Source: an optimization exercise on an open RTL-to-GDS flow (aim: small area). Production flows keep margins and buffers that such runs may drop. At most, simulation tests tie the RTL to the original design; equivalence was not proved. The series may have gaps, and a smaller design here may also do less where the tests do not look. Function not checked in runs 3, 4 and 6: the RTL went through the layout flow alone. The flow treats the clock pin as an ideal source, which a real chip does not have.

## flow/config.mk

```make
export PLATFORM = sky130hd
export DESIGN_NAME = whack_a_mole
export DESIGN_NICKNAME = whack_a_mole
export VERILOG_FILES = /design/flow/design.v
export SDC_FILE = /design/flow/constraint.sdc
export NUM_CORES = 4
export LEC_CHECK = 0
export CAP_MARGIN = 20
export CORE_MARGIN = 2
export CORE_UTILIZATION = 40
export PLACE_DENSITY = 0.6
export SLEW_MARGIN = 20
```

## flow/run.sh

```bash
#!/bin/bash
# synth_recipe.tcl (not shown) runs the flow's synth.tcl, then flattens the netlist and writes it again
# the make line also repeats each setting of config.mk as NAME=value (left out here)
make -C /OpenROAD-flow-scripts/flow DESIGN_CONFIG=/design/flow/config.mk WORK_HOME=/design/flow/orfs CLKGATE_MAP_FILE= SYNTH_SCRIPT=/design/flow/synth_recipe.tcl finish
```

## flow/design.v

```verilog
`timescale 1ns / 1ps
module clock(
    clk     ,
    rst     ,
    difficulty  ,
    mole_tick,
    fast_tick,
    blink,
    sound_tick
    );
    input clk;
    input rst;
    input difficulty;
    output reg mole_tick;
    output reg fast_tick;
    output reg blink;
    output reg sound_tick;
    reg mole_clk;
    reg fast;
    reg sound;
    integer count1;
    integer count3;
    integer count4;
    integer count5;
    always @ (posedge clk)
    begin
        if (rst)
        begin
            mole_clk <= 0;
            mole_tick <= 0;
            count1 <= 0;
        end
        else
        begin
            mole_tick <= 0;
            if (difficulty)
            begin
                if (count1 >= 37_500)
                begin
                    mole_clk <= ~mole_clk;
                    mole_tick <= ~mole_clk;
                    count1 <= 0;
                end
                else
                    count1 <= count1 + 1;
            end
            else
            begin
                if (count1 >= 50_000)
                begin
                    mole_clk <= ~mole_clk;
                    mole_tick <= ~mole_clk;
                    count1 <= 0;
                end
                else
                    count1 <= count1 + 1;
            end
        end
    end
    always @ (posedge clk)
    begin
        if (rst)
        begin
            fast <= 0;
            fast_tick <= 0;
            count3 <= 0;
        end
        else if (count3 >= 31)
        begin
            fast <= ~fast;
            fast_tick <= ~fast;
            count3 <= 0;
        end
        else
        begin
            fast_tick <= 0;
            count3 <= count3 + 1;
        end
    end
    always @ (posedge clk)
    begin
        if (rst)
        begin
            blink <= 0;
            count4 <= 0;
        end
        else if (count4 >= 20000)
        begin
            blink <= ~blink;
            count4 <= 0;
        end
        else
            count4 <= count4 + 1;
    end
    always @ (posedge clk)
    begin
        if (rst)
        begin
            sound <= 0;
            sound_tick <= 0;
            count5 <= 0;
        end
        else if (count5 >= 20)
        begin
            sound <= ~sound;
            sound_tick <= ~sound;
            count5 <= 0;
        end
        else
        begin
            sound_tick <= 0;
            count5 <= count5 + 1;
        end
    end
endmodule
`timescale 1ns / 1ps
module reset(
    btn, clk, rst,
    reset
    );
    input btn;
    input clk;
    input rst;
    output reg reset;
    always @ (posedge clk)
    begin
        if (rst)
            reset <= 0;
        else if (btn)
            reset <= 1;
        else
            reset <= 0;
    end
endmodule
`timescale 1ns / 1ps
module start(
    btn, clk, rst, reset,
    enable
    );
    input btn;
    input clk;
    input rst;
    input reset;
    output reg enable;
    always @ (posedge clk)
    begin
    if (rst)
        enable <= 0;
    else if (reset)
        enable <= 0;
    else
        if (btn)
            enable <= 1;
    end
endmodule
`timescale 1ns / 1ps
module difficulty(
    clk, rst, tick, difficulty_btn,
    difficulty
    );
    input clk;
    input rst;
    input tick;
    input difficulty_btn;
    output reg difficulty;
    integer count;
    integer c;
    reg d;
    always @ (posedge clk)
    begin
        if (rst)
        begin
            difficulty <= 0;
            count <= 0;
        end
        else if (tick)
        begin
            c = count;
            d = difficulty;
            if (difficulty_btn)
            begin
                if (c == 0 || c >= 3000)
                begin
                    d = ~d;
                    c = 0;
                end
                c = c + 1;
            end
            else
                c = 0;
            count <= c;
            difficulty <= d;
        end
    end
endmodule
`timescale 1ns / 1ps
module random(
    clk, rst, tick, reset,
    data
    );
    input clk;
    input rst;
    input tick;
    input reset;
    output reg [4:0] data;
    reg [4:0] data_next;
    always @* begin
        data_next[4] = data[4]^data[1];
        data_next[3] = data[3]^data[0];
        data_next[2] = data[2]^data_next[4];
        data_next[1] = data[1]^data_next[3];
        data_next[0] = data[0]^data_next[2];
    end
    always @(posedge clk)
    begin
        if (rst)
            data <= 5'h1f;
        else if (tick)
        begin
            if (reset)
                data <= 5'h1f;
            else
                data <= data_next;
        end
    end
endmodule
`timescale 1ns / 1ps
module mole(
     enable, clk, rst, tick, reset, difficulty,
     led, mole, blink, end_enable, start_enable
    );
    input enable;
    input clk;
    input rst;
    input tick;
    input reset;
    input difficulty;
    input [4:0] mole;
    output reg [7:0] led;
    output reg blink;
    output reg end_enable;
    output reg start_enable;
    integer i;
    reg [4:0] data;
    integer i_v;
    reg [7:0] led_v;
    reg blink_v;
    reg end_v;
    reg start_v;
    always @ (posedge clk)
    begin
        if (rst)
        begin
            i <= 0;
            blink <= 0;
            led <= 0;
            end_enable <= 0;
            start_enable <= 0;
        end
        else if (tick)
        begin
            i_v = i;
            led_v = led;
            blink_v = blink;
            end_v = end_enable;
            start_v = start_enable;
            if (reset)
            begin
                i_v = 0;
                blink_v = 0;
                led_v = 0;
                end_v = 0;
            end
            else
            begin
                if (enable)
                begin
                    if (i_v == 31)  
                    begin
                        end_v = ~end_v;
                        blink_v = 1;
                        led_v = 0;
                    end
                    else if ( i_v == 0)
                    begin
                        start_v = ~start_v;
                        i_v = i_v + 1;
                    end
                    else
                    begin
                        start_v = 0;
                        end_v = 0;
                        if (difficulty)
                        begin
                            data = mole%16;
                            case (data)
                                  0 : led_v = 8'b01111111;
                                  1 : led_v = 8'b10111111;
                                  2 : led_v = 8'b11011111;
                                  3 : led_v = 8'b11101111;
                                  4 : led_v = 8'b11110111;
                                  5 : led_v = 8'b11111011;
                                  6 : led_v = 8'b11111101;
                                  7 : led_v = 8'b11111110;
                                  8 : led_v = 8'b01111110;
                                  9 : led_v = 8'b10110111;
                                  10: led_v = 8'b01011111;
                                  11: led_v = 8'b11101101;
                                  12: led_v = 8'b11100111;
                                  13: led_v = 8'b11111010;
                                  14: led_v = 8'b10111101;
                                  15: led_v = 8'b11011110;
                                  default: ;
                             endcase
                         end
                         else
                         begin
                            data = mole%8;
                            case (data)
                              0 : led_v = 8'b01111111;
                              1 : led_v = 8'b10111111;
                              2 : led_v = 8'b11011111;
                              3 : led_v = 8'b11101111;
                              4 : led_v = 8'b11110111;
                              5 : led_v = 8'b11111011;
                              6 : led_v = 8'b11111101;
                              7 : led_v = 8'b11111110;
                              default: ;
                            endcase
                         end
                         led_v = ~led_v;
                         i_v = i_v + 1;
                    end
                end
            end
            i <= i_v;
            led <= led_v;
            blink <= blink_v;
            end_enable <= end_v;
            start_enable <= start_v;
        end
    end
endmodule
`timescale 1ns / 1ps
module display(
    digit0,
    digit1,
    digit2,
    digit3,
    clk,
    rst,
    tick,
    blink,
    blink_enable,
    enable,
    btn,
    difficulty,
    AN,
    seg
    );
input [3:0] digit0;
input [3:0] digit1;
input [3:0] digit2;
input [3:0] digit3;
input clk;
input rst;
input tick;
input blink;
input blink_enable;
input enable;
input btn;
input difficulty;
output reg [3:0] AN;
output reg [7:0] seg;
integer count;
integer c;
reg [3:0] an_v;
reg [7:0] seg_v;
reg [3:0] dig;
always @ (posedge clk)
begin
    if (rst)
    begin
        count <= 0;
        AN <= 4'b1111;
        seg <= 8'b11111111;
    end
    else if (tick)
    begin
        c = count;
        an_v = AN;
        seg_v = seg;
        dig = 4'd0;
        c = c%4;
        if (btn && !enable)
        begin
            if (difficulty)
            begin
                 case (c)
                  0 : begin seg_v = 8'b10001001; an_v = 4'b0111; end
                  1 : begin seg_v = 8'b10001000; an_v = 4'b1011; end
                  2 : begin seg_v = 8'b10101111; an_v = 4'b1101; end
                  3 : begin seg_v = 8'b10100001; an_v = 4'b1110; end
                  default: ;
                 endcase
            end
            else
            begin
                 case (c)
                  0 : begin seg_v = 8'b10000110; an_v = 4'b0111; end
                  1 : begin seg_v = 8'b10001000; an_v = 4'b1011; end
                  2 : begin seg_v = 8'b10010010; an_v = 4'b1101; end
                  3 : begin seg_v = 8'b10010001; an_v = 4'b1110; end
                  default: ;
                 endcase
            end
        end
        else
        begin
             if (blink && blink_enable)
             begin
                  an_v = 4'b1111;
             end
             else
             begin
                 case (c)
                      0 : begin dig = digit0; an_v = 4'b0111; end
                      1 : begin dig = digit1; an_v = 4'b1011; end
                      2 : begin dig = digit2; an_v = 4'b1101; end
                      3 : begin dig = digit3; an_v = 4'b1110; end
                      default: ;
                 endcase
                 case (dig)
                      0 : seg_v = 8'b11000000;
                      1 : seg_v = 8'b11111001;
                      2 : seg_v = 8'b10100100;
                      3 : seg_v = 8'b10110000;
                      4 : seg_v = 8'b10011001;
                      5 : seg_v = 8'b10010010;
                      6 : seg_v = 8'b10000010;
                      7 : seg_v = 8'b11011000;
                      8 : seg_v = 8'b10000000;
                      9 : seg_v = 8'b10010000;
                      default: ;
                 endcase
            end
        end
        c = c + 1;
        count <= c;
        AN <= an_v;
        seg <= seg_v;
    end
end
endmodule
`timescale 1ns / 1ps
module whack(
    clk, rst, tick, sw, led, reset, god_mode,
    digit0, digit1, digit2, digit3, led_out, sound_enable
    );
    input clk;
    input rst;
    input tick;
    input [7:0] sw;
    input [7:0] led;
    input reset;
    input god_mode;
    reg [7:0] led_save;
    output reg [3:0] digit0;
    output reg [3:0] digit1;
    output reg [3:0] digit2;
    output reg [3:0] digit3;
    output reg [7:0] led_out;
    output reg sound_enable;
    reg [7:0] state;
    reg god;
    reg [7:0] led_save_v;
    reg [7:0] led_out_v;
    reg [7:0] state_v;
    reg god_v;
    reg snd_v;
    reg score;
    integer k;
    always @ (posedge clk)
    begin
        if (rst)
        begin
            digit0 <= 0;
            digit1 <= 0;
            digit2 <= 0;
            digit3 <= 0;
            state <= 0;
            led_save <= 0;
            led_out <= 0;
            sound_enable <= 0;
            god <= 0;
        end
        else if (tick)
        begin
            if (reset)
            begin
                digit0 <= 0;
                digit1 <= 0;
                digit2 <= 0;
                digit3 <= 0;
                state <= 0;
                led_save <= 0;
                led_out <= 0;
                sound_enable <= 0;
            end
            else
            begin
                led_save_v = led_save;
                led_out_v = led_out;
                state_v = state;
                god_v = god;
                snd_v = 0;
                score = 0;
                if (led_save_v != led)
                begin
                    led_save_v = led;
                    led_out_v = led_save_v;
                end
                if (god_mode)
                begin
                    led_out_v = 8'b11111111;
                    god_v = 1;
                end
                else if (god_v && !god_mode)
                begin
                    led_out_v = 0;
                    god_v = 0;
                end
                for (k = 0; k < 8; k = k + 1)
                begin
                    if (sw[k] != state_v[k])
                    begin
                        if (led_out_v[k] == 1)
                        begin
                            score = 1;
                            snd_v = 1;
                            led_out_v[k] = 0;
                        end
                        state_v[k] = sw[k];
                    end
                end
                if (score)
                begin
                    if (digit3 >= 9)
                    begin
                        if (digit2 >= 9)
                        begin
                            if (digit1 >= 9)
                            begin
                               if (digit0 < 9)
                               begin
                                    digit0 <= digit0 + 1;
                                    digit1 <= 0;
                               end
                               else
                                    digit0 <= 9;
                            end
                            else
                            begin
                                digit1 <= digit1 + 1;
                            end
                            digit2 <= 0;
                        end
                        else
                        begin
                            digit2 <= digit2 + 1;
                        end
                        digit3 <= 0;
                    end
                    else
                    begin
                        digit3 <= digit3 + 1;
                    end
                end
                led_save <= led_save_v;
                led_out <= led_out_v;
                state <= state_v;
                god <= god_v;
                sound_enable <= snd_v;
            end
        end
    end
endmodule
`timescale 1ns / 1ps
module sound(
    clk,
    rst,
    tick,
    enable,
    start_enable,
    end_enable,
    god_mode,
    speaker
    );
input clk;
input rst;
input tick;
input enable;
input start_enable;
input end_enable;
input god_mode;
output reg speaker;
reg activated;
integer count;
reg spk_v;
reg act_v;
integer c;
always@(posedge clk)
begin
    if (rst)
    begin
        speaker <= 0;
        activated <= 0;
        count <= 0;
    end
    else if (tick)
    begin
        spk_v = speaker;
        act_v = activated;
        c = count;
        if (enable || start_enable || end_enable)
        begin
            spk_v = ~spk_v;
            act_v = 1;
            c = 0;
        end
        else
            if (c >= 1000)
            begin
                spk_v = 0;
                act_v = 0;
            end
            else
                if (act_v)
                begin
                    spk_v = ~spk_v;
                end
        if (c < 1000)
            c = c + 1;
        speaker <= spk_v;
        activated <= act_v;
        count <= c;
    end
end
endmodule
`timescale 1ns / 1ps
module konami(
    up_btn, down_btn, left_btn, right_btn, mid_btn,
    clk, rst, tick,
    god_mode
    );
    input up_btn, down_btn, left_btn, right_btn, mid_btn;
    input clk;
    input rst;
    input tick;
    output reg god_mode;
    reg [8:0] mem;
    reg up_btn_sig;
    reg down_btn_sig;
    reg left_btn_sig;
    reg right_btn_sig;
    reg mid_btn_sig;
    reg [8:0] mem_v;
    reg god_v;
    reg up_v, down_v, left_v, right_v, mid_v;
    always @ (posedge clk)
    begin
        if (rst)
        begin
            god_mode <= 0;
            mem <= 0;
            up_btn_sig <= 0;
            down_btn_sig <= 0;
            left_btn_sig <= 0;
            right_btn_sig <= 0;
            mid_btn_sig <= 0;
        end
        else if (tick)
        begin
            mem_v = mem;
            god_v = god_mode;
            up_v = up_btn_sig;
            down_v = down_btn_sig;
            left_v = left_btn_sig;
            right_v = right_btn_sig;
            mid_v = mid_btn_sig;
            if (up_btn && !down_btn && !left_btn && !right_btn && !mid_btn)
                up_v = 1;
            else if (!up_btn && down_btn && !left_btn && !right_btn && !mid_btn)
                down_v = 1;
            else if (!up_btn && !down_btn && left_btn && !right_btn && !mid_btn)
                left_v = 1;
            else if (!up_btn && !down_btn && !left_btn && right_btn && !mid_btn)
                right_v = 1;
            else if (!up_btn && !down_btn && !left_btn && !right_btn && mid_btn)
                mid_v = 1;
            else if (!up_btn && !down_btn && !left_btn && !right_btn && !mid_btn)
            begin
                if (up_v)
                begin
                    if (mem_v == 0)
                        mem_v = 9'b100000000;
                    else
                        mem_v = 0;
                    up_v = 0;
                end
                else if (down_v)
                begin
                    if (mem_v == 9'b100000000)
                        mem_v = 9'b110000000;
                    else
                        mem_v = 0;
                    down_v = 0;
                end
                else if (left_v)
                begin
                    if (mem_v == 9'b110000000)
                        mem_v = 9'b111000000;
                    else
                        mem_v = 0;
                    left_v = 0;
                end
                else if (right_v)
                begin
                    if (mem_v == 9'b111000000)
                        mem_v = 9'b111100000;
                    else
                        mem_v = 0;
                    right_v = 0;
                end
            end
            if (mem_v == 9'b111100000)
            begin
                god_v = ~god_v;
                mem_v = 0;
            end
            mem <= mem_v;
            god_mode <= god_v;
            up_btn_sig <= up_v;
            down_btn_sig <= down_v;
            left_btn_sig <= left_v;
            right_btn_sig <= right_v;
            mid_btn_sig <= mid_v;
        end
    end
endmodule
`timescale 1ns / 1ps
module whack_a_mole(
     clk, rst, sw, start, reset_btn, difficulty_btn, left, down,
    led, seg, an, speaker
    );
    input clk;
    input rst;
    input [7:0] sw;
    input start;
    input reset_btn;
    input difficulty_btn;
    input left;
    input down;
    output [7:0] led;
    output [7:0] seg;
    output [3:0] an;
    output speaker;
    wire reset;
    wire enable;
    wire mole_tick;
    wire fast_tick;
    wire blink;
    wire blink_enable;
    wire sound_tick;
    wire sound_enable;
    wire end_enable;
    wire start_enable;
    wire [4:0] mole_num;
    wire [7:0] led_out;
    wire [3:0] digit0;
    wire [3:0] digit1;
    wire [3:0] digit2;
    wire [3:0] digit3;
    wire difficulty;
    wire god_mode;
    start btn (
        .btn(start),
        .clk(clk),
        .rst(rst),
        .reset(reset),
        .enable(enable)
    );
    reset rst_btn (
        .btn(reset_btn),
        .clk(clk),
        .rst(rst),
        .reset(reset)
    );
    difficulty diff(
        .clk(clk),
        .rst(rst),
        .tick(fast_tick),
        .difficulty_btn(difficulty_btn),
        .difficulty(difficulty)
    );
    clock clock (
        .clk(clk),
        .rst(rst),
        .difficulty(difficulty),
        .mole_tick(mole_tick),
        .fast_tick(fast_tick),
        .blink(blink),
        .sound_tick(sound_tick)
    );
    random random (
        .clk(clk),
        .rst(rst),
        .tick(fast_tick),
        .reset(reset),
        .data(mole_num)
    );
    mole mole (
        .reset(reset),
        .enable(enable),
        .clk(clk),
        .rst(rst),
        .tick(mole_tick),
        .difficulty(difficulty),
        .led(led_out),
        .mole(mole_num),
        .blink(blink_enable),
        .end_enable(end_enable),
        .start_enable(start_enable)
    );
    display display (
        .digit0(digit0),
        .digit1(digit1),
        .digit2(digit2),
        .digit3(digit3),
        .clk(clk),
        .rst(rst),
        .tick(fast_tick),
        .blink(blink),
        .blink_enable(blink_enable),
        .enable(enable),
        .btn(difficulty_btn),
        .difficulty(difficulty),
        .AN(an),
        .seg(seg)
    );
    whack whack (
        .reset(reset),
        .clk(clk),
        .rst(rst),
        .tick(fast_tick),
        .sw(sw),
        .god_mode(god_mode),
        .led(led_out),
        .digit0(digit0),
        .digit1(digit1),
        .digit2(digit2),
        .digit3(digit3),
        .led_out(led),
        .sound_enable(sound_enable)
    );
    sound sound(
        .clk(clk),
        .rst(rst),
        .tick(sound_tick),
        .enable(sound_enable),
        .start_enable(start_enable),
        .end_enable(end_enable),
        .speaker(speaker),
        .god_mode(god_mode)
    );
    konami konami(
        .up_btn(difficulty_btn),
        .down_btn(down),
        .left_btn(left),
        .right_btn(reset_btn),
        .mid_btn(start),
        .clk(clk),
        .rst(rst),
        .tick(fast_tick),
        .god_mode(god_mode)
    );
endmodule
```

## flow/constraint.sdc

```tcl
create_clock -name core_clock -period 10.0 [get_ports {clk}]
set_input_delay 2.0000 -clock core_clock [delete_from_list [all_inputs] [get_ports {clk}]]
set_output_delay 2.0000 -clock core_clock [all_outputs]
set_load 0.01 [all_outputs]
```

**Run 1: track usage over the die**

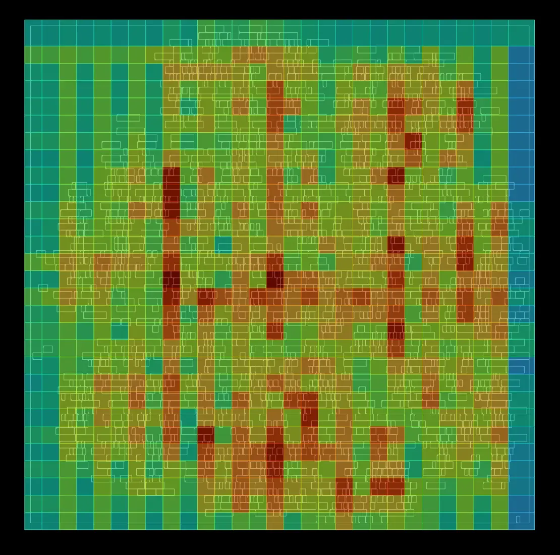
DR WL/cell: 14.4 um
met2 routing resource usage after global routing: 27.8%

**Run 1: cell density map**

Scale: 2 px per um. The die is cut into 20 by 20 equal tiles; dark purple is low, yellow is high, 0 to 100% covered.
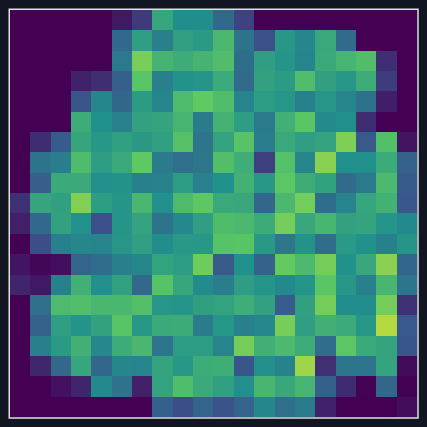
tiles over 75% full = 4.5%
mean over tiles = 42%
fullest tile = 89%

==> results by group, run 1 <==
Timing
  – Count of final hold-check violations: 0
  – Count of pins over their slew limit: 0
  – Finish-stage setup viols: 0
  – Worst clock skew on the final layout: around 9.4 ps
  – Measured slew at the worst slew-check pin: about 1000 ps
  – Max_slew headroom: 30.8%
  – Crit path setup slack, layout: 5750 ps
  – Summed negative setup slack over all endpoints: 0 ps
  – Minimum clock period: roughly 4300 ps
  – Unrepaired setup endpoints after global routing: no
  – Maximum frequency from static timing analysis: between 200 and 250 MHz
  – Worst hold slack after final layout: ~440 ps
  – Post-route fraction of the period consumed by the critical path: a little over two fifths

CTS
  – Post-cts gate resize count: 0
  – Register clock-pin slew on the reported worst setup and hold paths: 60 ps
  – Clk Latency, worst-skew pair: 540 ps
  – TritonCTS clock tree: yes
  – Hold buffer count at cts: 0
  – Clock tree root driver cell: clkbuf_16
  – Number of H-tree branching levels: 2
  – Num CTS Buffers: 38
  – Longest Clk Path Bufs: 3
  – Buffers inserted during post-CTS setup optimization: 0
  – TritonCTS sink count: 322

Final layout
  – Total inserted antenna cells: 0
  – Non-filler instance count after layout: roughly 2.5k
  – Commonest cells after routing, fill and taps aside: dfxtp_1 (322), nor2_1 (305), nand2_1 (199), xor2_1 (129), nand3_1 (115)
  – Fillcell total: between 3k and 4k
  – Share of cells above drive strength 1: 5.22%
  – Most common library cell in the layout ignoring fill and taps: dfxtp_1
  – Final core utilization: 45.5%
  – Final #Nets: roughly 2k
  – Area growth from synthesis to final layout: 12.8%

Setup path
  – Source of the worst register-to-register timing path: diff.count[23]$_SDFFE_PP0P_
  – Path depth of the worst reg2reg path: 12
  – Data arrival time of the critical path: roughly 4700 ps
  – Reg2reg end: diff.count[26]$_SDFFE_PP0P_
  – Crit path kind: in -> reg
  – Required time of the critical path: ~10000 ps
  – Kind of start point of the critical path: input port
  – FF-to-FF setup slack: about 6200 ps
  – Element type at the critical path end: flop
  – Start point of the critical path: difficulty_btn
  – Capturing element of the worst setup path: konami.mem[7]$_SDFFE_PP0P_
  – Highest net fanout along the worst path: 19

Placed design
  – Placed wire-length estimate after detailed placement: ~24 mm
  – Final GP Congestion: 0.840
  – Standard cell area after detailed placement: between 0.015 and 0.02 mm2
  – Worst slack at placement: around 5200 ps
  – Count of input and output buffers: 34
  – Number of instances in the placed design: between 2k and 2.5k

Yosys
  – Primary flip-flop cell chosen by synthesis mapping: dfxtp_1
  – Portion of netlist area occupied by mux cells: 1.03%
  – Number of enable flip-flop cells after synthesis: 0
  – Cell with the most instances after synthesis: dfxtp_1
  – Synth cell count leaders: dfxtp_1 (322), nor2_1 (306), nand2_1 (199), xor2_1 (129), nand3_1 (115)
  – Net count after synthesis: slightly above 2k
  – Area fraction in compound gates after synthesis: 13.4%
  – Number of storage elements in the synthesis netlist: approximately 320
  – Synthesized-area fraction occupied by adder cells: roughly 2.0%
  – Biggest area consumer among synthesized cells: dfxtp_1
  – Async S/R FF share, synth: 0%
  – XOR/XNOR Fraction of Synth Area: approximately 11%
  – Yosys top cell area share: just over 40%
  – Largest family of logic cells by synthesized area: simple AND/OR/NAND/NOR gates
  – Main area contributors after synthesis: dfxtp_1 (40%), nor2_1 (7.2%), xor2_1 (7.1%), nand2_1 (4.7%), xnor2_1 (3.7%)
  – Post-Synth Simple-Gate Area: about 29%
  – Post-synthesis cell area: 0.0159 mm2
  – Average instance area after synthesis: 8.09 um2
  – Number of distinct library cells after synthesis: 80
  – Count of yosys warnings during synthesis: 10
  – Portion of the post-synthesis area used by sequential elements: 40.4%
  – Gate Count Post-Synth: a little under 2k

Min path
  – Worst hold stages: 1
  – End point of the most critical hold path: konami.mem[3]$_SDFFE_PP0P_
  – Hold wc startpoint: konami.mem[3]$_SDFFE_PP0P_
  – Worst Hold Class: reg -> reg

GRT
  – Met3 Track Usage GR: roughly 2.8%
  – Global-route wire length before repair: approximately 62 mm
  – Largest net degree at the start of global routing: 95
  – Vias in the first global route: ~13k
  – Antenna violations before repair: 0
  – Layer with the highest usage: met2
  – GR Util All Layers: roughly 18%
  – GR Layer Usage met1: about a quarter
  – Total congestion overflow: 0

Run
  – Maxcap violations: 0

Routing
  – Router iterations before antenna repair: 7
  – # DRC: 0
  – Antenna Violating Nets Remaining: 0
  – Starting DRC count in detailed routing: around 970
  – Total Routed Length: 36.2 mm
  – DR vias: roughly 14k
  – Number of vias per cell: 5.44

Die
  – Count of pins on the block boundary: 36
  – Die height: just over 200 um
  – Initial standard-cell utilization of the core: between 40% and 50%
  – Area enclosed by the die boundary: 0.0415 mm2
  – Floorplan die width: 204 um
  – Floorplan row count: 73

Outcome
  – Result of the run: timing/DRC/antenna clean
**Run 1: placed cells, one color a class**

Scale: 2 px per um. Fill, decap, tap and diode cells in gray.
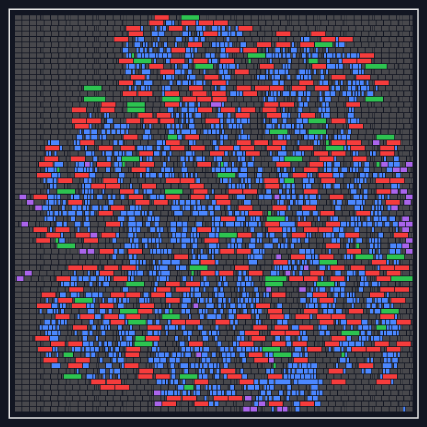
other buffers and delay cells -> purple  # cells 45
clock drivers and dummy loads -> green  # cells 66
all other logic -> blue  # cells 1561
flip-flops -> red  # cells 322
Seq area share: 35.8%
final instance area: 0.0180 mm2
Placeable Area: 0.0395 mm2

## run 1: worst max-delay path, cell delays in order
cell and delay [ps]:
clkdlybuf4s50_1 410, buf_4 220, or3_4 450, nor4_4 330, nand2_1 90, a211o_1 320
a2111oi_4 490, nor2_1 100, a32o_1 270
## run 1: sequential cells by signal, summed over array words and instances (netlist names), 9 cells and up
name	flops
mole.i	32
sound.count	32
konami.mem	9
clock.count5	32
diff.count	32
clock.count4	32
clock.count3	32
clock.count1	32
## run 1: cell type report
| class | count | area [um2] | share of cell area [%] |
|---|---|---|---|
| Timing Repair Buffer | 45 | 428 | 2.38 |
| Sequential cell | 322 | 6450 | 35.8 |
| Tap cell | 525 | 657 | 3.65 |
| Inverter | 52 | 195 | 1.08 |
| Clock buffer | 55 | 1150 | 6.38 |
| Multi-Input combinational cell | 1509 | 8960 | 49.8 |
| Clock inverter | 11 | 155 | 0.862 |
## run 1: per-layer routing
metal / vias to the layer above / part of all wire [%]
met5: - / 0
met4: 0 / 2.2
met3: 56 / 4.0
met2: 246 / 44
met1: 6471 / 50
li1: 6933 / -
**Run 1: signal wires on met1**

Scale: 2 px per um.
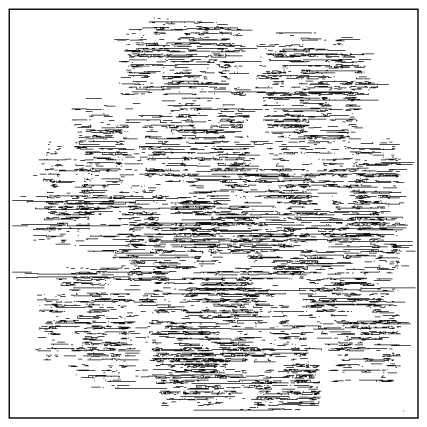

--- run 2 (changed files replaced; the others as in run 1) ---
==> flow/design.v <==
`timescale 1ns / 1ps
module clock(
    input clk,
    input rst,
    input difficulty,
    output reg mole_tick,
    output fast_tick,
    output [1:0] digit,
    output reg blink,
    output sound_tick
    );
    localparam [15:0] M_37500 = 16'ha0ea;
    localparam [15:0] M_50000 = 16'h0910;
    localparam [14:0] B_20000 = 15'h023c;
    localparam [4:0]  S_20    = 5'h1b;
    reg [15:0] m;
    reg past;
    reg mole_clk;
    reg [7:0] f;
    reg [14:0] b;
    reg [4:0] s;
    reg sound;
    wire m_37500 = (m == M_37500);
    wire m_wrap = difficulty ? (m_37500 | past) : (m == M_50000);
    wire b_wrap = (b == B_20000);
    wire s_wrap = (s == S_20);
    always @(posedge clk)
    begin
        if (rst || m_wrap)
            m <= 16'd0;
        else
            m <= {m[14:0], ~(m[15] ^ m[2])};
        if (rst || m_wrap)
            past <= 1'b0;
        else if (m_37500)
            past <= 1'b1;
        if (rst)
            mole_clk <= 1'b0;
        else if (m_wrap)
            mole_clk <= ~mole_clk;
        mole_tick <= ~rst & m_wrap & ~mole_clk;
        if (rst)
            f <= 8'd31;
        else
            f <= f + 8'd1;
        if (rst || b_wrap)
            b <= 15'd0;
        else
            b <= {b[13:0], ~(b[14] ^ b[0])};
        if (rst)
            blink <= 1'b0;
        else if (b_wrap)
            blink <= ~blink;
        if (rst || s_wrap)
            s <= 5'd0;
        else
            s <= {s[3:0], ~(s[4] ^ s[2])};
        if (rst)
            sound <= 1'b0;
        else if (s_wrap)
            sound <= ~sound;
    end
    assign fast_tick = &f[5:0];
    assign digit = f[7:6];
    assign sound_tick = sound & (s == 5'd0);
endmodule
`timescale 1ns / 1ps
module reset(
    input btn,
    input clk,
    input rst,
    output reg reset
    );
    always @(posedge clk)
        reset <= ~rst & btn;
endmodule
`timescale 1ns / 1ps
module start(
    input btn,
    input clk,
    input rst,
    input reset,
    output reg enable
    );
    always @(posedge clk)
    begin
        if (rst || reset)
            enable <= 1'b0;
        else if (btn)
            enable <= 1'b1;
    end
endmodule
`timescale 1ns / 1ps
module difficulty(
    input clk,
    input rst,
    input tick,
    input difficulty_btn,
    output reg difficulty
    );
    localparam [11:0] C_3000 = 12'he84;
    reg [11:0] c;
    wire c_0 = (c == 12'd0);
    wire c_3000 = (c == C_3000);
    always @(posedge clk)
    begin
        if (rst)
        begin
            difficulty <= 1'b0;
            c <= 12'd0;
        end
        else if (tick)
        begin
            if (!difficulty_btn)
                c <= 12'd0;
            else if (c_3000)
                c <= 12'd1;
            else
                c <= {c[10:0], ~(c[11] ^ c[10])};
            if (difficulty_btn && (c_0 || c_3000))
                difficulty <= ~difficulty;
        end
    end
endmodule
`timescale 1ns / 1ps
module random(
    clk, rst, tick, reset,
    data
    );
    input clk;
    input rst;
    input tick;
    input reset;
    output reg [4:0] data;
    reg [4:0] data_next;
    always @* begin
        data_next[4] = data[4]^data[1];
        data_next[3] = data[3]^data[0];
        data_next[2] = data[2]^data_next[4];
        data_next[1] = data[1]^data_next[3];
        data_next[0] = data[0]^data_next[2];
    end
    always @(posedge clk)
    begin
        if (rst)
            data <= 5'h1f;
        else if (tick)
        begin
            if (reset)
                data <= 5'h1f;
            else
                data <= data_next;
        end
    end
endmodule
`timescale 1ns / 1ps
module mole(
    input enable,
    input clk,
    input rst,
    input tick,
    input reset,
    input difficulty,
    input [4:0] mole,
    output reg [4:0] led,
    output reg blink,
    output reg end_enable,
    output reg start_enable
    );
    reg [4:0] i;
    wire i_31 = (i == 5'd31);
    wire i_0 = (i == 5'd0);
    always @(posedge clk)
    begin
        if (rst)
        begin
            i <= 5'd0;
            blink <= 1'b0;
            led <= 5'd0;
            end_enable <= 1'b0;
            start_enable <= 1'b0;
        end
        else if (tick)
        begin
            if (reset)
            begin
                i <= 5'd0;
                blink <= 1'b0;
                led <= 5'd0;
                end_enable <= 1'b0;
            end
            else if (enable)
            begin
                if (i_31)
                begin
                    end_enable <= ~end_enable;
                    blink <= 1'b1;
                    led <= 5'd0;
                end
                else if (i_0)
                begin
                    start_enable <= ~start_enable;
                    i <= 5'd1;
                end
                else
                begin
                    start_enable <= 1'b0;
                    end_enable <= 1'b0;
                    led <= {1'b1, difficulty & mole[3], mole[2:0]};
                    i <= i + 5'd1;
                end
            end
        end
    end
endmodule
`timescale 1ns / 1ps
module display(
    input [3:0] digit0,
    input [3:0] digit1,
    input [3:0] digit2,
    input [3:0] digit3,
    input clk,
    input rst,
    input tick,
    input [1:0] cnt,
    input blink,
    input blink_enable,
    input enable,
    input btn,
    input difficulty,
    output [3:0] AN,
    output [7:0] seg
    );
    reg blank;
    reg [6:0] s;
    wire mode = btn & ~enable;
    wire blank_v = ~mode & blink & blink_enable;
    reg [3:0] dig;
    reg [6:0] seg_v;
    always @*
    begin
        case (cnt)
            2'd0: dig = digit0;
            2'd1: dig = digit1;
            2'd2: dig = digit2;
            default: dig = digit3;
        endcase
        if (mode)
        begin
            case ({difficulty, cnt})
                3'b100: seg_v = 7'b0001001;
                3'b101: seg_v = 7'b0001000;
                3'b110: seg_v = 7'b0101111;
                3'b111: seg_v = 7'b0100001;
                3'b000: seg_v = 7'b0000110;
                3'b001: seg_v = 7'b0001000;
                3'b010: seg_v = 7'b0010010;
                default: seg_v = 7'b0010001;
            endcase
        end
        else
        begin
            case (dig)
                4'd0: seg_v = 7'b1000000;
                4'd1: seg_v = 7'b1111001;
                4'd2: seg_v = 7'b0100100;
                4'd3: seg_v = 7'b0110000;
                4'd4: seg_v = 7'b0011001;
                4'd5: seg_v = 7'b0010010;
                4'd6: seg_v = 7'b0000010;
                4'd7: seg_v = 7'b1011000;
                4'd8: seg_v = 7'b0000000;
                default: seg_v = 7'b0010000;
            endcase
        end
    end
    always @(posedge clk)
    begin
        if (rst)
        begin
            blank <= 1'b1;
            s <= 7'b1111111;
        end
        else if (tick)
        begin
            blank <= blank_v;
            if (!blank_v)
                s <= seg_v;
        end
    end
    assign AN = blank ? 4'b1111 : ~(4'b1000 >> (cnt - 2'd1));
    assign seg = {1'b1, s};
endmodule
`timescale 1ns / 1ps
module whack(
    input clk,
    input rst,
    input tick,
    input [7:0] sw,
    input [4:0] led,
    input reset,
    input god_mode,
    output reg [3:0] digit0,
    output reg [3:0] digit1,
    output reg [3:0] digit2,
    output reg [3:0] digit3,
    output reg [7:0] led_out,
    output reg sound_enable
    );
    reg [4:0] led_save;
    reg [7:0] state;
    reg god;
    reg [7:0] pat;
    always @*
    begin
        case (led[3:0])
            4'd0:  pat = 8'b10000000;
            4'd1:  pat = 8'b01000000;
            4'd2:  pat = 8'b00100000;
            4'd3:  pat = 8'b00010000;
            4'd4:  pat = 8'b00001000;
            4'd5:  pat = 8'b00000100;
            4'd6:  pat = 8'b00000010;
            4'd7:  pat = 8'b00000001;
            4'd8:  pat = 8'b10000001;
            4'd9:  pat = 8'b01001000;
            4'd10: pat = 8'b10100000;
            4'd11: pat = 8'b00010010;
            4'd12: pat = 8'b00011000;
            4'd13: pat = 8'b00000101;
            4'd14: pat = 8'b01000010;
            default: pat = 8'b00100001;
        endcase
        if (!led[4])
            pat = 8'd0;
    end
    wire [7:0] lo0 = (led_save != led) ? pat : led_out;
    wire [7:0] lo1 = god_mode ? 8'hff : (god ? 8'h00 : lo0);
    wire [7:0] flip = sw ^ state;
    wire hit = |(flip & lo1);
    function [3:0] inc;
        input [3:0] d;
        inc = {(d[2] & d[1] & d[0]) | (d[3] & ~d[0]),
               d[2] ^ (d[1] & d[0]),
               (d[1] ^ d[0]) & ~d[3],
               ~d[0]};
    endfunction
    wire n3 = digit3[3] & digit3[0];
    wire n2 = digit2[3] & digit2[0];
    wire n1 = digit1[3] & digit1[0];
    wire n0 = digit0[3] & digit0[0];
    always @(posedge clk)
    begin
        if (rst)
        begin
            digit0 <= 4'd0;
            digit1 <= 4'd0;
            digit2 <= 4'd0;
            digit3 <= 4'd0;
            state <= 8'd0;
            led_save <= 5'd0;
            led_out <= 8'd0;
            sound_enable <= 1'b0;
            god <= 1'b0;
        end
        else if (tick)
        begin
            if (reset)
            begin
                digit0 <= 4'd0;
                digit1 <= 4'd0;
                digit2 <= 4'd0;
                digit3 <= 4'd0;
                state <= 8'd0;
                led_save <= 5'd0;
                led_out <= 8'd0;
                sound_enable <= 1'b0;
            end
            else
            begin
                led_save <= led;
                led_out <= lo1 & ~flip;
                state <= sw;
                god <= god_mode;
                sound_enable <= hit;
                if (hit)
                begin
                    digit3 <= inc(digit3);
                    if (n3)
                    begin
                        digit2 <= inc(digit2);
                        if (n2)
                        begin
                            if (!n1)
                                digit1 <= inc(digit1);
                            else if (!n0)
                            begin
                                digit1 <= 4'd0;
                                digit0 <= inc(digit0);
                            end
                        end
                    end
                end
            end
        end
    end
endmodule
`timescale 1ns / 1ps
module sound(
    input clk,
    input rst,
    input tick,
    input enable,
    input start_enable,
    input end_enable,
    input god_mode,
    output reg speaker
    );
    localparam [9:0] C_1000 = 10'h2b2;
    reg [9:0] c;
    wire event_v = enable | start_enable | end_enable;
    wire idle = &c;
    wire c_1000 = (c == C_1000);
    always @(posedge clk)
    begin
        if (rst)
        begin
            speaker <= 1'b0;
            c <= 10'h3ff;
        end
        else if (tick)
        begin
            if (event_v)
            begin
                speaker <= ~speaker;
                c <= 10'd0;
            end
            else if (c_1000 || idle)
            begin
                speaker <= 1'b0;
                c <= 10'h3ff;
            end
            else
            begin
                speaker <= ~speaker;
                c <= {c[8:0], ~(c[9] ^ c[6])};
            end
        end
    end
endmodule
`timescale 1ns / 1ps
module konami(
    input up_btn, down_btn, left_btn, right_btn, mid_btn,
    input clk,
    input rst,
    input tick,
    output reg god_mode
    );
    reg [1:0] mem;
    reg up_s, down_s, left_s, right_s;
    wire [4:0] b = {up_btn, down_btn, left_btn, right_btn, mid_btn};
    always @(posedge clk)
    begin
        if (rst)
        begin
            god_mode <= 1'b0;
            mem <= 2'd0;
            up_s <= 1'b0;
            down_s <= 1'b0;
            left_s <= 1'b0;
            right_s <= 1'b0;
        end
        else if (tick)
        begin
            case (b)
                5'b10000: up_s <= 1'b1;
                5'b01000: down_s <= 1'b1;
                5'b00100: left_s <= 1'b1;
                5'b00010: right_s <= 1'b1;
                5'b00000:
                begin
                    if (up_s)
                    begin
                        mem <= (mem == 2'd0) ? 2'd1 : 2'd0;
                        up_s <= 1'b0;
                    end
                    else if (down_s)
                    begin
                        mem <= (mem == 2'd1) ? 2'd2 : 2'd0;
                        down_s <= 1'b0;
                    end
                    else if (left_s)
                    begin
                        mem <= (mem == 2'd2) ? 2'd3 : 2'd0;
                        left_s <= 1'b0;
                    end
                    else if (right_s)
                    begin
                        if (mem == 2'd3)
                            god_mode <= ~god_mode;
                        mem <= 2'd0;
                        right_s <= 1'b0;
                    end
                end
                default: ;
            endcase
        end
    end
endmodule
`timescale 1ns / 1ps
module whack_a_mole(
    input clk,
    input rst,
    input [7:0] sw,
    input start,
    input reset_btn,
    input difficulty_btn,
    input left,
    input down,
    output [7:0] led,
    output [7:0] seg,
    output [3:0] an,
    output speaker
    );
    wire reset;
    wire enable;
    wire mole_tick;
    wire fast_tick;
    wire [1:0] digit;
    wire blink;
    wire blink_enable;
    wire sound_tick;
    wire sound_enable;
    wire end_enable;
    wire start_enable;
    wire [4:0] mole_num;
    wire [4:0] led_code;
    wire [3:0] digit0, digit1, digit2, digit3;
    wire difficulty;
    wire god_mode;
    start btn (
        .btn(start), .clk(clk), .rst(rst), .reset(reset), .enable(enable));
    reset rst_btn (
        .btn(reset_btn), .clk(clk), .rst(rst), .reset(reset));
    difficulty diff (
        .clk(clk), .rst(rst), .tick(fast_tick),
        .difficulty_btn(difficulty_btn), .difficulty(difficulty));
    clock clock (
        .clk(clk), .rst(rst), .difficulty(difficulty),
        .mole_tick(mole_tick), .fast_tick(fast_tick), .digit(digit),
        .blink(blink), .sound_tick(sound_tick));
    random random (
        .clk(clk), .rst(rst), .tick(fast_tick), .reset(reset), .data(mole_num));
    mole mole (
        .reset(reset), .enable(enable), .clk(clk), .rst(rst), .tick(mole_tick),
        .difficulty(difficulty), .led(led_code), .mole(mole_num),
        .blink(blink_enable), .end_enable(end_enable),
        .start_enable(start_enable));
    display display (
        .digit0(digit0), .digit1(digit1), .digit2(digit2), .digit3(digit3),
        .clk(clk), .rst(rst), .tick(fast_tick), .cnt(digit), .blink(blink),
        .blink_enable(blink_enable), .enable(enable), .btn(difficulty_btn),
        .difficulty(difficulty), .AN(an), .seg(seg));
    whack whack (
        .reset(reset), .clk(clk), .rst(rst), .tick(fast_tick), .sw(sw),
        .god_mode(god_mode), .led(led_code),
        .digit0(digit0), .digit1(digit1), .digit2(digit2), .digit3(digit3),
        .led_out(led), .sound_enable(sound_enable));
    sound sound (
        .clk(clk), .rst(rst), .tick(sound_tick), .enable(sound_enable),
        .start_enable(start_enable), .end_enable(end_enable),
        .speaker(speaker), .god_mode(god_mode));
    konami konami (
        .up_btn(difficulty_btn), .down_btn(down), .left_btn(left),
        .right_btn(reset_btn), .mid_btn(start), .clk(clk), .rst(rst),
        .tick(fast_tick), .god_mode(god_mode));
endmodule
**Run 2: signal wires on met1**

Scale: 3 px per um.
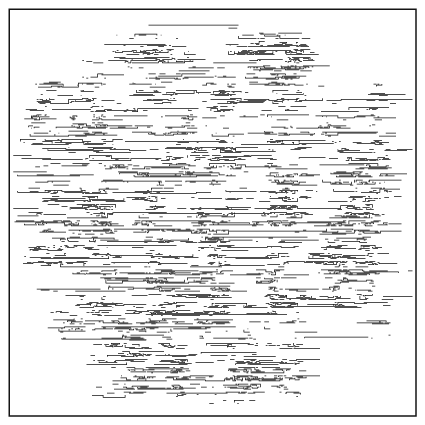
main direction = horizontal
nets with wire on the layer = 786
share of all routed wire = 46%
Total Routed Length: 16.3 mm
GR Layer Usage met1: 23.4%
DR vias: 5809

**Run 2: met2 routing**

Scale: 3 px per um.
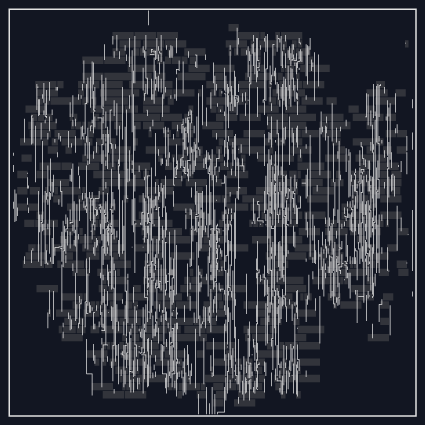
wire length on this layer = 7750 um
longest straight run = 64.4 um
met2 routing resource usage after global routing: 30.0%

**Run 2: placed cells, one color a class**

Scale: 3 px per um. Fill, decap, tap and diode cells in gray.
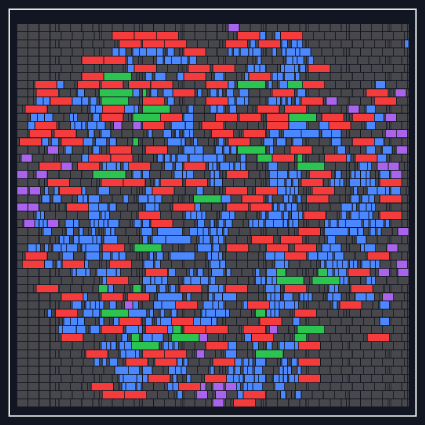
all other logic -> blue  # cells 581
flip-flops -> red  # cells 155
other buffers and delay cells -> purple  # cells 40
clock drivers and dummy loads -> green  # cells 32

==> run 2 against run 1 <==
  * Largest cell class unchanged
  * Non-clock buffer count is 5 lower
  * Routed wire length decreased by 55%
  * Critical path depth unchanged
==> results by group, run 2 <==
Final layout
  – Final core utilization: 47.7% (was 45.5%)
  – Inverter count: 26 (was 52)
  – Final #Nets: 824 (was 2009)
  – Sequential cell area: 0.00310 mm2 (was 0.00645 mm2)
  – Largest register by flop count: clock.m
  – Most common library cell in the layout ignoring fill and taps: dfxtp_1 (unchanged)
  – Area occupied by multi-input gates: 0.00352 mm2 (was 0.00896 mm2)
  – Seq area share: 38.9% (was 35.8%)
  – Number of non-clock buffers in the layout: 40 (was 45)
  – Data buffer area share: 4.77% (was 2.38%)
  – Clock buffers and inverters, area share: 7.47% (was 7.25%)
  – Fillcell total: 1566 (was 3876)
  – Total inserted antenna cells: 0 (unchanged)
  – Share of cells above drive strength 1: 7.05% (was 5.22%)
  – Non-filler instance count after layout: 1028 (was 2519)
  – Number of combinational gates with multiple inputs: 555 (was 1509)
  – Largest register FFs: 16
  – Final instance area: 0.00797 mm2 (was 0.0180 mm2)
  – Total number of sequential cells: 155 (was 322)
  – Share of cell area taken by multi-input logic gates: 44.1% (was 49.8%)
  – Layout clock buffers: 20 (was 55)
  – Area growth from synthesis to final layout: 16.0% (was 12.8%)
  – Biggest registers after layout: clock.m (16), clock.b (15), diff.c (12)
  – Commonest cells after routing, fill and taps aside: dfxtp_1 (155), nand2_1 (85), nor2_1 (65), a21oi_1 (50), and3_1 (36) (was dfxtp_1 (322), nor2_1 (305), nand2_1 (199), xor2_1 (129), nand3_1 (115))
  – Dominant kind of cell by area: multi-input combinational cells (unchanged)

CTS
  – Number of H-tree branching levels: 4 (was 2)
  – TritonCTS clock tree: yes (unchanged)
  – TritonCTS sink count: 155 (was 322)
  – Buffers inserted during post-CTS setup optimization: 0 (unchanged)
  – Longest Clk Path Bufs: 2 (was 3)
  – Post-cts gate resize count: 0 (unchanged)
  – Register clock-pin slew on the reported worst setup and hold paths: 60 ps (about the same)
  – Clk Latency, worst-skew pair: 420 ps (was 540 ps)
  – Hold buffer count at cts: 0 (unchanged)
  – Clock tree root driver cell: clkbuf_16 (unchanged)
  – Num CTS Buffers: 17 (was 38)

Timing
  – Unrepaired setup endpoints after global routing: no (unchanged)
  – Crit path setup slack, layout: 5680 ps (was 5750 ps)
  – Minimum clock period: 4320 ps (was 4250 ps)
  – Finish-stage setup viols: 0 (unchanged)
  – Worst clock skew on the final layout: 5.92 ps (was 9.44 ps)
  – Measured slew at the worst slew-check pin: 891 ps (was 1030 ps)
  – Worst hold slack after final layout: 413 ps (was 436 ps)
  – Post-route fraction of the period consumed by the critical path: 43.2% (was 42.5%)
  – Count of pins over their slew limit: 0 (unchanged)
  – Max_slew headroom: 40.4% (was 30.8%)
  – Summed negative setup slack over all endpoints: 0 ps (unchanged)
  – Count of final hold-check violations: 0 (unchanged)
  – Maximum frequency from static timing analysis: 231 MHz (was 235 MHz)

Setup path
  – Required time of the critical path: 10310 ps (was 10430 ps)
  – Element type at the critical path end: flop (unchanged)
  – Start point of the critical path: sw[6] (was difficulty_btn)
  – Family of cells with the greatest summed delay on the critical path: compound AO/OA/AOI/OAI gates (unchanged)
  – Kind of start point of the critical path: input port (unchanged)
  – Path depth of the worst reg2reg path: 8 (was 12)
  – Cell chain of the critical path: clkdlybuf4s50_1 -> xor2_1 -> a22oi_1 -> or2_2 -> o21ai_0 -> nor4_4 -> a21oi_1 -> o2bb2ai_1 -> a32o_1 (was clkdlybuf4s50_1 -> buf_4 -> or3_4 -> nor4_4 -> nand2_1 -> a211o_1 -> a2111oi_4 -> nor2_1 -> a32o_1)
  – FF-to-FF setup slack: 6990 ps (was 6200 ps)
  – Slowest stage delay, CP: 510 ps (was 490 ps)
  – Source of the worst register-to-register timing path: mole.led[4]$_SDFFE_PP0N_ (was diff.count[23]$_SDFFE_PP0P_)
  – Crit path kind: in -> reg (unchanged)
  – Buffer and inverter count on the worst path: 1 (was 2)
  – Data arrival time of the critical path: 4630 ps (was 4690 ps)
  – Crit path depth: 9 (unchanged)
  – Highest net fanout along the worst path: 8 (was 19)
  – Reg2reg end: whack.digit3[3]$_SDFFE_PP0P_ (was diff.count[26]$_SDFFE_PP0P_)
  – CP max stage cell: clkdlybuf4s50_1 (was a2111oi_4)
  – Capturing element of the worst setup path: whack.digit0[3]$_SDFFE_PP0P_ (was konami.mem[7]$_SDFFE_PP0P_)

Placed design
  – Worst slack at placement: 5290 ps (was 5220 ps)
  – Number of instances in the placed design: 996 (was 2451)
  – Count of input and output buffers: 34 (unchanged)
  – Standard cell area after detailed placement: 0.00737 mm2 (was 0.0167 mm2)
  – Final GP Congestion: 0.844 (was 0.840)
  – Placed wire-length estimate after detailed placement: 11.0 mm (was 24.2 mm)

Routing
  – Starting DRC count in detailed routing: 385 (was 967)
  – Number of vias per cell: 5.65 (was 5.44)
  – Router iterations before antenna repair: 5 (was 7)
  – # DRC: 0 (unchanged)
  – Antenna Violating Nets Remaining: 0 (unchanged)
  – DR WL/cell: 15.9 um (was 14.4 um)

Yosys
  – Cell with the most instances after synthesis: dfxtp_1 (unchanged)
  – Number of distinct library cells after synthesis: 68 (was 80)
  – Number of storage elements in the synthesis netlist: 155 (was 322)
  – Biggest area consumer among synthesized cells: dfxtp_1 (unchanged)
  – Post-synthesis cell area: 0.00687 mm2 (was 0.0159 mm2)
  – Number of enable flip-flop cells after synthesis: 0 (unchanged)
  – Primary flip-flop cell chosen by synthesis mapping: dfxtp_1 (unchanged)
  – Async S/R FF share, synth: 0% (unchanged)
  – Main area contributors after synthesis: dfxtp_1 (45%), nand2_1 (4.6%), a21oi_1 (3.6%), nor2_1 (3.6%), and3_1 (3.3%) (was dfxtp_1 (40%), nor2_1 (7.2%), xor2_1 (7.1%), nand2_1 (4.7%), xnor2_1 (3.7%))
  – Net count after synthesis: 805 (was 2013)
  – Yosys top cell area share: 45.2% (was 40.4%)
  – Average instance area after synthesis: 8.85 um2 (was 8.09 um2)
  – Count of yosys warnings during synthesis: 10 (unchanged)
  – Gate Count Post-Synth: 776 (was 1972)
  – Portion of the post-synthesis area used by sequential elements: 45.2% (was 40.4%)
  – Synth cell count leaders: dfxtp_1 (155), nand2_1 (85), nor2_1 (65), a21oi_1 (50), and3_1 (36) (was dfxtp_1 (322), nor2_1 (306), nand2_1 (199), xor2_1 (129), nand3_1 (115))

Min path
  – Worst hold stages: 1 (unchanged)
  – Hold wc startpoint: clock.f[0]$_SDFF_PP1_ (was konami.mem[3]$_SDFFE_PP0P_)
  – Worst Hold Class: reg -> reg (unchanged)
  – End point of the most critical hold path: clock.f[0]$_SDFF_PP1_ (was konami.mem[3]$_SDFFE_PP0P_)

Die
  – Count of inserted tapcells: 220 (was 525)
  – Area enclosed by the die boundary: 0.0182 mm2 (was 0.0415 mm2)
  – Floorplan die width: 135 um (was 204 um)
  – Placeable Area: 0.0167 mm2 (was 0.0395 mm2)
  – Initial standard-cell utilization of the core: 41.1% (was 40.3%)
  – Count of pins on the block boundary: 36 (unchanged)
  – Floorplan row count: 47 (was 73)
  – Die height: 135 um (was 204 um)

GRT
  – Total congestion overflow: 0 (unchanged)
  – GR Util All Layers: 18.4% (was 17.7%)
  – Largest net degree at the start of global routing: 50 (was 95)
  – Antenna violations before repair: 0 (unchanged)
  – Vias in the first global route: 5520 (was 12.8k)
  – Global-route wire length before repair: 26.9 mm (was 62.2 mm)

Run
  – Maxcap violations: 0 (unchanged)

Outcome
  – Result of the run: timing/DRC/antenna clean (unchanged)
## run 2: changes by cell type in the layout (fill, tap and decap cells not counted), sizes merged, moves of 52 or more
cell	previous run	this run
xor2	129	17
xnor2	68	16
nor4	63	7
nand2	199	86
dfxtp	322	155
nand4	66	12
nand3	115	27
nor2	306	65
## run 2: kinds of logic after synthesis
kind of cell | synth area share (%)
xor+xnor | 4.43
buf+inv | 3.81
simple gates | 23.0
other cells | 0.0546
compound gates | 18.5
mux | 2.48
fa+ha+maj | 2.55
flops | 45.2
## run 2: routing by layer
| layer | routed length (um) | global-route usage [%] | vias to the layer above |
|---|---|---|---|
| met3 | 629 | 3.68 | 32 |
| met1 | 7560 | 23.4 | 2787 |
| li1 | - | - | 2852 |
| met5 | 0 | 0 | - |
| met4 | 403 | 8.39 | 0 |
| met2 | 7750 | 30.0 | 138 |
**Run 2: cell density map**

Scale: 3 px per um. The die is cut into 14 by 14 equal tiles; dark purple is low, yellow is high, 0 to 100% covered.
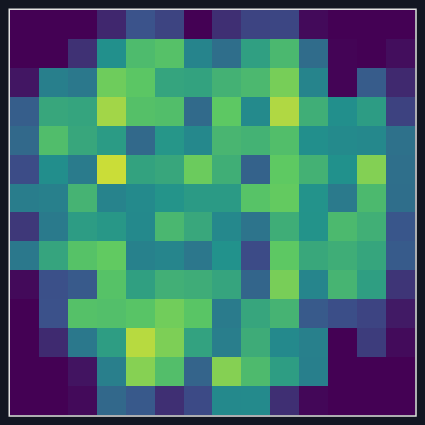

==> run 3: changes to the inputs <==
--- a/flow/design.v
+++ b/flow/design.v
@@ -39,5 +39,5 @@
         else if (m_wrap)
             mole_clk <= ~mole_clk;
-        mole_tick <= ~rst & m_wrap & ~mole_clk;
+        mole_tick <= m_wrap & ~mole_clk;
         if (rst)
             f <= 8'd31;
@@ -166,9 +166,15 @@
     output reg blink,
     output reg end_enable,
-    output reg start_enable
+    output reg start_enable,
+    output led_changed
     );
     reg [4:0] i;
     wire i_31 = (i == 5'd31);
     wire i_0 = (i == 5'd0);
+    wire [3:0] pat = {difficulty & mole[3], mole[2:0]};
+    wire clr = reset | i_31;
+    wire set = ~reset & ~i_31 & ~i_0;
+    assign led_changed = ~rst & tick & (reset | enable) &
+        (clr ? led[4] : (set & (~led[4] | (led[3:0] != pat))));
     always @(posedge clk)
     begin
@@ -207,5 +213,5 @@
                     start_enable <= 1'b0;
                     end_enable <= 1'b0;
-                    led <= {1'b1, difficulty & mole[3], mole[2:0]};
+                    led <= {1'b1, pat};
                     i <= i + 5'd1;
                 end
@@ -233,9 +239,8 @@
     );
     reg blank;
-    reg [6:0] s;
+    reg [4:0] v;
     wire mode = btn & ~enable;
     wire blank_v = ~mode & blink & blink_enable;
     reg [3:0] dig;
-    reg [6:0] seg_v;
     always @*
     begin
@@ -246,32 +251,4 @@
             default: dig = digit3;
         endcase
-        if (mode)
-        begin
-            case ({difficulty, cnt})
-                3'b100: seg_v = 7'b0001001;
-                3'b101: seg_v = 7'b0001000;
-                3'b110: seg_v = 7'b0101111;
-                3'b111: seg_v = 7'b0100001;
-                3'b000: seg_v = 7'b0000110;
-                3'b001: seg_v = 7'b0001000;
-                3'b010: seg_v = 7'b0010010;
-                default: seg_v = 7'b0010001;
-            endcase
-        end
-        else
-        begin
-            case (dig)
-                4'd0: seg_v = 7'b1000000;
-                4'd1: seg_v = 7'b1111001;
-                4'd2: seg_v = 7'b0100100;
-                4'd3: seg_v = 7'b0110000;
-                4'd4: seg_v = 7'b0011001;
-                4'd5: seg_v = 7'b0010010;
-                4'd6: seg_v = 7'b0000010;
-                4'd7: seg_v = 7'b1011000;
-                4'd8: seg_v = 7'b0000000;
-                default: seg_v = 7'b0010000;
-            endcase
-        end
     end
     always @(posedge clk)
@@ -280,5 +257,5 @@
         begin
             blank <= 1'b1;
-            s <= 7'b1111111;
+            v <= 5'd31;
         end
         else if (tick)
@@ -286,7 +263,16 @@
             blank <= blank_v;
             if (!blank_v)
-                s <= seg_v;
+                v <= mode ? {2'b10, difficulty, cnt} : {1'b0, dig};
         end
     end
+    wire [31:0] o = 32'd1 << v;
+    wire [6:0] s;
+    assign s[0] = ~(o[0] | o[2] | o[3] | o[5] | o[6] | o[7] | o[8] | o[9] | o[16] | o[17] | o[18] | o[21]);
+    assign s[1] = ~(o[0] | o[1] | o[2] | o[3] | o[4] | o[7] | o[8] | o[9] | o[17] | o[19] | o[20] | o[21] | o[23]);
+    assign s[2] = ~(o[0] | o[1] | o[3] | o[4] | o[5] | o[6] | o[7] | o[8] | o[9] | o[17] | o[18] | o[19] | o[20] | o[21] | o[23]);
+    assign s[3] = ~(o[0] | o[2] | o[3] | o[5] | o[6] | o[8] | o[9] | o[16] | o[18] | o[19] | o[23]);
+    assign s[4] = ~(o[0] | o[2] | o[6] | o[8] | o[16] | o[17] | o[20] | o[21] | o[22] | o[23]);
+    assign s[5] = ~(o[0] | o[4] | o[5] | o[6] | o[7] | o[8] | o[9] | o[16] | o[17] | o[18] | o[19] | o[20] | o[21]);
+    assign s[6] = ~(o[2] | o[3] | o[4] | o[5] | o[6] | o[8] | o[9] | o[16] | o[17] | o[18] | o[19] | o[20] | o[21] | o[22] | o[23]);
     assign AN = blank ? 4'b1111 : ~(4'b1000 >> (cnt - 2'd1));
     assign seg = {1'b1, s};
@@ -299,4 +285,5 @@
     input [7:0] sw,
     input [4:0] led,
+    input led_changed,
     input reset,
     input god_mode,
@@ -308,32 +295,21 @@
     output reg sound_enable
     );
-    reg [4:0] led_save;
+    reg z;
+    reg mchg;
     reg [7:0] state;
     reg god;
-    reg [7:0] pat;
-    always @*
-    begin
-        case (led[3:0])
-            4'd0:  pat = 8'b10000000;
-            4'd1:  pat = 8'b01000000;
-            4'd2:  pat = 8'b00100000;
-            4'd3:  pat = 8'b00010000;
-            4'd4:  pat = 8'b00001000;
-            4'd5:  pat = 8'b00000100;
-            4'd6:  pat = 8'b00000010;
-            4'd7:  pat = 8'b00000001;
-            4'd8:  pat = 8'b10000001;
-            4'd9:  pat = 8'b01001000;
-            4'd10: pat = 8'b10100000;
-            4'd11: pat = 8'b00010010;
-            4'd12: pat = 8'b00011000;
-            4'd13: pat = 8'b00000101;
-            4'd14: pat = 8'b01000010;
-            default: pat = 8'b00100001;
-        endcase
-        if (!led[4])
-            pat = 8'd0;
-    end
-    wire [7:0] lo0 = (led_save != led) ? pat : led_out;
+    wire [15:0] p;
+    assign p = 16'd1 << led[3:0];
+    wire [7:0] pat;
+    assign pat[7] = led[4] & (p[0] | p[8] | p[10]);
+    assign pat[6] = led[4] & (p[1] | p[9] | p[14]);
+    assign pat[5] = led[4] & (p[2] | p[10] | p[15]);
+    assign pat[4] = led[4] & (p[3] | p[11] | p[12]);
+    assign pat[3] = led[4] & (p[4] | p[9] | p[12]);
+    assign pat[2] = led[4] & (p[5] | p[13]);
+    assign pat[1] = led[4] & (p[6] | p[11] | p[14]);
+    assign pat[0] = led[4] & (p[7] | p[8] | p[13] | p[15]);
+    wire chg = z ? led[4] : mchg;
+    wire [7:0] lo0 = chg ? pat : led_out;
     wire [7:0] lo1 = god_mode ? 8'hff : (god ? 8'h00 : lo0);
     wire [7:0] flip = sw ^ state;
@@ -352,4 +328,13 @@
     always @(posedge clk)
     begin
+        if (tick)
+            z <= reset;
+        if (led_changed)
+            mchg <= 1'b1;
+        else if (tick)
+            mchg <= 1'b0;
+    end
+    always @(posedge clk)
+    begin
         if (rst)
         begin
@@ -358,6 +343,4 @@
             digit2 <= 4'd0;
             digit3 <= 4'd0;
-            state <= 8'd0;
-            led_save <= 5'd0;
             led_out <= 8'd0;
             sound_enable <= 1'b0;
@@ -373,5 +356,4 @@
                 digit3 <= 4'd0;
                 state <= 8'd0;
-                led_save <= 5'd0;
                 led_out <= 8'd0;
                 sound_enable <= 1'b0;
@@ -379,5 +361,4 @@
             else
             begin
-                led_save <= led;
                 led_out <= lo1 & ~flip;
                 state <= sw;
@@ -534,4 +515,5 @@
     wire end_enable;
     wire start_enable;
+    wire led_changed;
     wire [4:0] mole_num;
     wire [4:0] led_code;
@@ -556,5 +538,5 @@
         .difficulty(difficulty), .led(led_code), .mole(mole_num),
         .blink(blink_enable), .end_enable(end_enable),
-        .start_enable(start_enable));
+        .start_enable(start_enable), .led_changed(led_changed));
     display display (
         .digit0(digit0), .digit1(digit1), .digit2(digit2), .digit3(digit3),
@@ -564,5 +546,5 @@
     whack whack (
         .reset(reset), .clk(clk), .rst(rst), .tick(fast_tick), .sw(sw),
-        .god_mode(god_mode), .led(led_code),
+        .god_mode(god_mode), .led(led_code), .led_changed(led_changed),
         .digit0(digit0), .digit1(digit1), .digit2(digit2), .digit3(digit3),
         .led_out(led), .sound_enable(sound_enable));
--- a/flow/config.mk
+++ b/flow/config.mk
@@ -8,5 +8,5 @@
 export CAP_MARGIN = 20
 export CORE_MARGIN = 2
-export CORE_UTILIZATION = 40
-export PLACE_DENSITY = 0.6
+export CORE_UTILIZATION = 70
+export PLACE_DENSITY = 0.8
 export SLEW_MARGIN = 20
**Run 3: cell density map**

Scale: 4 px per um. The die is cut into 10 by 10 equal tiles; dark purple is low, yellow is high, 0 to 100% covered.
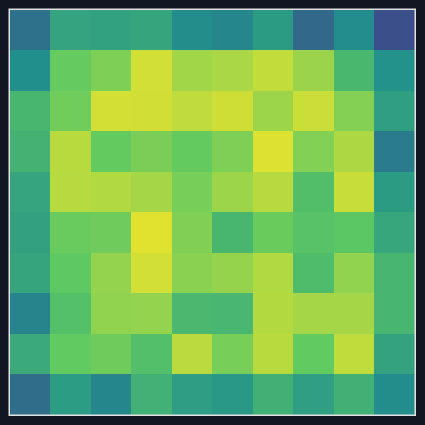
mean over tiles = 72%
fullest tile = 96%
tiles over 75% full = 54%

**Run 3: met2 routing**

Scale: 4 px per um.
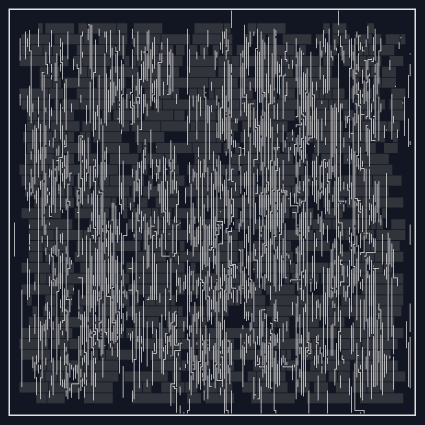
longest straight run = 45.4 um
nets with wire on the layer = 690
share of all routed wire = 49%
wire length on this layer = 7500 um

==> run 3 against run 2 <==
  * First-iteration DRC count is 19% lower
  * Final area decreased by 6.0%
  * Utilization rose by 34 points
==> results by group, run 3 <==
Outcome
  – Result of the run: timing/DRC/antenna clean (unchanged)

GRT
  – Largest net degree at the start of global routing: 79 (was 50)
  – Total congestion overflow: 0 (unchanged)
  – Antenna violations before repair: 0 (unchanged)
  – GR Layer Usage met1: 39.1% (was 23.4%)
  – Met2 routing resource usage after global routing: 52.0% (was 30.0%)
  – Met3 Track Usage GR: 6.69% (was 3.68%)
  – GR Util All Layers: 31.1% (was 18.4%)
  – Vias in the first global route: 5292 (was 5520)

Placed design
  – Standard cell area after detailed placement: 0.00691 mm2 (was 0.00737 mm2)
  – Worst slack at placement: 5750 ps (was 5290 ps)
  – Number of instances in the placed design: 854 (was 996)
  – Count of input and output buffers: 34 (unchanged)

Routing
  – DR vias: 5729 (was 5809)
  – Router iterations before antenna repair: 6 (was 5)
  – Met1 wire length: 6.49 mm (was 7.56 mm)
  – DR WL/cell: 17.4 um (was 15.9 um)
  – # DRC: 0 (unchanged)
  – Antenna Violating Nets Remaining: 0 (unchanged)
  – Number of vias per cell: 6.47 (was 5.65)
  – Detail Route met2 WL: 7.50 mm (was 7.75 mm)
  – DR WL met3: 1.05 mm (was 629 um)
  – Total Routed Length: 15.4 mm (was 16.3 mm)

CTS
  – Num CTS Buffers: 17 (unchanged)
  – Number of H-tree branching levels: 4 (unchanged)
  – Register clock-pin slew on the reported worst setup and hold paths: 60 ps (about the same)
  – TritonCTS clock tree: yes (unchanged)
  – Buffers inserted during post-CTS setup optimization: 0 (unchanged)
  – Clk Latency, worst-skew pair: 530 ps (was 420 ps)
  – Hold buffer count at cts: 0 (unchanged)

Setup path
  – Most frequent cell on the critical path: a21oi_1
  – Source of the worst register-to-register timing path: clock.f[0]$_SDFF_PP1_ (was mole.led[4]$_SDFFE_PP0N_)
  – Data arrival time of the critical path: 2400 ps (was 4630 ps)
  – Family of cells with the greatest summed delay on the critical path: buffers and inverters (was compound AO/OA/AOI/OAI gates)
  – Start point of the critical path: display.v[1]$_SDFFE_PP1P_ (was sw[6])
  – Crit path depth: 7 (was 9)
  – Reg2reg end: whack.digit1[3]$_SDFFE_PP0P_ (was whack.digit3[3]$_SDFFE_PP0P_)
  – Required time of the critical path: 8000 ps (was 10310 ps)
  – CP max stage cell: dfxtp_1 (was clkdlybuf4s50_1)
  – Cell chain of the critical path: inv_1 -> nand3_1 -> a21oi_1 -> a211oi_1 -> nor2_1 -> a21oi_1 -> clkdlybuf4s50_1 (was clkdlybuf4s50_1 -> xor2_1 -> a22oi_1 -> or2_2 -> o21ai_0 -> nor4_4 -> a21oi_1 -> o2bb2ai_1 -> a32o_1)
  – Kind of start point of the critical path: flop (was input port)
  – Highest net fanout along the worst path: 13 (was 8)
  – FF-to-FF setup slack: 6830 ps (was 6990 ps)
  – Path depth of the worst reg2reg path: 7 (was 8)
  – Capturing element of the worst setup path: seg[3] (was whack.digit0[3]$_SDFFE_PP0P_)
  – Crit path kind: reg -> out (was in -> reg)

Yosys
  – Post-synthesis cell area: 0.00661 mm2 (was 0.00687 mm2)
  – Yosys top cell area share: 40.3% (was 45.2%)
  – Number of storage elements in the synthesis netlist: 142 (was 155)
  – Main area contributors after synthesis: dfxtp_1 (40%), nor2_1 (4.4%), nand2_1 (4.1%), edfxtp_1 (4.1%), a21oi_1 (3.3%) (was dfxtp_1 (45%), nand2_1 (4.6%), a21oi_1 (3.6%), nor2_1 (3.6%), and3_1 (3.3%))
  – Primary flip-flop cell chosen by synthesis mapping: dfxtp_1 (unchanged)
  – Average instance area after synthesis: 8.77 um2 (was 8.85 um2)
  – Async S/R FF share, synth: 0% (unchanged)
  – Number of enable flip-flop cells after synthesis: 9 (was 0)
  – Portion of the post-synthesis area used by sequential elements: 44.4% (was 45.2%)
  – Count of yosys warnings during synthesis: 10 (unchanged)

Final layout
  – Most common library cell in the layout ignoring fill and taps: dfxtp_1 (unchanged)
  – Commonest cells after routing, fill and taps aside: dfxtp_1 (133), nor2_1 (77), nand2_1 (73), a21oi_1 (43), and3_1 (34) (was dfxtp_1 (155), nand2_1 (85), nor2_1 (65), a21oi_1 (50), and3_1 (36))
  – Total inserted antenna cells: 0 (unchanged)
  – Final core utilization: 81.4% (was 47.7%)
  – Final #Nets: 787 (was 824)
  – Largest register by flop count: clock.m (unchanged)
  – Share of cells above drive strength 1: 6.84% (was 7.05%)
  – Final instance area: 0.00749 mm2 (was 0.00797 mm2)
  – Non-filler instance count after layout: 886 (was 1028)

Timing
  – Unrepaired setup endpoints after global routing: no (unchanged)
  – Crit path setup slack, layout: 5600 ps (was 5680 ps)
  – Post-route fraction of the period consumed by the critical path: 44.0% (was 43.2%)
  – Worst hold slack after final layout: 451 ps (was 413 ps)
  – Worst clock skew on the final layout: 8.16 ps (was 5.92 ps)
  – Finish-stage setup viols: 0 (unchanged)
  – Maximum frequency from static timing analysis: 227 MHz (was 231 MHz)
  – Count of final hold-check violations: 0 (unchanged)
  – Minimum clock period: 4400 ps (was 4320 ps)
  – Count of pins over their slew limit: 0 (unchanged)

Die
  – Area enclosed by the die boundary: 0.0102 mm2 (was 0.0182 mm2)
  – Placeable Area: 0.00920 mm2 (was 0.0167 mm2)
  – Floorplan die width: 101 um (was 135 um)
  – Count of pins on the block boundary: 36 (unchanged)
  – Initial standard-cell utilization of the core: 71.8% (was 41.1%)

Min path
  – Hold wc startpoint: clock.f[0]$_SDFF_PP1_ (unchanged)
  – Worst hold stages: 1 (unchanged)
  – Worst Hold Class: reg -> reg (unchanged)
  – End point of the most critical hold path: clock.f[0]$_SDFF_PP1_ (unchanged)
**Run 3: placed cells, one color a class**

Scale: 4 px per um. Fill, decap, tap and diode cells in gray.
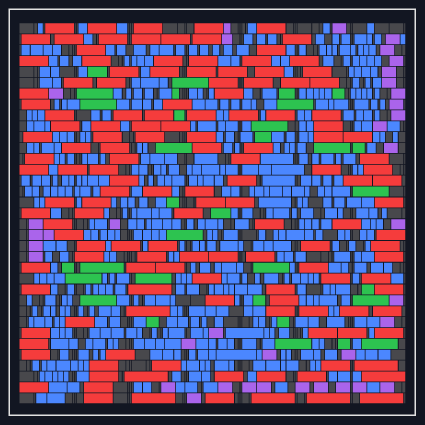
clock drivers and dummy loads -> green  # cells 32
other buffers and delay cells -> purple  # cells 37
all other logic -> blue  # cells 564
flip-flops -> red  # cells 142

==> run 3: cell types whose count changed in the layout (fill, tap and decap cells not counted), moves of 6 or more <==
cell | before | now
a21oi_1 | 50 | 43
a22o_1 | 21 | 12
dfxtp_1 | 155 | 133
edfxtp_1 | 0 | 9
inv_1 | 26 | 18
nand2_1 | 85 | 73
nand3_1 | 27 | 33
nor2_1 | 65 | 77
nor2b_1 | 16 | 26
nor3_1 | 25 | 16
o21ai_0 | 30 | 23
==> run 3: cell families after synthesis <==
kind of cell | Yosys count | synth area share [%]
flops | 142 | 44.4
mux | 8 | 1.97
simple gates | 330 | 25.6
buf+inv | 66 | 4.03
compound gates | 166 | 18.1
fa+ha+maj | 10 | 1.89
xor+xnor | 30 | 3.98
other cells | 1 | 0.0568
==> run 3: final cells by class <==
| type | instances | area, um2 | area share, % |
|---|---|---|---|
| Multi-Input combinational cell | 545 | 3420 | 45.6 |
| Sequential cell | 142 | 2930 | 39.2 |
| Clock buffer | 18 | 428 | 5.71 |
| Timing Repair Buffer | 37 | 358 | 4.78 |
| Clock inverter | 14 | 144 | 1.92 |
| Tap cell | 111 | 139 | 1.85 |
| Inverter | 19 | 71.3 | 0.952 |
**Run 3: track usage over the die**

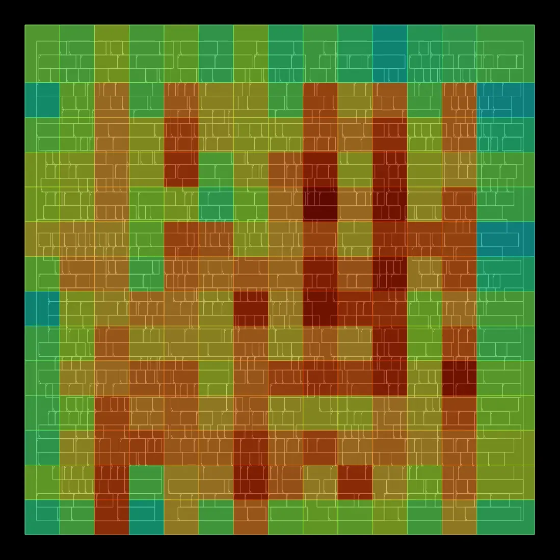

==> run 4: changes to the inputs <==
--- a/flow/design.v
+++ b/flow/design.v
@@ -10,8 +10,8 @@
     output sound_tick
     );
-    localparam [15:0] M_37500 = 16'ha0ea;
-    localparam [15:0] M_50000 = 16'h0910;
-    localparam [14:0] B_20000 = 15'h023c;
-    localparam [4:0]  S_20    = 5'h1b;
+    localparam [15:0] M_37500 = 16'h3f4c;
+    localparam [15:0] M_50000 = 16'h0e1f;
+    localparam [14:0] B_20000 = 15'h03d7;
+    localparam [4:0]  S_20    = 5'h1f;
     reg [15:0] m;
     reg past;
@@ -30,5 +30,5 @@
             m <= 16'd0;
         else
-            m <= {m[14:0], ~(m[15] ^ m[2])};
+            m <= {~m[14:0], m[15] ^ m[2]};
         if (rst || m_wrap)
             past <= 1'b0;
@@ -47,5 +47,5 @@
             b <= 15'd0;
         else
-            b <= {b[13:0], ~(b[14] ^ b[0])};
+            b <= {~b[13:0], b[14] ^ b[0]};
         if (rst)
             blink <= 1'b0;
@@ -55,5 +55,5 @@
             s <= 5'd0;
         else
-            s <= {s[3:0], ~(s[4] ^ s[2])};
+            s <= {~s[3:0], s[4] ^ s[0]};
         if (rst)
             sound <= 1'b0;
--- a/flow/config.mk
+++ b/flow/config.mk
@@ -9,4 +9,5 @@
 export CORE_MARGIN = 2
 export CORE_UTILIZATION = 70
+export CTS_BUF_LIST = sky130_fd_sc_hd__clkbuf_8
 export PLACE_DENSITY = 0.8
 export SLEW_MARGIN = 20
**Run 4: track usage over the die**

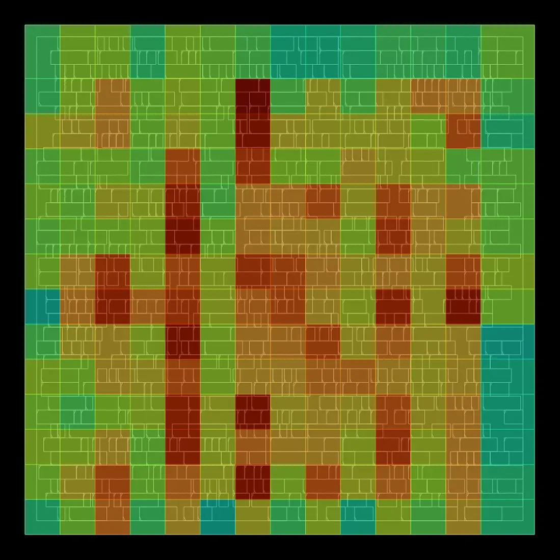
met3 Track Usage GR: 6.20%
final core utilization: 78.8%
GR Layer Usage met1: 36.7%
DR WL/cell: 15.8 um
GR Util All Layers: 28.5%

**Run 4: met2 routing**

Scale: 4 px per um.
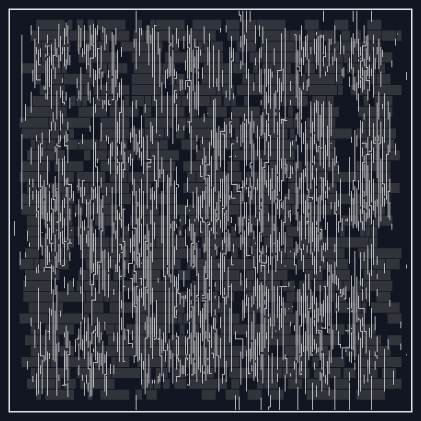
main direction = vertical
wire length on this layer = 6790 um
nets with wire on the layer = 670
share of all routed wire = 49%
DR vias: 5504
Total Routed Length: 13.9 mm

==> run 4 against run 3 <==
  * Highest routed layer unchanged
  * Clock skew is 5.6 ps higher
  * Still clean
  * Die area is 1.8% lower
  * Sequential cell count stayed put
==> results by group, run 4 <==
Final layout
  – Final #Nets: 781 (was 787)
  – Layout clock buffers: 17 (was 18)
  – Total inserted antenna cells: 0 (unchanged)
  – Inverter count: 15 (was 19)
  – Biggest registers after layout: clock.m (16), clock.b (15), diff.c (12) (unchanged)
  – Number of combinational gates with multiple inputs: 542 (was 545)
  – Share of cell area taken by multi-input logic gates: 45.9% (was 45.6%)
  – Commonest cells after routing, fill and taps aside: dfxtp_1 (133), nor2_1 (119), nand2_1 (52), a21oi_1 (46), clkdlybuf4s50_1 (33) (was dfxtp_1 (133), nor2_1 (77), nand2_1 (73), a21oi_1 (43), and3_1 (34))
  – Data buffer area share: 5.09% (was 4.78%)
  – Final instance area: 0.00718 mm2 (was 0.00749 mm2)
  – Area occupied by multi-input gates: 0.00330 mm2 (was 0.00342 mm2)
  – Fillcell total: 637 (was 606)
  – Non-filler instance count after layout: 879 (was 886)
  – Number of non-clock buffers in the layout: 38 (was 37)
  – Area growth from synthesis to final layout: 10.7% (was 13.4%)
  – Total number of sequential cells: 142 (unchanged)
  – Most common library cell in the layout ignoring fill and taps: dfxtp_1 (unchanged)
  – Seq area share: 40.8% (was 39.2%)
  – Sequential cell area: 0.00293 mm2 (unchanged)
  – Dominant kind of cell by area: multi-input combinational cells (unchanged)
  – Share of cells above drive strength 1: 7.29% (was 6.84%)
  – Largest register FFs: 16 (unchanged)
  – Clock buffers and inverters, area share: 5.40% (was 7.64%)
  – Largest register by flop count: clock.m (unchanged)

Timing
  – Measured slew at the worst slew-check pin: 991 ps (was 951 ps)
  – Max_slew headroom: 33.8% (was 36.1%)
  – Worst clock skew on the final layout: 13.7 ps (was 8.16 ps)
  – Worst hold slack after final layout: 420 ps (was 451 ps)
  – Finish-stage setup viols: 0 (unchanged)
  – Minimum clock period: 4290 ps (was 4400 ps)
  – Post-route fraction of the period consumed by the critical path: 42.9% (was 44.0%)
  – Count of final hold-check violations: 0 (unchanged)
  – Summed negative setup slack over all endpoints: 0 ps (unchanged)
  – Maximum frequency from static timing analysis: 233 MHz (was 227 MHz)
  – Crit path setup slack, layout: 5710 ps (was 5600 ps)
  – Unrepaired setup endpoints after global routing: no (unchanged)
  – Count of pins over their slew limit: 0 (unchanged)

Min path
  – Worst Hold Class: reg -> reg (unchanged)
  – Worst hold stages: 1 (unchanged)
  – Hold wc startpoint: clock.s[2]$_SDFF_PP0_ (was clock.f[0]$_SDFF_PP1_)
  – End point of the most critical hold path: clock.s[3]$_SDFF_PP0_ (was clock.f[0]$_SDFF_PP1_)

Setup path
  – Most frequent cell on the critical path: a21oi_1 (unchanged)
  – Path depth of the worst reg2reg path: 6 (was 7)
  – Highest net fanout along the worst path: 13 (unchanged)
  – Source of the worst register-to-register timing path: clock.f[0]$_SDFF_PP1_ (unchanged)
  – FF-to-FF setup slack: 6650 ps (was 6830 ps)
  – Crit path depth: 7 (unchanged)
  – Reg2reg end: diff.c[3]$_SDFFE_PP0P_ (was whack.digit1[3]$_SDFFE_PP0P_)
  – Buffer and inverter count on the worst path: 2 (unchanged)
  – Family of cells with the greatest summed delay on the critical path: buffers and inverters (unchanged)
  – Cell chain of the critical path: inv_1 -> nand3_1 -> a21oi_1 -> a211oi_1 -> nor2_1 -> a21oi_1 -> clkdlybuf4s50_1 (unchanged)
  – CP max stage cell: dfxtp_1 (unchanged)
  – Start point of the critical path: display.v[1]$_SDFFE_PP1P_ (unchanged)
  – Capturing element of the worst setup path: seg[3] (unchanged)
  – Slowest stage delay, CP: 560 ps (was 570 ps)
  – Crit path kind: reg -> out (unchanged)
  – Element type at the critical path end: primary output (unchanged)
  – Data arrival time of the critical path: 2290 ps (was 2400 ps)
  – Kind of start point of the critical path: flop (unchanged)
  – Required time of the critical path: 8000 ps (about the same)

Placed design
  – Final GP Congestion: 0.840 (was 0.922)
  – Number of instances in the placed design: 848 (was 854)
  – Standard cell area after detailed placement: 0.00679 mm2 (was 0.00691 mm2)
  – Placed wire-length estimate after detailed placement: 9.28 mm (was 9.93 mm)
  – Count of input and output buffers: 34 (unchanged)
  – Worst slack at placement: 5750 ps (about the same)

Yosys
  – Portion of the post-synthesis area used by sequential elements: 45.2% (was 44.4%)
  – Gate Count Post-Synth: 746 (was 753)
  – Net count after synthesis: 771 (was 778)
  – Yosys top cell area share: 41.1% (was 40.3%)
  – Synth cell count leaders: dfxtp_1 (133), nor2_1 (119), nand2_1 (52), a21oi_1 (46), clkbuf_1 (41) (was dfxtp_1 (133), nor2_1 (78), nand2_1 (73), a21oi_1 (43), clkbuf_1 (37))
  – Async S/R FF share, synth: 0% (unchanged)
  – Number of enable flip-flop cells after synthesis: 9 (unchanged)
  – Cell with the most instances after synthesis: dfxtp_1 (unchanged)
  – Biggest area consumer among synthesized cells: dfxtp_1 (unchanged)
  – Average instance area after synthesis: 8.69 um2 (was 8.77 um2)
  – Number of storage elements in the synthesis netlist: 142 (unchanged)
  – Main area contributors after synthesis: dfxtp_1 (41%), nor2_1 (6.9%), edfxtp_1 (4.2%), a21oi_1 (3.6%), nand2_1 (3.0%) (was dfxtp_1 (40%), nor2_1 (4.4%), nand2_1 (4.1%), edfxtp_1 (4.1%), a21oi_1 (3.3%))
  – Number of distinct library cells after synthesis: 70 (was 71)
  – Count of yosys warnings during synthesis: 10 (unchanged)
  – Post-synthesis cell area: 0.00648 mm2 (was 0.00661 mm2)
  – Primary flip-flop cell chosen by synthesis mapping: dfxtp_1 (unchanged)

CTS
  – Post-cts gate resize count: 0 (unchanged)
  – TritonCTS clock tree: yes (unchanged)
  – Hold buffer count at cts: 0 (unchanged)
  – Num CTS Buffers: 17 (unchanged)
  – Buffers inserted during post-CTS setup optimization: 0 (unchanged)
  – TritonCTS sink count: 142 (unchanged)
  – Number of H-tree branching levels: 4 (unchanged)
  – Clk Latency, worst-skew pair: 440 ps (was 530 ps)
  – Longest Clk Path Bufs: 2 (unchanged)
  – Clock tree root driver cell: clkbuf_8 (unchanged)
  – Register clock-pin slew on the reported worst setup and hold paths: 80 ps (was 60 ps)

Die
  – Area enclosed by the die boundary: 0.0101 mm2 (was 0.0102 mm2)
  – Floorplan die width: 100 um (was 101 um)
  – Die height: 100 um (was 101 um)
  – Count of pins on the block boundary: 36 (unchanged)
  – Initial standard-cell utilization of the core: 71.2% (was 71.8%)
  – Floorplan row count: 35 (unchanged)
  – Count of inserted tapcells: 111 (unchanged)
  – Placeable Area: 0.00911 mm2 (was 0.00920 mm2)

GRT
  – Largest net degree at the start of global routing: 98 (was 79)
  – Global-route wire length before repair: 23.1 mm (was 25.0 mm)
  – Vias in the first global route: 5037 (was 5292)
  – Antenna violations before repair: 0 (unchanged)
  – Total congestion overflow: 0 (unchanged)

Routing
  – Number of vias per cell: 6.26 (was 6.47)
  – Antenna Violating Nets Remaining: 0 (unchanged)
  – Starting DRC count in detailed routing: 324 (was 312)
  – Router iterations before antenna repair: 5 (was 6)
  – # DRC: 0 (unchanged)

Run
  – Maxcap violations: 0 (unchanged)

Outcome
  – Result of the run: timing/DRC/antenna clean (unchanged)
**Run 4: signal wires on met1**

Scale: 4 px per um.
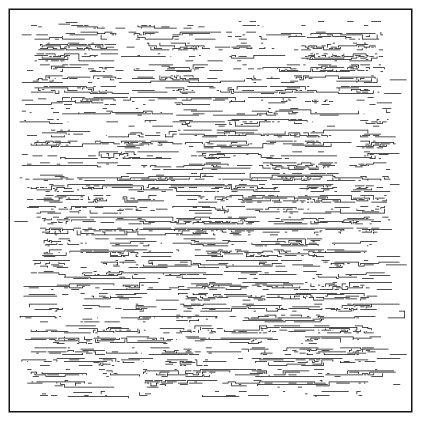
longest straight run = 44.6 um
main direction = horizontal
wire length on this layer = 6090 um
nets with wire on the layer = 739

-- run 4: cell types whose count changed in the layout (fill, tap and decap cells not counted), sizes merged, moves of 7 or more --
cell / change
nand2: -20
nor2b: -8
nor2: +41
nand4b: +7
and3: -25
nand2b: +11
-- run 4: cells by family (layout without fill, tap and decap cells) --
logic type / Yosys count / after routing / share of synthesized area [%]
AO/OA/AOI/OAI: 169 / 169 / 17.8
XOR/XNOR: 30 / 30 / 4.05
adder cells (fa/ha/maj): 10 / 10 / 1.93
buffers and inverters: 62 / 84 / 3.90
flip-flops: 142 / 142 / 45.2
multiplexers: 9 / 9 / 2.24
other: 1 / 1 / 0.0578
AND/OR/NAND/NOR: 323 / 323 / 24.8
-- run 4: metal layers --
metal	up-vias	global-route usage, %	routed length [um]
met5	-	0	0
li1	2699	-	-
met3	26	6.20	769
met2	182	47.3	6790
met4	0	10.3	227
met1	2597	36.7	6090
**Run 4: placed cells, one color a class**

Scale: 4 px per um. Fill, decap, tap and diode cells in gray.
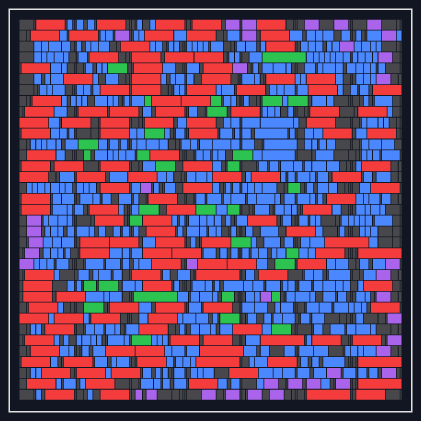

==> run 5: changes to the inputs <==
--- a/flow/design.v
+++ b/flow/design.v
@@ -170,6 +170,7 @@
     );
     reg [4:0] i;
-    wire i_31 = (i == 5'd31);
+    wire i_31 = (i == 5'h15);
     wire i_0 = (i == 5'd0);
+    wire i_30 = (i == 5'h1f);
     wire [3:0] pat = {difficulty & mole[3], mole[2:0]};
     wire clr = reset | i_31;
@@ -207,5 +208,5 @@
                 begin
                     start_enable <= ~start_enable;
-                    i <= 5'd1;
+                    i <= {~i[3:0], i[4] ^ i[1]};
                 end
                 else
@@ -214,5 +215,5 @@
                     end_enable <= 1'b0;
                     led <= {1'b1, pat};
-                    i <= i + 5'd1;
+                    i <= i_30 ? 5'h15 : {~i[3:0], i[4] ^ i[1]};
                 end
             end
==> flow/flow/run.sh (new file) <==
#!/bin/bash
# Layout flow: the standard flow (standard.sh: the standard synthesis and
# ORFS steps, unchanged), with three changes to how the layout is made:
#  - the port buffers are buf_1 instead of ORFS's default choice;
#  - CTS uses clkbuf_4 (root clkbuf_8) and no dummy loads;
#  - after CTS, post_cts.tcl gives the clock buffers whose flip-flop clock
#    pins would see a slow slew a clkbuf_8 instead, and legalizes again.
# Each tool's full output goes to standard.log (and ORFS's own logs under
# orfs/logs).
set -e
export BUFFER_PORTS_ARGS="-buffer_cell sky130_fd_sc_hd__buf_1"
export CTS_ARGS="-sink_clustering_enable -repair_clock_nets -dont_use_dummy_load -root_buf sky130_fd_sc_hd__clkbuf_8 -buf_list sky130_fd_sc_hd__clkbuf_4"
export POST_CTS_TCL="$PWD/flow/post_cts.tcl"
bash standard.sh > standard.log 2>&1
==> flow/flow/post_cts.tcl (new file) <==
# After CTS: give each clock buffer that drives flip-flop clock pins with a
# slow slew the next larger clock buffer, then legalize the placement again.
proc my_fix_clock_slew { limit_ns } {
  estimate_parasitics -placement
  set changed 0
  foreach inst [get_cells clkbuf_*] {
    set cell [get_property [get_lib_cells -of_objects $inst] name]
    if { $cell != "sky130_fd_sc_hd__clkbuf_4" } { continue }
    set worst 0
    foreach pin [get_pins -of_objects [get_nets -of_objects [get_pins [get_name $inst]/X]] -filter "direction == input"] {
      set s [get_property $pin slew_max]
      if { $s > $worst } { set worst $s }
    }
    if { $worst > $limit_ns } {
      replace_cell $inst sky130_fd_sc_hd__clkbuf_8
      incr changed
    }
  }
  puts "my_fix_clock_slew: $changed clock buffers upsized"
  return $changed
}
if { [my_fix_clock_slew 0.110] > 0 } {
  detailed_placement
  check_placement -verbose
  estimate_parasitics -placement
}
==> flow/standard.sh (new file) <==
#!/bin/bash
# synth_recipe.tcl (not shown) runs the flow's synth.tcl, then flattens the netlist and writes it again
# the make line also repeats each setting of config.mk as NAME=value (left out here)
make -C /OpenROAD-flow-scripts/flow DESIGN_CONFIG=/design/flow/config.mk WORK_HOME=/design/flow/orfs CLKGATE_MAP_FILE= SYNTH_SCRIPT=/design/flow/synth_recipe.tcl "${@:-finish}"
--- a/flow/config.mk
+++ b/flow/config.mk
@@ -9,5 +9,4 @@
 export CORE_MARGIN = 2
 export CORE_UTILIZATION = 70
-export CTS_BUF_LIST = sky130_fd_sc_hd__clkbuf_8
 export PLACE_DENSITY = 0.8
 export SLEW_MARGIN = 20
removed: flow/run.sh
**Run 5: placed cells, one color a class**

Scale: 4 px per um. Fill, decap, tap and diode cells in gray.
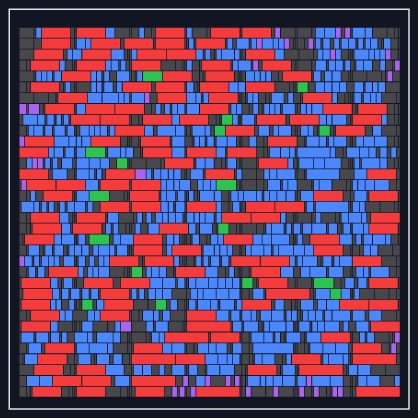
all other logic -> blue  # cells 549
flip-flops -> red  # cells 142
cells driving clock nets -> green  # cells 17
other buffers and delay cells -> purple  # cells 37
final core utilization: 75.5%
Placeable Area: 0.00881 mm2
floorplan row count: 34
Seq area share: 44.1%

**Run 5: track usage over the die**

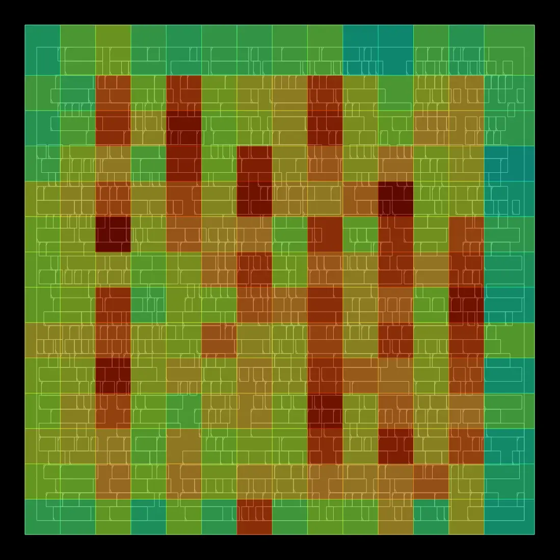
GR Util All Layers: 28.5%
met2 routing resource usage after global routing: 45.5%
layer with the highest usage: met2
DR WL/cell: 15.9 um

**Run 5: met2 routing**

Scale: 4 px per um.
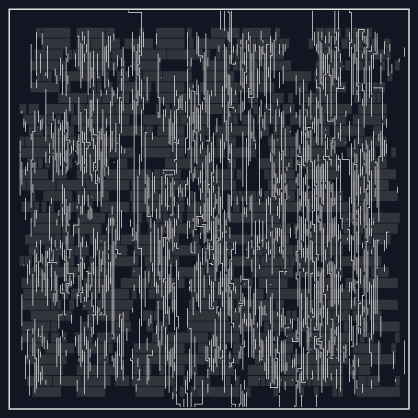
wire length on this layer = 6300 um
main direction = vertical
DR vias: 5372
Total Routed Length: 13.6 mm

==> run 5 against run 4 <==
  * Final cell count down 3.0%
  * Sequential cell count unchanged
  * Critical path depth is the same
  * Clock-buffer cell count unchanged
  * Synthesized cell count shrank 1.5%
  * First-iteration DRC count increased by 12%
  * Die area fell by 1.4%
  * Fmax is 9.6% higher
  * Sequential share of layout area increased by 3.2 points
  * Clock skew up 16 ps
  * Final area down 7.4%
==> results by group, run 5 <==
Final layout
  – Sequential cell area: 0.00293 mm2 (unchanged)
  – Area occupied by multi-input gates: 0.00320 mm2 (was 0.00330 mm2)
  – Biggest registers after layout: clock.m (16), clock.b (15), diff.c (12) (unchanged)
  – Commonest cells after routing, fill and taps aside: dfxtp_1 (133), nor2_1 (112), nand2_1 (65), a21oi_1 (48), nand3_1 (34) (was dfxtp_1 (133), nor2_1 (119), nand2_1 (52), a21oi_1 (46), clkdlybuf4s50_1 (33))
  – Total inserted antenna cells: 0 (unchanged)
  – Share of cells above drive strength 1: 4.97% (was 7.29%)
  – Most common library cell in the layout ignoring fill and taps: dfxtp_1 (unchanged)
  – Largest register FFs: 16 (unchanged)
  – Final instance area: 0.00665 mm2 (was 0.00718 mm2)
  – Area growth from synthesis to final layout: 4.13% (was 10.7%)
  – Largest register by flop count: clock.m (unchanged)
  – Fillcell total: 678 (was 637)

CTS
  – Register clock-pin slew on the reported worst setup and hold paths: 90 ps (was 80 ps)
  – TritonCTS sink count: 142 (unchanged)
  – Clk Latency, worst-skew pair: 420 ps (was 440 ps)
  – TritonCTS clock tree: yes (unchanged)

Routing
  – Number of vias per cell: 6.30 (was 6.26)
  – Router iterations before antenna repair: 7 (was 5)
  – Detail Route met2 WL: 6.30 mm (was 6.79 mm)
  – Antenna Violating Nets Remaining: 0 (unchanged)
  – Starting DRC count in detailed routing: 364 (was 324)
  – Met1 wire length: 6.41 mm (was 6.09 mm)
  – Top Layer Used: met4 (unchanged)
  – # DRC: 0 (unchanged)

Die
  – Die height: 99.5 um (was 100 um)
  – Floorplan die width: 99.5 um (was 100 um)
  – Count of pins on the block boundary: 36 (unchanged)
  – Initial standard-cell utilization of the core: 72.5% (was 71.2%)

Setup path
  – Kind of start point of the critical path: flop (unchanged)
  – Data arrival time of the critical path: 1920 ps (was 2290 ps)
  – Required time of the critical path: 8000 ps (about the same)
  – Start point of the critical path: display.v[1]$_SDFFE_PP1P_ (unchanged)
  – Source of the worst register-to-register timing path: whack.z$_DFFE_PP_ (was clock.f[0]$_SDFF_PP1_)
  – Path depth of the worst reg2reg path: 7 (was 6)
  – Highest net fanout along the worst path: 13 (unchanged)
  – Element type at the critical path end: primary output (unchanged)
  – Reg2reg end: whack.digit1[1]$_SDFFE_PP0P_ (was diff.c[3]$_SDFFE_PP0P_)

Placed design
  – Final GP Congestion: 0.867 (was 0.840)
  – Standard cell area after detailed placement: 0.00649 mm2 (was 0.00679 mm2)
  – Placed wire-length estimate after detailed placement: 9.24 mm (was 9.28 mm)

Timing
  – Minimum clock period: 3920 ps (was 4290 ps)
  – Max_slew headroom: 29.8% (was 33.8%)
  – Count of final hold-check violations: 0 (unchanged)
  – Worst clock skew on the final layout: 29.3 ps (was 13.7 ps)
  – Finish-stage setup viols: 0 (unchanged)
  – Post-route fraction of the period consumed by the critical path: 39.2% (was 42.9%)
  – Unrepaired setup endpoints after global routing: no (unchanged)
  – Count of pins over their slew limit: 0 (unchanged)
  – Measured slew at the worst slew-check pin: 1050 ps (was 991 ps)
  – Summed negative setup slack over all endpoints: 0 ps (unchanged)

Yosys
  – Net count after synthesis: 757 (was 771)
  – Largest family of logic cells by synthesized area: simple AND/OR/NAND/NOR gates (unchanged)
  – Area fraction in compound gates after synthesis: 18.1% (was 17.8%)
  – Synthesized-area fraction occupied by adder cells: 1.37% (was 1.93%)
  – Main area contributors after synthesis: dfxtp_1 (42%), nor2_1 (6.6%), edfxtp_1 (4.2%), nand2_1 (3.8%), a21oi_1 (3.8%) (was dfxtp_1 (41%), nor2_1 (6.9%), edfxtp_1 (4.2%), a21oi_1 (3.6%), nand2_1 (3.0%))
  – Average instance area after synthesis: 8.69 um2 (about the same)
  – Gate Count Post-Synth: 735 (was 746)
  – Portion of netlist area occupied by mux cells: 2.51% (was 2.24%)
  – Number of storage elements in the synthesis netlist: 142 (unchanged)
  – Cell with the most instances after synthesis: dfxtp_1 (unchanged)
  – XOR/XNOR Fraction of Synth Area: 4.25% (was 4.05%)
  – Yosys top cell area share: 41.7% (was 41.1%)
  – Async S/R FF share, synth: 0% (unchanged)
  – Count of yosys warnings during synthesis: 10 (unchanged)
  – Portion of the post-synthesis area used by sequential elements: 45.9% (was 45.2%)
  – Post-Synth Simple-Gate Area: 23.8% (was 24.8%)
  – Number of distinct library cells after synthesis: 73 (was 70)

GRT
  – GR Layer Usage met1: 39.2% (was 36.7%)
  – Vias in the first global route: 4964 (was 5037)
  – Total congestion overflow: 0 (unchanged)

Min path
  – Worst hold stages: 1 (unchanged)
  – Hold wc startpoint: clock.b[2]$_SDFF_PP0_ (was clock.s[2]$_SDFF_PP0_)

Outcome
  – Result of the run: timing/DRC/antenna clean (unchanged)

Run
  – Maxcap violations: 0 (unchanged)
==> run 5: changes by cell type after synthesis, moves of 5 or more <==
cell,before,now
clkbuf_1,41,34
a22o_1,10,17
a32o_1,7,1
xor2_1,11,18
o211ai_1,4,11
o21ai_0,25,19
nand2_1,52,65
nor2_1,119,112
a22oi_1,6,1
xnor2_1,19,13
nand2b_1,19,9
==> run 5: cell type report <==
cell class | instances | area share [%]
well taps | 108 | 2.03
inverters | 19 | 1.07
clock buffers | 17 | 2.48
multi-input cells | 530 | 48.1
flip-flops and latches | 142 | 44.1
repair buffers | 37 | 2.28
==> run 5: per-stage QoR <==
step	worst slack, ps	cells	hold WS [ps]
after global placement	6000	836	396
after detailed placement	5940	836	401
after floorplan	6540	735	384
after global routing	5880	853	429
final	6080	853	410
==> run 5: critical path, stage by stage (launching register included) <==
cell and delay (ps):
dfxtp_1 580, inv_1 180, nand3_1 120, a21oi_1 70, a211oi_1 220, nor2_1 60
a21oi_1 120, buf_1 160
**Run 5: signal wires on met1**

Scale: 4 px per um.
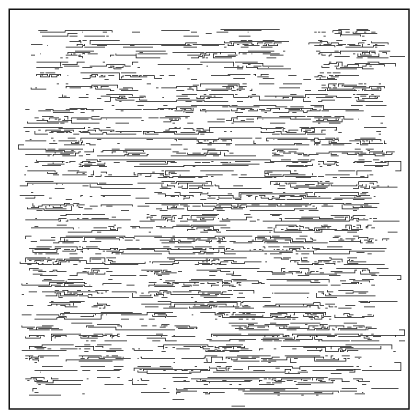

==> run 6: changes to the inputs <==
--- a/flow/design.v
+++ b/flow/design.v
@@ -143,9 +143,7 @@
     always @(posedge clk)
     begin
-        if (rst)
-            data <= 5'h1f;
-        else if (tick)
+        if (tick | rst)
         begin
-            if (reset)
+            if (reset | rst)
                 data <= 5'h1f;
             else
@@ -176,19 +174,11 @@
     wire clr = reset | i_31;
     wire set = ~reset & ~i_31 & ~i_0;
-    assign led_changed = ~rst & tick & (reset | enable) &
+    assign led_changed = tick & (reset | enable) &
         (clr ? led[4] : (set & (~led[4] | (led[3:0] != pat))));
     always @(posedge clk)
     begin
-        if (rst)
+        if (tick | rst)
         begin
-            i <= 5'd0;
-            blink <= 1'b0;
-            led <= 5'd0;
-            end_enable <= 1'b0;
-            start_enable <= 1'b0;
-        end
-        else if (tick)
-        begin
-            if (reset)
+            if (reset | rst)
             begin
                 i <= 5'd0;
@@ -196,4 +186,6 @@
                 led <= 5'd0;
                 end_enable <= 1'b0;
+                if (rst)
+                    start_enable <= 1'b0;
             end
             else if (enable)
@@ -336,19 +328,13 @@
             mchg <= 1'b0;
     end
+    wire en = tick | rst;
+    wire clr = reset | rst;
+    wire c2 = hit & n3;
+    wire c1 = c2 & n2;
     always @(posedge clk)
     begin
-        if (rst)
-        begin
-            digit0 <= 4'd0;
-            digit1 <= 4'd0;
-            digit2 <= 4'd0;
-            digit3 <= 4'd0;
-            led_out <= 8'd0;
-            sound_enable <= 1'b0;
-            god <= 1'b0;
-        end
-        else if (tick)
+        if (en)
         begin
-            if (reset)
+            if (clr)
             begin
                 digit0 <= 4'd0;
@@ -359,4 +345,6 @@
                 led_out <= 8'd0;
                 sound_enable <= 1'b0;
+                if (rst)
+                    god <= 1'b0;
             end
             else
@@ -367,21 +355,11 @@
                 sound_enable <= hit;
                 if (hit)
-                begin
                     digit3 <= inc(digit3);
-                    if (n3)
-                    begin
-                        digit2 <= inc(digit2);
-                        if (n2)
-                        begin
-                            if (!n1)
-                                digit1 <= inc(digit1);
-                            else if (!n0)
-                            begin
-                                digit1 <= 4'd0;
-                                digit0 <= inc(digit0);
-                            end
-                        end
-                    end
-                end
+                if (c2)
+                    digit2 <= inc(digit2);
+                if (c1 & ~(n1 & n0))
+                    digit1 <= inc(digit1);
+                if (c1 & n1 & ~n0)
+                    digit0 <= inc(digit0);
             end
         end
**Run 6: signal wires on met1**

Scale: 4 px per um.
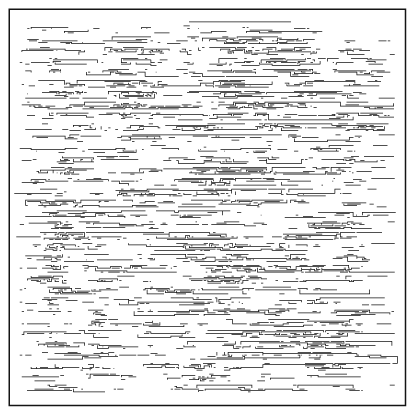
nets with wire on the layer = 633
longest straight run = 37.3 um
main direction = horizontal
share of all routed wire = 48%
Total Routed Length: 11.6 mm
GR Layer Usage met1: 35.5%
DR vias: 4582

**Run 6: cell density map**

Scale: 4 px per um. The die is cut into 10 by 10 equal tiles; dark purple is low, yellow is high, 0 to 100% covered.
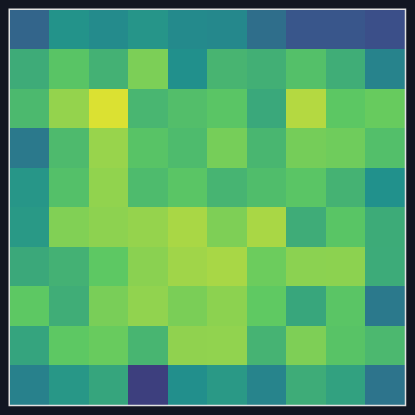
densest ninth of the die = center
fullest tile = 95%
tiles over 75% full = 31%
mean over tiles = 66%
final core utilization: 75.0%
Placeable Area: 0.00872 mm2
initial standard-cell utilization of the core: 72.0%

**Run 6: track usage over the die**

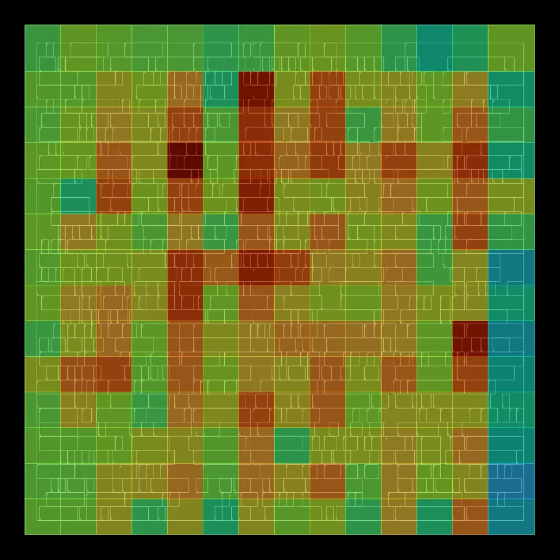
met2 routing resource usage after global routing: 40.6%
GR Util All Layers: 25.4%

==> run 6 against run 5 <==
  * Still clean on timing, DRC and antenna
  * Non-clock buffer count decreased by 2
  * Sequential cell count did not move
  * Fmax down 8.0%
  * Via count shrank 15%
  * Clock-buffer cell count is the same
  * Final cell count down 11%
  * Critical path depth is 1 lower
  * Highest routed layer unchanged
==> results by group, run 6 <==
Run
  – Maxcap violations: 0 (unchanged)

Setup path
  – Source of the worst register-to-register timing path: clock.f[0]$_SDFF_PP1_ (was whack.z$_DFFE_PP_)
  – Reg2reg end: whack.digit2[3]$_SDFFCE_PN0P_ (was whack.digit1[1]$_SDFFE_PP0P_)
  – Highest net fanout along the worst path: 57 (was 13)
  – Family of cells with the greatest summed delay on the critical path: buffers and inverters (was flip-flops)
  – Element type at the critical path end: flop (was primary output)
  – Cell chain of the critical path: clkbuf_2 -> buf_4 -> nor2_1 -> inv_1 -> nand3_1 -> o21ai_0 (was inv_1 -> nand3_1 -> a21oi_1 -> a211oi_1 -> nor2_1 -> a21oi_1 -> buf_1)
  – Crit path kind: in -> reg (was reg -> out)
  – Crit path depth: 6 (was 7)
  – Capturing element of the worst setup path: whack.digit2[3]$_SDFFCE_PN0P_ (was seg[3])
  – Slowest stage delay, CP: 800 ps (was 580 ps)
  – FF-to-FF setup slack: 6600 ps (was 7120 ps)

Timing
  – Minimum clock period: 4260 ps (was 3920 ps)
  – Maximum frequency from static timing analysis: 235 MHz (was 255 MHz)
  – Count of final hold-check violations: 0 (unchanged)
  – Summed negative setup slack over all endpoints: 0 ps (unchanged)
  – Count of pins over their slew limit: 0 (unchanged)
  – Post-route fraction of the period consumed by the critical path: 42.6% (was 39.2%)
  – Max_slew headroom: 34.1% (was 29.8%)
  – Worst clock skew on the final layout: 25.9 ps (was 29.3 ps)
  – Measured slew at the worst slew-check pin: 987 ps (was 1050 ps)
  – Crit path setup slack, layout: 5740 ps (was 6080 ps)

Yosys
  – Biggest area consumer among synthesized cells: dfxtp_1 (unchanged)
  – Post-synthesis cell area: 0.00628 mm2 (was 0.00639 mm2)
  – Net count after synthesis: 653 (was 757)
  – Number of enable flip-flop cells after synthesis: 53 (was 9)
  – Number of distinct library cells after synthesis: 62 (was 73)
  – Primary flip-flop cell chosen by synthesis mapping: dfxtp_1 (unchanged)
  – Number of storage elements in the synthesis netlist: 142 (unchanged)
  – Yosys top cell area share: 28.4% (was 41.7%)

Final layout
  – Most common library cell in the layout ignoring fill and taps: nor2_1 (was dfxtp_1)
  – Area growth from synthesis to final layout: 4.27% (was 4.13%)
  – Final #Nets: 676 (was 769)
  – Commonest cells after routing, fill and taps aside: nor2_1 (94), dfxtp_1 (89), nand2_1 (53), edfxtp_1 (53) (was dfxtp_1 (133), nor2_1 (112), nand2_1 (65), a21oi_1 (48), nand3_1 (34))
  – Total inserted antenna cells: 0 (unchanged)

GRT
  – Total congestion overflow: 0 (unchanged)
  – Global-route wire length before repair: 20.1 mm (was 23.0 mm)
  – Vias in the first global route: 4376 (was 4964)
  – Largest net degree at the start of global routing: 58 (was 72)

Die
  – Floorplan die width: 98.7 um (was 99.5 um)
  – Floorplan row count: 34 (unchanged)
  – Area enclosed by the die boundary: 0.00974 mm2 (was 0.00991 mm2)

Placed design
  – Placed wire-length estimate after detailed placement: 8.17 mm (was 9.24 mm)
  – Worst slack at placement: 5340 ps (was 5940 ps)
  – Final GP Congestion: 0.848 (was 0.867)
  – Count of input and output buffers: 34 (unchanged)

Routing
  – Number of vias per cell: 6.03 (was 6.30)
  – Detail Route met2 WL: 5.51 mm (was 6.30 mm)
  – Met1 wire length: 5.55 mm (was 6.41 mm)
  – Router iterations before antenna repair: 5 (was 7)
  – Top Layer Used: met4 (unchanged)
  – DR WL met3: 457 um (was 749 um)
  – Starting DRC count in detailed routing: 234 (was 364)
  – Antenna Violating Nets Remaining: 0 (unchanged)

Min path
  – Hold wc startpoint: clock.b[7]$_SDFF_PP0_ (was clock.b[2]$_SDFF_PP0_)
  – End point of the most critical hold path: clock.b[8]$_SDFF_PP0_ (was clock.b[3]$_SDFF_PP0_)
  – Worst Hold Class: reg -> reg (unchanged)

CTS
  – TritonCTS sink count: 142 (unchanged)
  – Clk Latency, worst-skew pair: 410 ps (was 420 ps)

Outcome
  – Result of the run: timing/DRC/antenna clean (unchanged)
-- run 6: changes by cell type in the layout (fill, tap and decap cells not counted), moves of 11 or more --
cell and delta:
nand3_1 -17, nor2_1 -18, a21oi_1 -15, edfxtp_1 +44
nand2_1 -12, dfxtp_1 -44, a31oi_1 -11, o211ai_1 -11
-- run 6: final cells by class --
type | instances | area [um2] | share of cell area, %
clock buffer | 17 | 146 | 2.24
inverter | 13 | 48.8 | 0.746
multi-input combinational | 445 | 2700 | 41.3
sequential | 142 | 3370 | 51.5
tap | 108 | 135 | 2.07
timing repair buffer | 35 | 136 | 2.08
-- run 6: cells by family after synthesis --
kind of cell	after synthesis	share of synthesized area [%]
AOI/OAI and AO/OA	111	12.1
xor gates and xnor gates	36	5.02
adders and majority gates	7	1.40
buffers and inverters	44	3.17
DFF	142	53.7
muxes	14	2.67
other	1	0.0598
and+or+nand+nor	276	21.9
-- run 6: stage by stage --
stage               cell area (um2)  utilization, %  hold slack (ps)  std cells
finish                         6540            75.0              397        760
floorplan                      6280               -              383        631
detailed placement             6400            73.4              394        743
global route                   6540            75.0              396        760
global placement               6400            73.4              389        743
**Run 6: met2 routing**

Scale: 4 px per um.
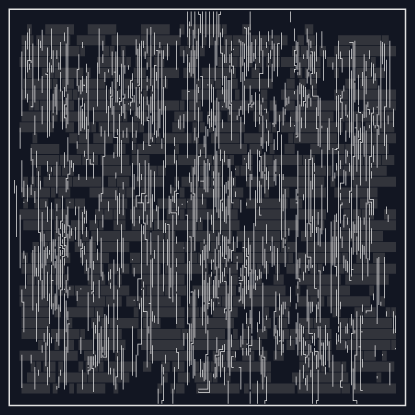

==> run 7: changes to the inputs <==
--- a/flow/design.v
+++ b/flow/design.v
@@ -21,8 +21,8 @@
     reg [4:0] s;
     reg sound;
-    wire m_37500 = (m == M_37500);
-    wire m_wrap = difficulty ? (m_37500 | past) : (m == M_50000);
-    wire b_wrap = (b == B_20000);
-    wire s_wrap = (s == S_20);
+    wire m_37500 = ((m & 16'hefdf) == (M_37500 & 16'hefdf));
+    wire m_wrap = difficulty ? (m_37500 | past) : ((m & 16'hf7fb) == (M_50000 & 16'hf7fb));
+    wire b_wrap = ((b & 15'h7fdb) == (B_20000 & 15'h7fdb));
+    wire s_wrap = ((s & 5'h0f) == (S_20 & 5'h0f));
     always @(posedge clk)
     begin
@@ -63,5 +63,5 @@
     assign fast_tick = &f[5:0];
     assign digit = f[7:6];
-    assign sound_tick = sound & (s == 5'd0);
+    assign sound_tick = sound & ((s & 5'h1b) == 5'd0);
 endmodule
 `timescale 1ns / 1ps
@@ -101,6 +101,6 @@
     localparam [11:0] C_3000 = 12'he84;
     reg [11:0] c;
-    wire c_0 = (c == 12'd0);
-    wire c_3000 = (c == C_3000);
+    wire c_0 = ((c & 12'h7fb) == 12'd0);
+    wire c_3000 = ((c & 12'hfb7) == (C_3000 & 12'hfb7));
     always @(posedge clk)
     begin
**Run 7: met2 routing**

Scale: 4 px per um.
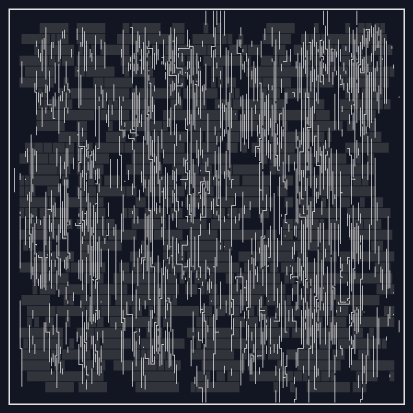
nets with wire on the layer = 580
wire length on this layer = 5710 um
share of all routed wire = 49%

**Run 7: signal wires on met1**

Scale: 4 px per um.
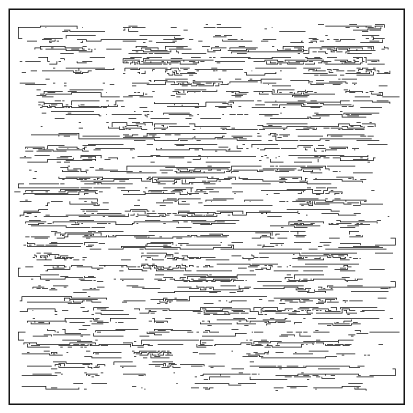
main direction = horizontal
wire length on this layer = 5490 um
longest straight run = 35.0 um
nets with wire on the layer = 625
DR vias: 4603
GR Layer Usage met1: 34.3%
Total Routed Length: 11.7 mm

**Run 7: cell density map**

Scale: 4 px per um. The die is cut into 10 by 10 equal tiles; dark purple is low, yellow is high, 0 to 100% covered.
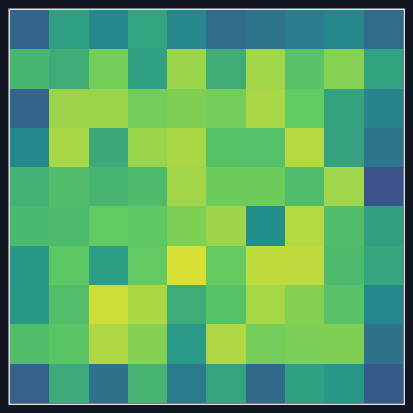
densest ninth of the die = center
mean over tiles = 66%
tiles over 75% full = 38%
fullest tile = 94%
final core utilization: 75.1%
initial standard-cell utilization of the core: 71.8%
Placeable Area: 0.00868 mm2

==> run 7 against run 6 <==
  * Still clean
  * Synthesized area shrank 0.68%
  * Global-route usage down 0.21 points
  * Final area shrank 0.36%
  * Utilization up 0.094 points
  * Sequential share of layout area grew 0.19 points
  * Via count is 0.46% higher
  * Routed wire length increased by 0.75%
  * Worst setup slack got worse by 24 ps
  * First-iteration DRC count increased by 18%
==> results by group, run 7 <==
Yosys
  – Largest family of logic cells by synthesized area: simple AND/OR/NAND/NOR gates (unchanged)
  – Biggest area consumer among synthesized cells: dfxtp_1 (unchanged)
  – Average instance area after synthesis: 10.0 um2 (was 9.95 um2)
  – Number of storage elements in the synthesis netlist: 142 (unchanged)
  – Gate Count Post-Synth: 623 (was 631)
  – Primary flip-flop cell chosen by synthesis mapping: dfxtp_1 (unchanged)
  – Number of distinct library cells after synthesis: 59 (was 62)
  – Net count after synthesis: 644 (was 653)
  – Portion of the post-synthesis area used by sequential elements: 54.1% (was 53.7%)
  – Main area contributors after synthesis: dfxtp_1 (29%), edfxtp_1 (26%), nor2_1 (5.7%), nand2_1 (3.1%), xnor2_1 (3.0%) (was dfxtp_1 (28%), edfxtp_1 (25%), nor2_1 (5.6%), nand2_1 (3.2%), xnor2_1 (3.1%))
  – Async S/R FF share, synth: 0% (unchanged)

GRT
  – Total congestion overflow: 0 (unchanged)
  – Global-route wire length before repair: 19.9 mm (was 20.1 mm)
  – Vias in the first global route: 4350 (was 4376)
  – Antenna violations before repair: 0 (unchanged)
  – Largest net degree at the start of global routing: 60 (was 58)
  – Layer with the highest usage: met2 (unchanged)

Final layout
  – Dominant kind of cell by area: sequential cells (unchanged)
  – Data buffer area share: 2.09% (was 2.08%)
  – Largest register FFs: 16 (unchanged)
  – Clock buffers and inverters, area share: 2.25% (was 2.24%)
  – Final #Nets: 666 (was 676)
  – Non-filler instance count after layout: 751 (was 760)
  – Total number of sequential cells: 142 (unchanged)
  – Biggest registers after layout: clock.m (16), clock.b (15), diff.c (12) (unchanged)
  – Layout clock buffers: 17 (unchanged)
  – Share of cell area taken by multi-input logic gates: 41.3% (about the same)
  – Most common library cell in the layout ignoring fill and taps: nor2_1 (unchanged)

CTS
  – Clk Latency, worst-skew pair: 400 ps (was 410 ps)
  – TritonCTS sink count: 142 (unchanged)
  – TritonCTS clock tree: yes (unchanged)

Die
  – Count of inserted tapcells: 108 (unchanged)
  – Area enclosed by the die boundary: 0.00968 mm2 (was 0.00974 mm2)
  – Floorplan die width: 98.4 um (was 98.7 um)
  – Count of pins on the block boundary: 36 (unchanged)
  – Floorplan row count: 34 (unchanged)

Outcome
  – Result of the run: timing/DRC/antenna clean (unchanged)

Timing
  – Maximum frequency from static timing analysis: 234 MHz (was 235 MHz)
  – Finish-stage setup viols: 0 (unchanged)
  – Worst clock skew on the final layout: 28.7 ps (was 25.9 ps)
  – Max_slew headroom: 38.8% (was 34.1%)
  – Post-route fraction of the period consumed by the critical path: 42.8% (was 42.6%)
  – Measured slew at the worst slew-check pin: 915 ps (was 987 ps)
  – Unrepaired setup endpoints after global routing: no (unchanged)
  – Minimum clock period: 4280 ps (was 4260 ps)
  – Crit path setup slack, layout: 5720 ps (was 5740 ps)
  – Summed negative setup slack over all endpoints: 0 ps (unchanged)

Setup path
  – Source of the worst register-to-register timing path: clock.f[0]$_SDFF_PP1_ (unchanged)
  – Element type at the critical path end: flop (unchanged)

Routing
  – Number of vias per cell: 6.13 (was 6.03)
  – Starting DRC count in detailed routing: 275 (was 234)
  – Detail Route met2 WL: 5.71 mm (was 5.51 mm)
  – DR WL met3: 468 um (was 457 um)

Min path
  – Worst hold stages: 1 (unchanged)
  – Hold wc startpoint: clock.b[2]$_SDFF_PP0_ (was clock.b[7]$_SDFF_PP0_)
  – Worst Hold Class: reg -> reg (unchanged)
  – End point of the most critical hold path: clock.b[3]$_SDFF_PP0_ (was clock.b[8]$_SDFF_PP0_)

Placed design
  – Final GP Congestion: 0.825 (was 0.848)
==> run 7: cell types whose count changed after synthesis, moves of 4 or more <==
cell,change
nor3_1,-6
mux2i_1,-4
and3_1,-4
clkbuf_1,+4
a22o_1,+5
inv_1,-4
or3_1,-4
==> run 7: critical path: stages <==
cell and delay, ps:
clkbuf_2 80, buf_4 280, nor2_1 780, inv_1 690, nand2_1 310, o31ai_1 210
==> run 7: worst max path at each step <==
stage / end / startpoint
after detailed placement: whack.digit0[0]$_SDFFCE_PN0P_ / rst
after floorplan: konami.mem[1]$_SDFFE_PP0P_ / difficulty_btn
final: whack.digit0[2]$_SDFFCE_PN0P_ / rst
after global routing: whack.digit1[2]$_SDFFCE_PN0P_ / rst
after global placement: whack.digit0[0]$_SDFFCE_PN0P_ / rst

[static timing again, ports no longer ideal]
The results above use ideal ports. As a check the final layouts listed here were re-extracted and re-timed, cells and wires unchanged.
Step 1 assumes that a clkbuf_16 drives the clock port and a buf_2 every other input.
Step 2 times the ports against the registers' clock, not the clock port: input delays grow and output delays shrink by t, the midpoint of the rising clock arrivals with the driver on.
Three values: ideal ports, drivers, drivers and shift; two values: the first two.
run	shift t [ns]	setup WS [ns]	worst setup path at the end	worst slew at a driven data input, ns
run 1	0.590	5.748 / 5.752 / 5.162	input to register	0.06
run 2	0.459	5.679 / 5.691 / 5.233	input to register	0.04
run 3	0.558	5.597 / 5.562 / 5.660	input to register	0.04
run 4	0.465	5.705 / 5.671 / 5.691	input to register	0.03
run 5	0.438	6.083 / 6.050 / 5.881	input to register	0.04
run 6	0.425	5.742 / 5.753 / 5.327	input to register	0.03
run 7	0.415	5.718 / 5.730 / 5.315	input to register	0.03
After both steps setup and hold are still met in every run listed. For run 1, which loses most, drivers alone change the setup slack by +0.004 ns; drivers and shift together by -0.586 ns.
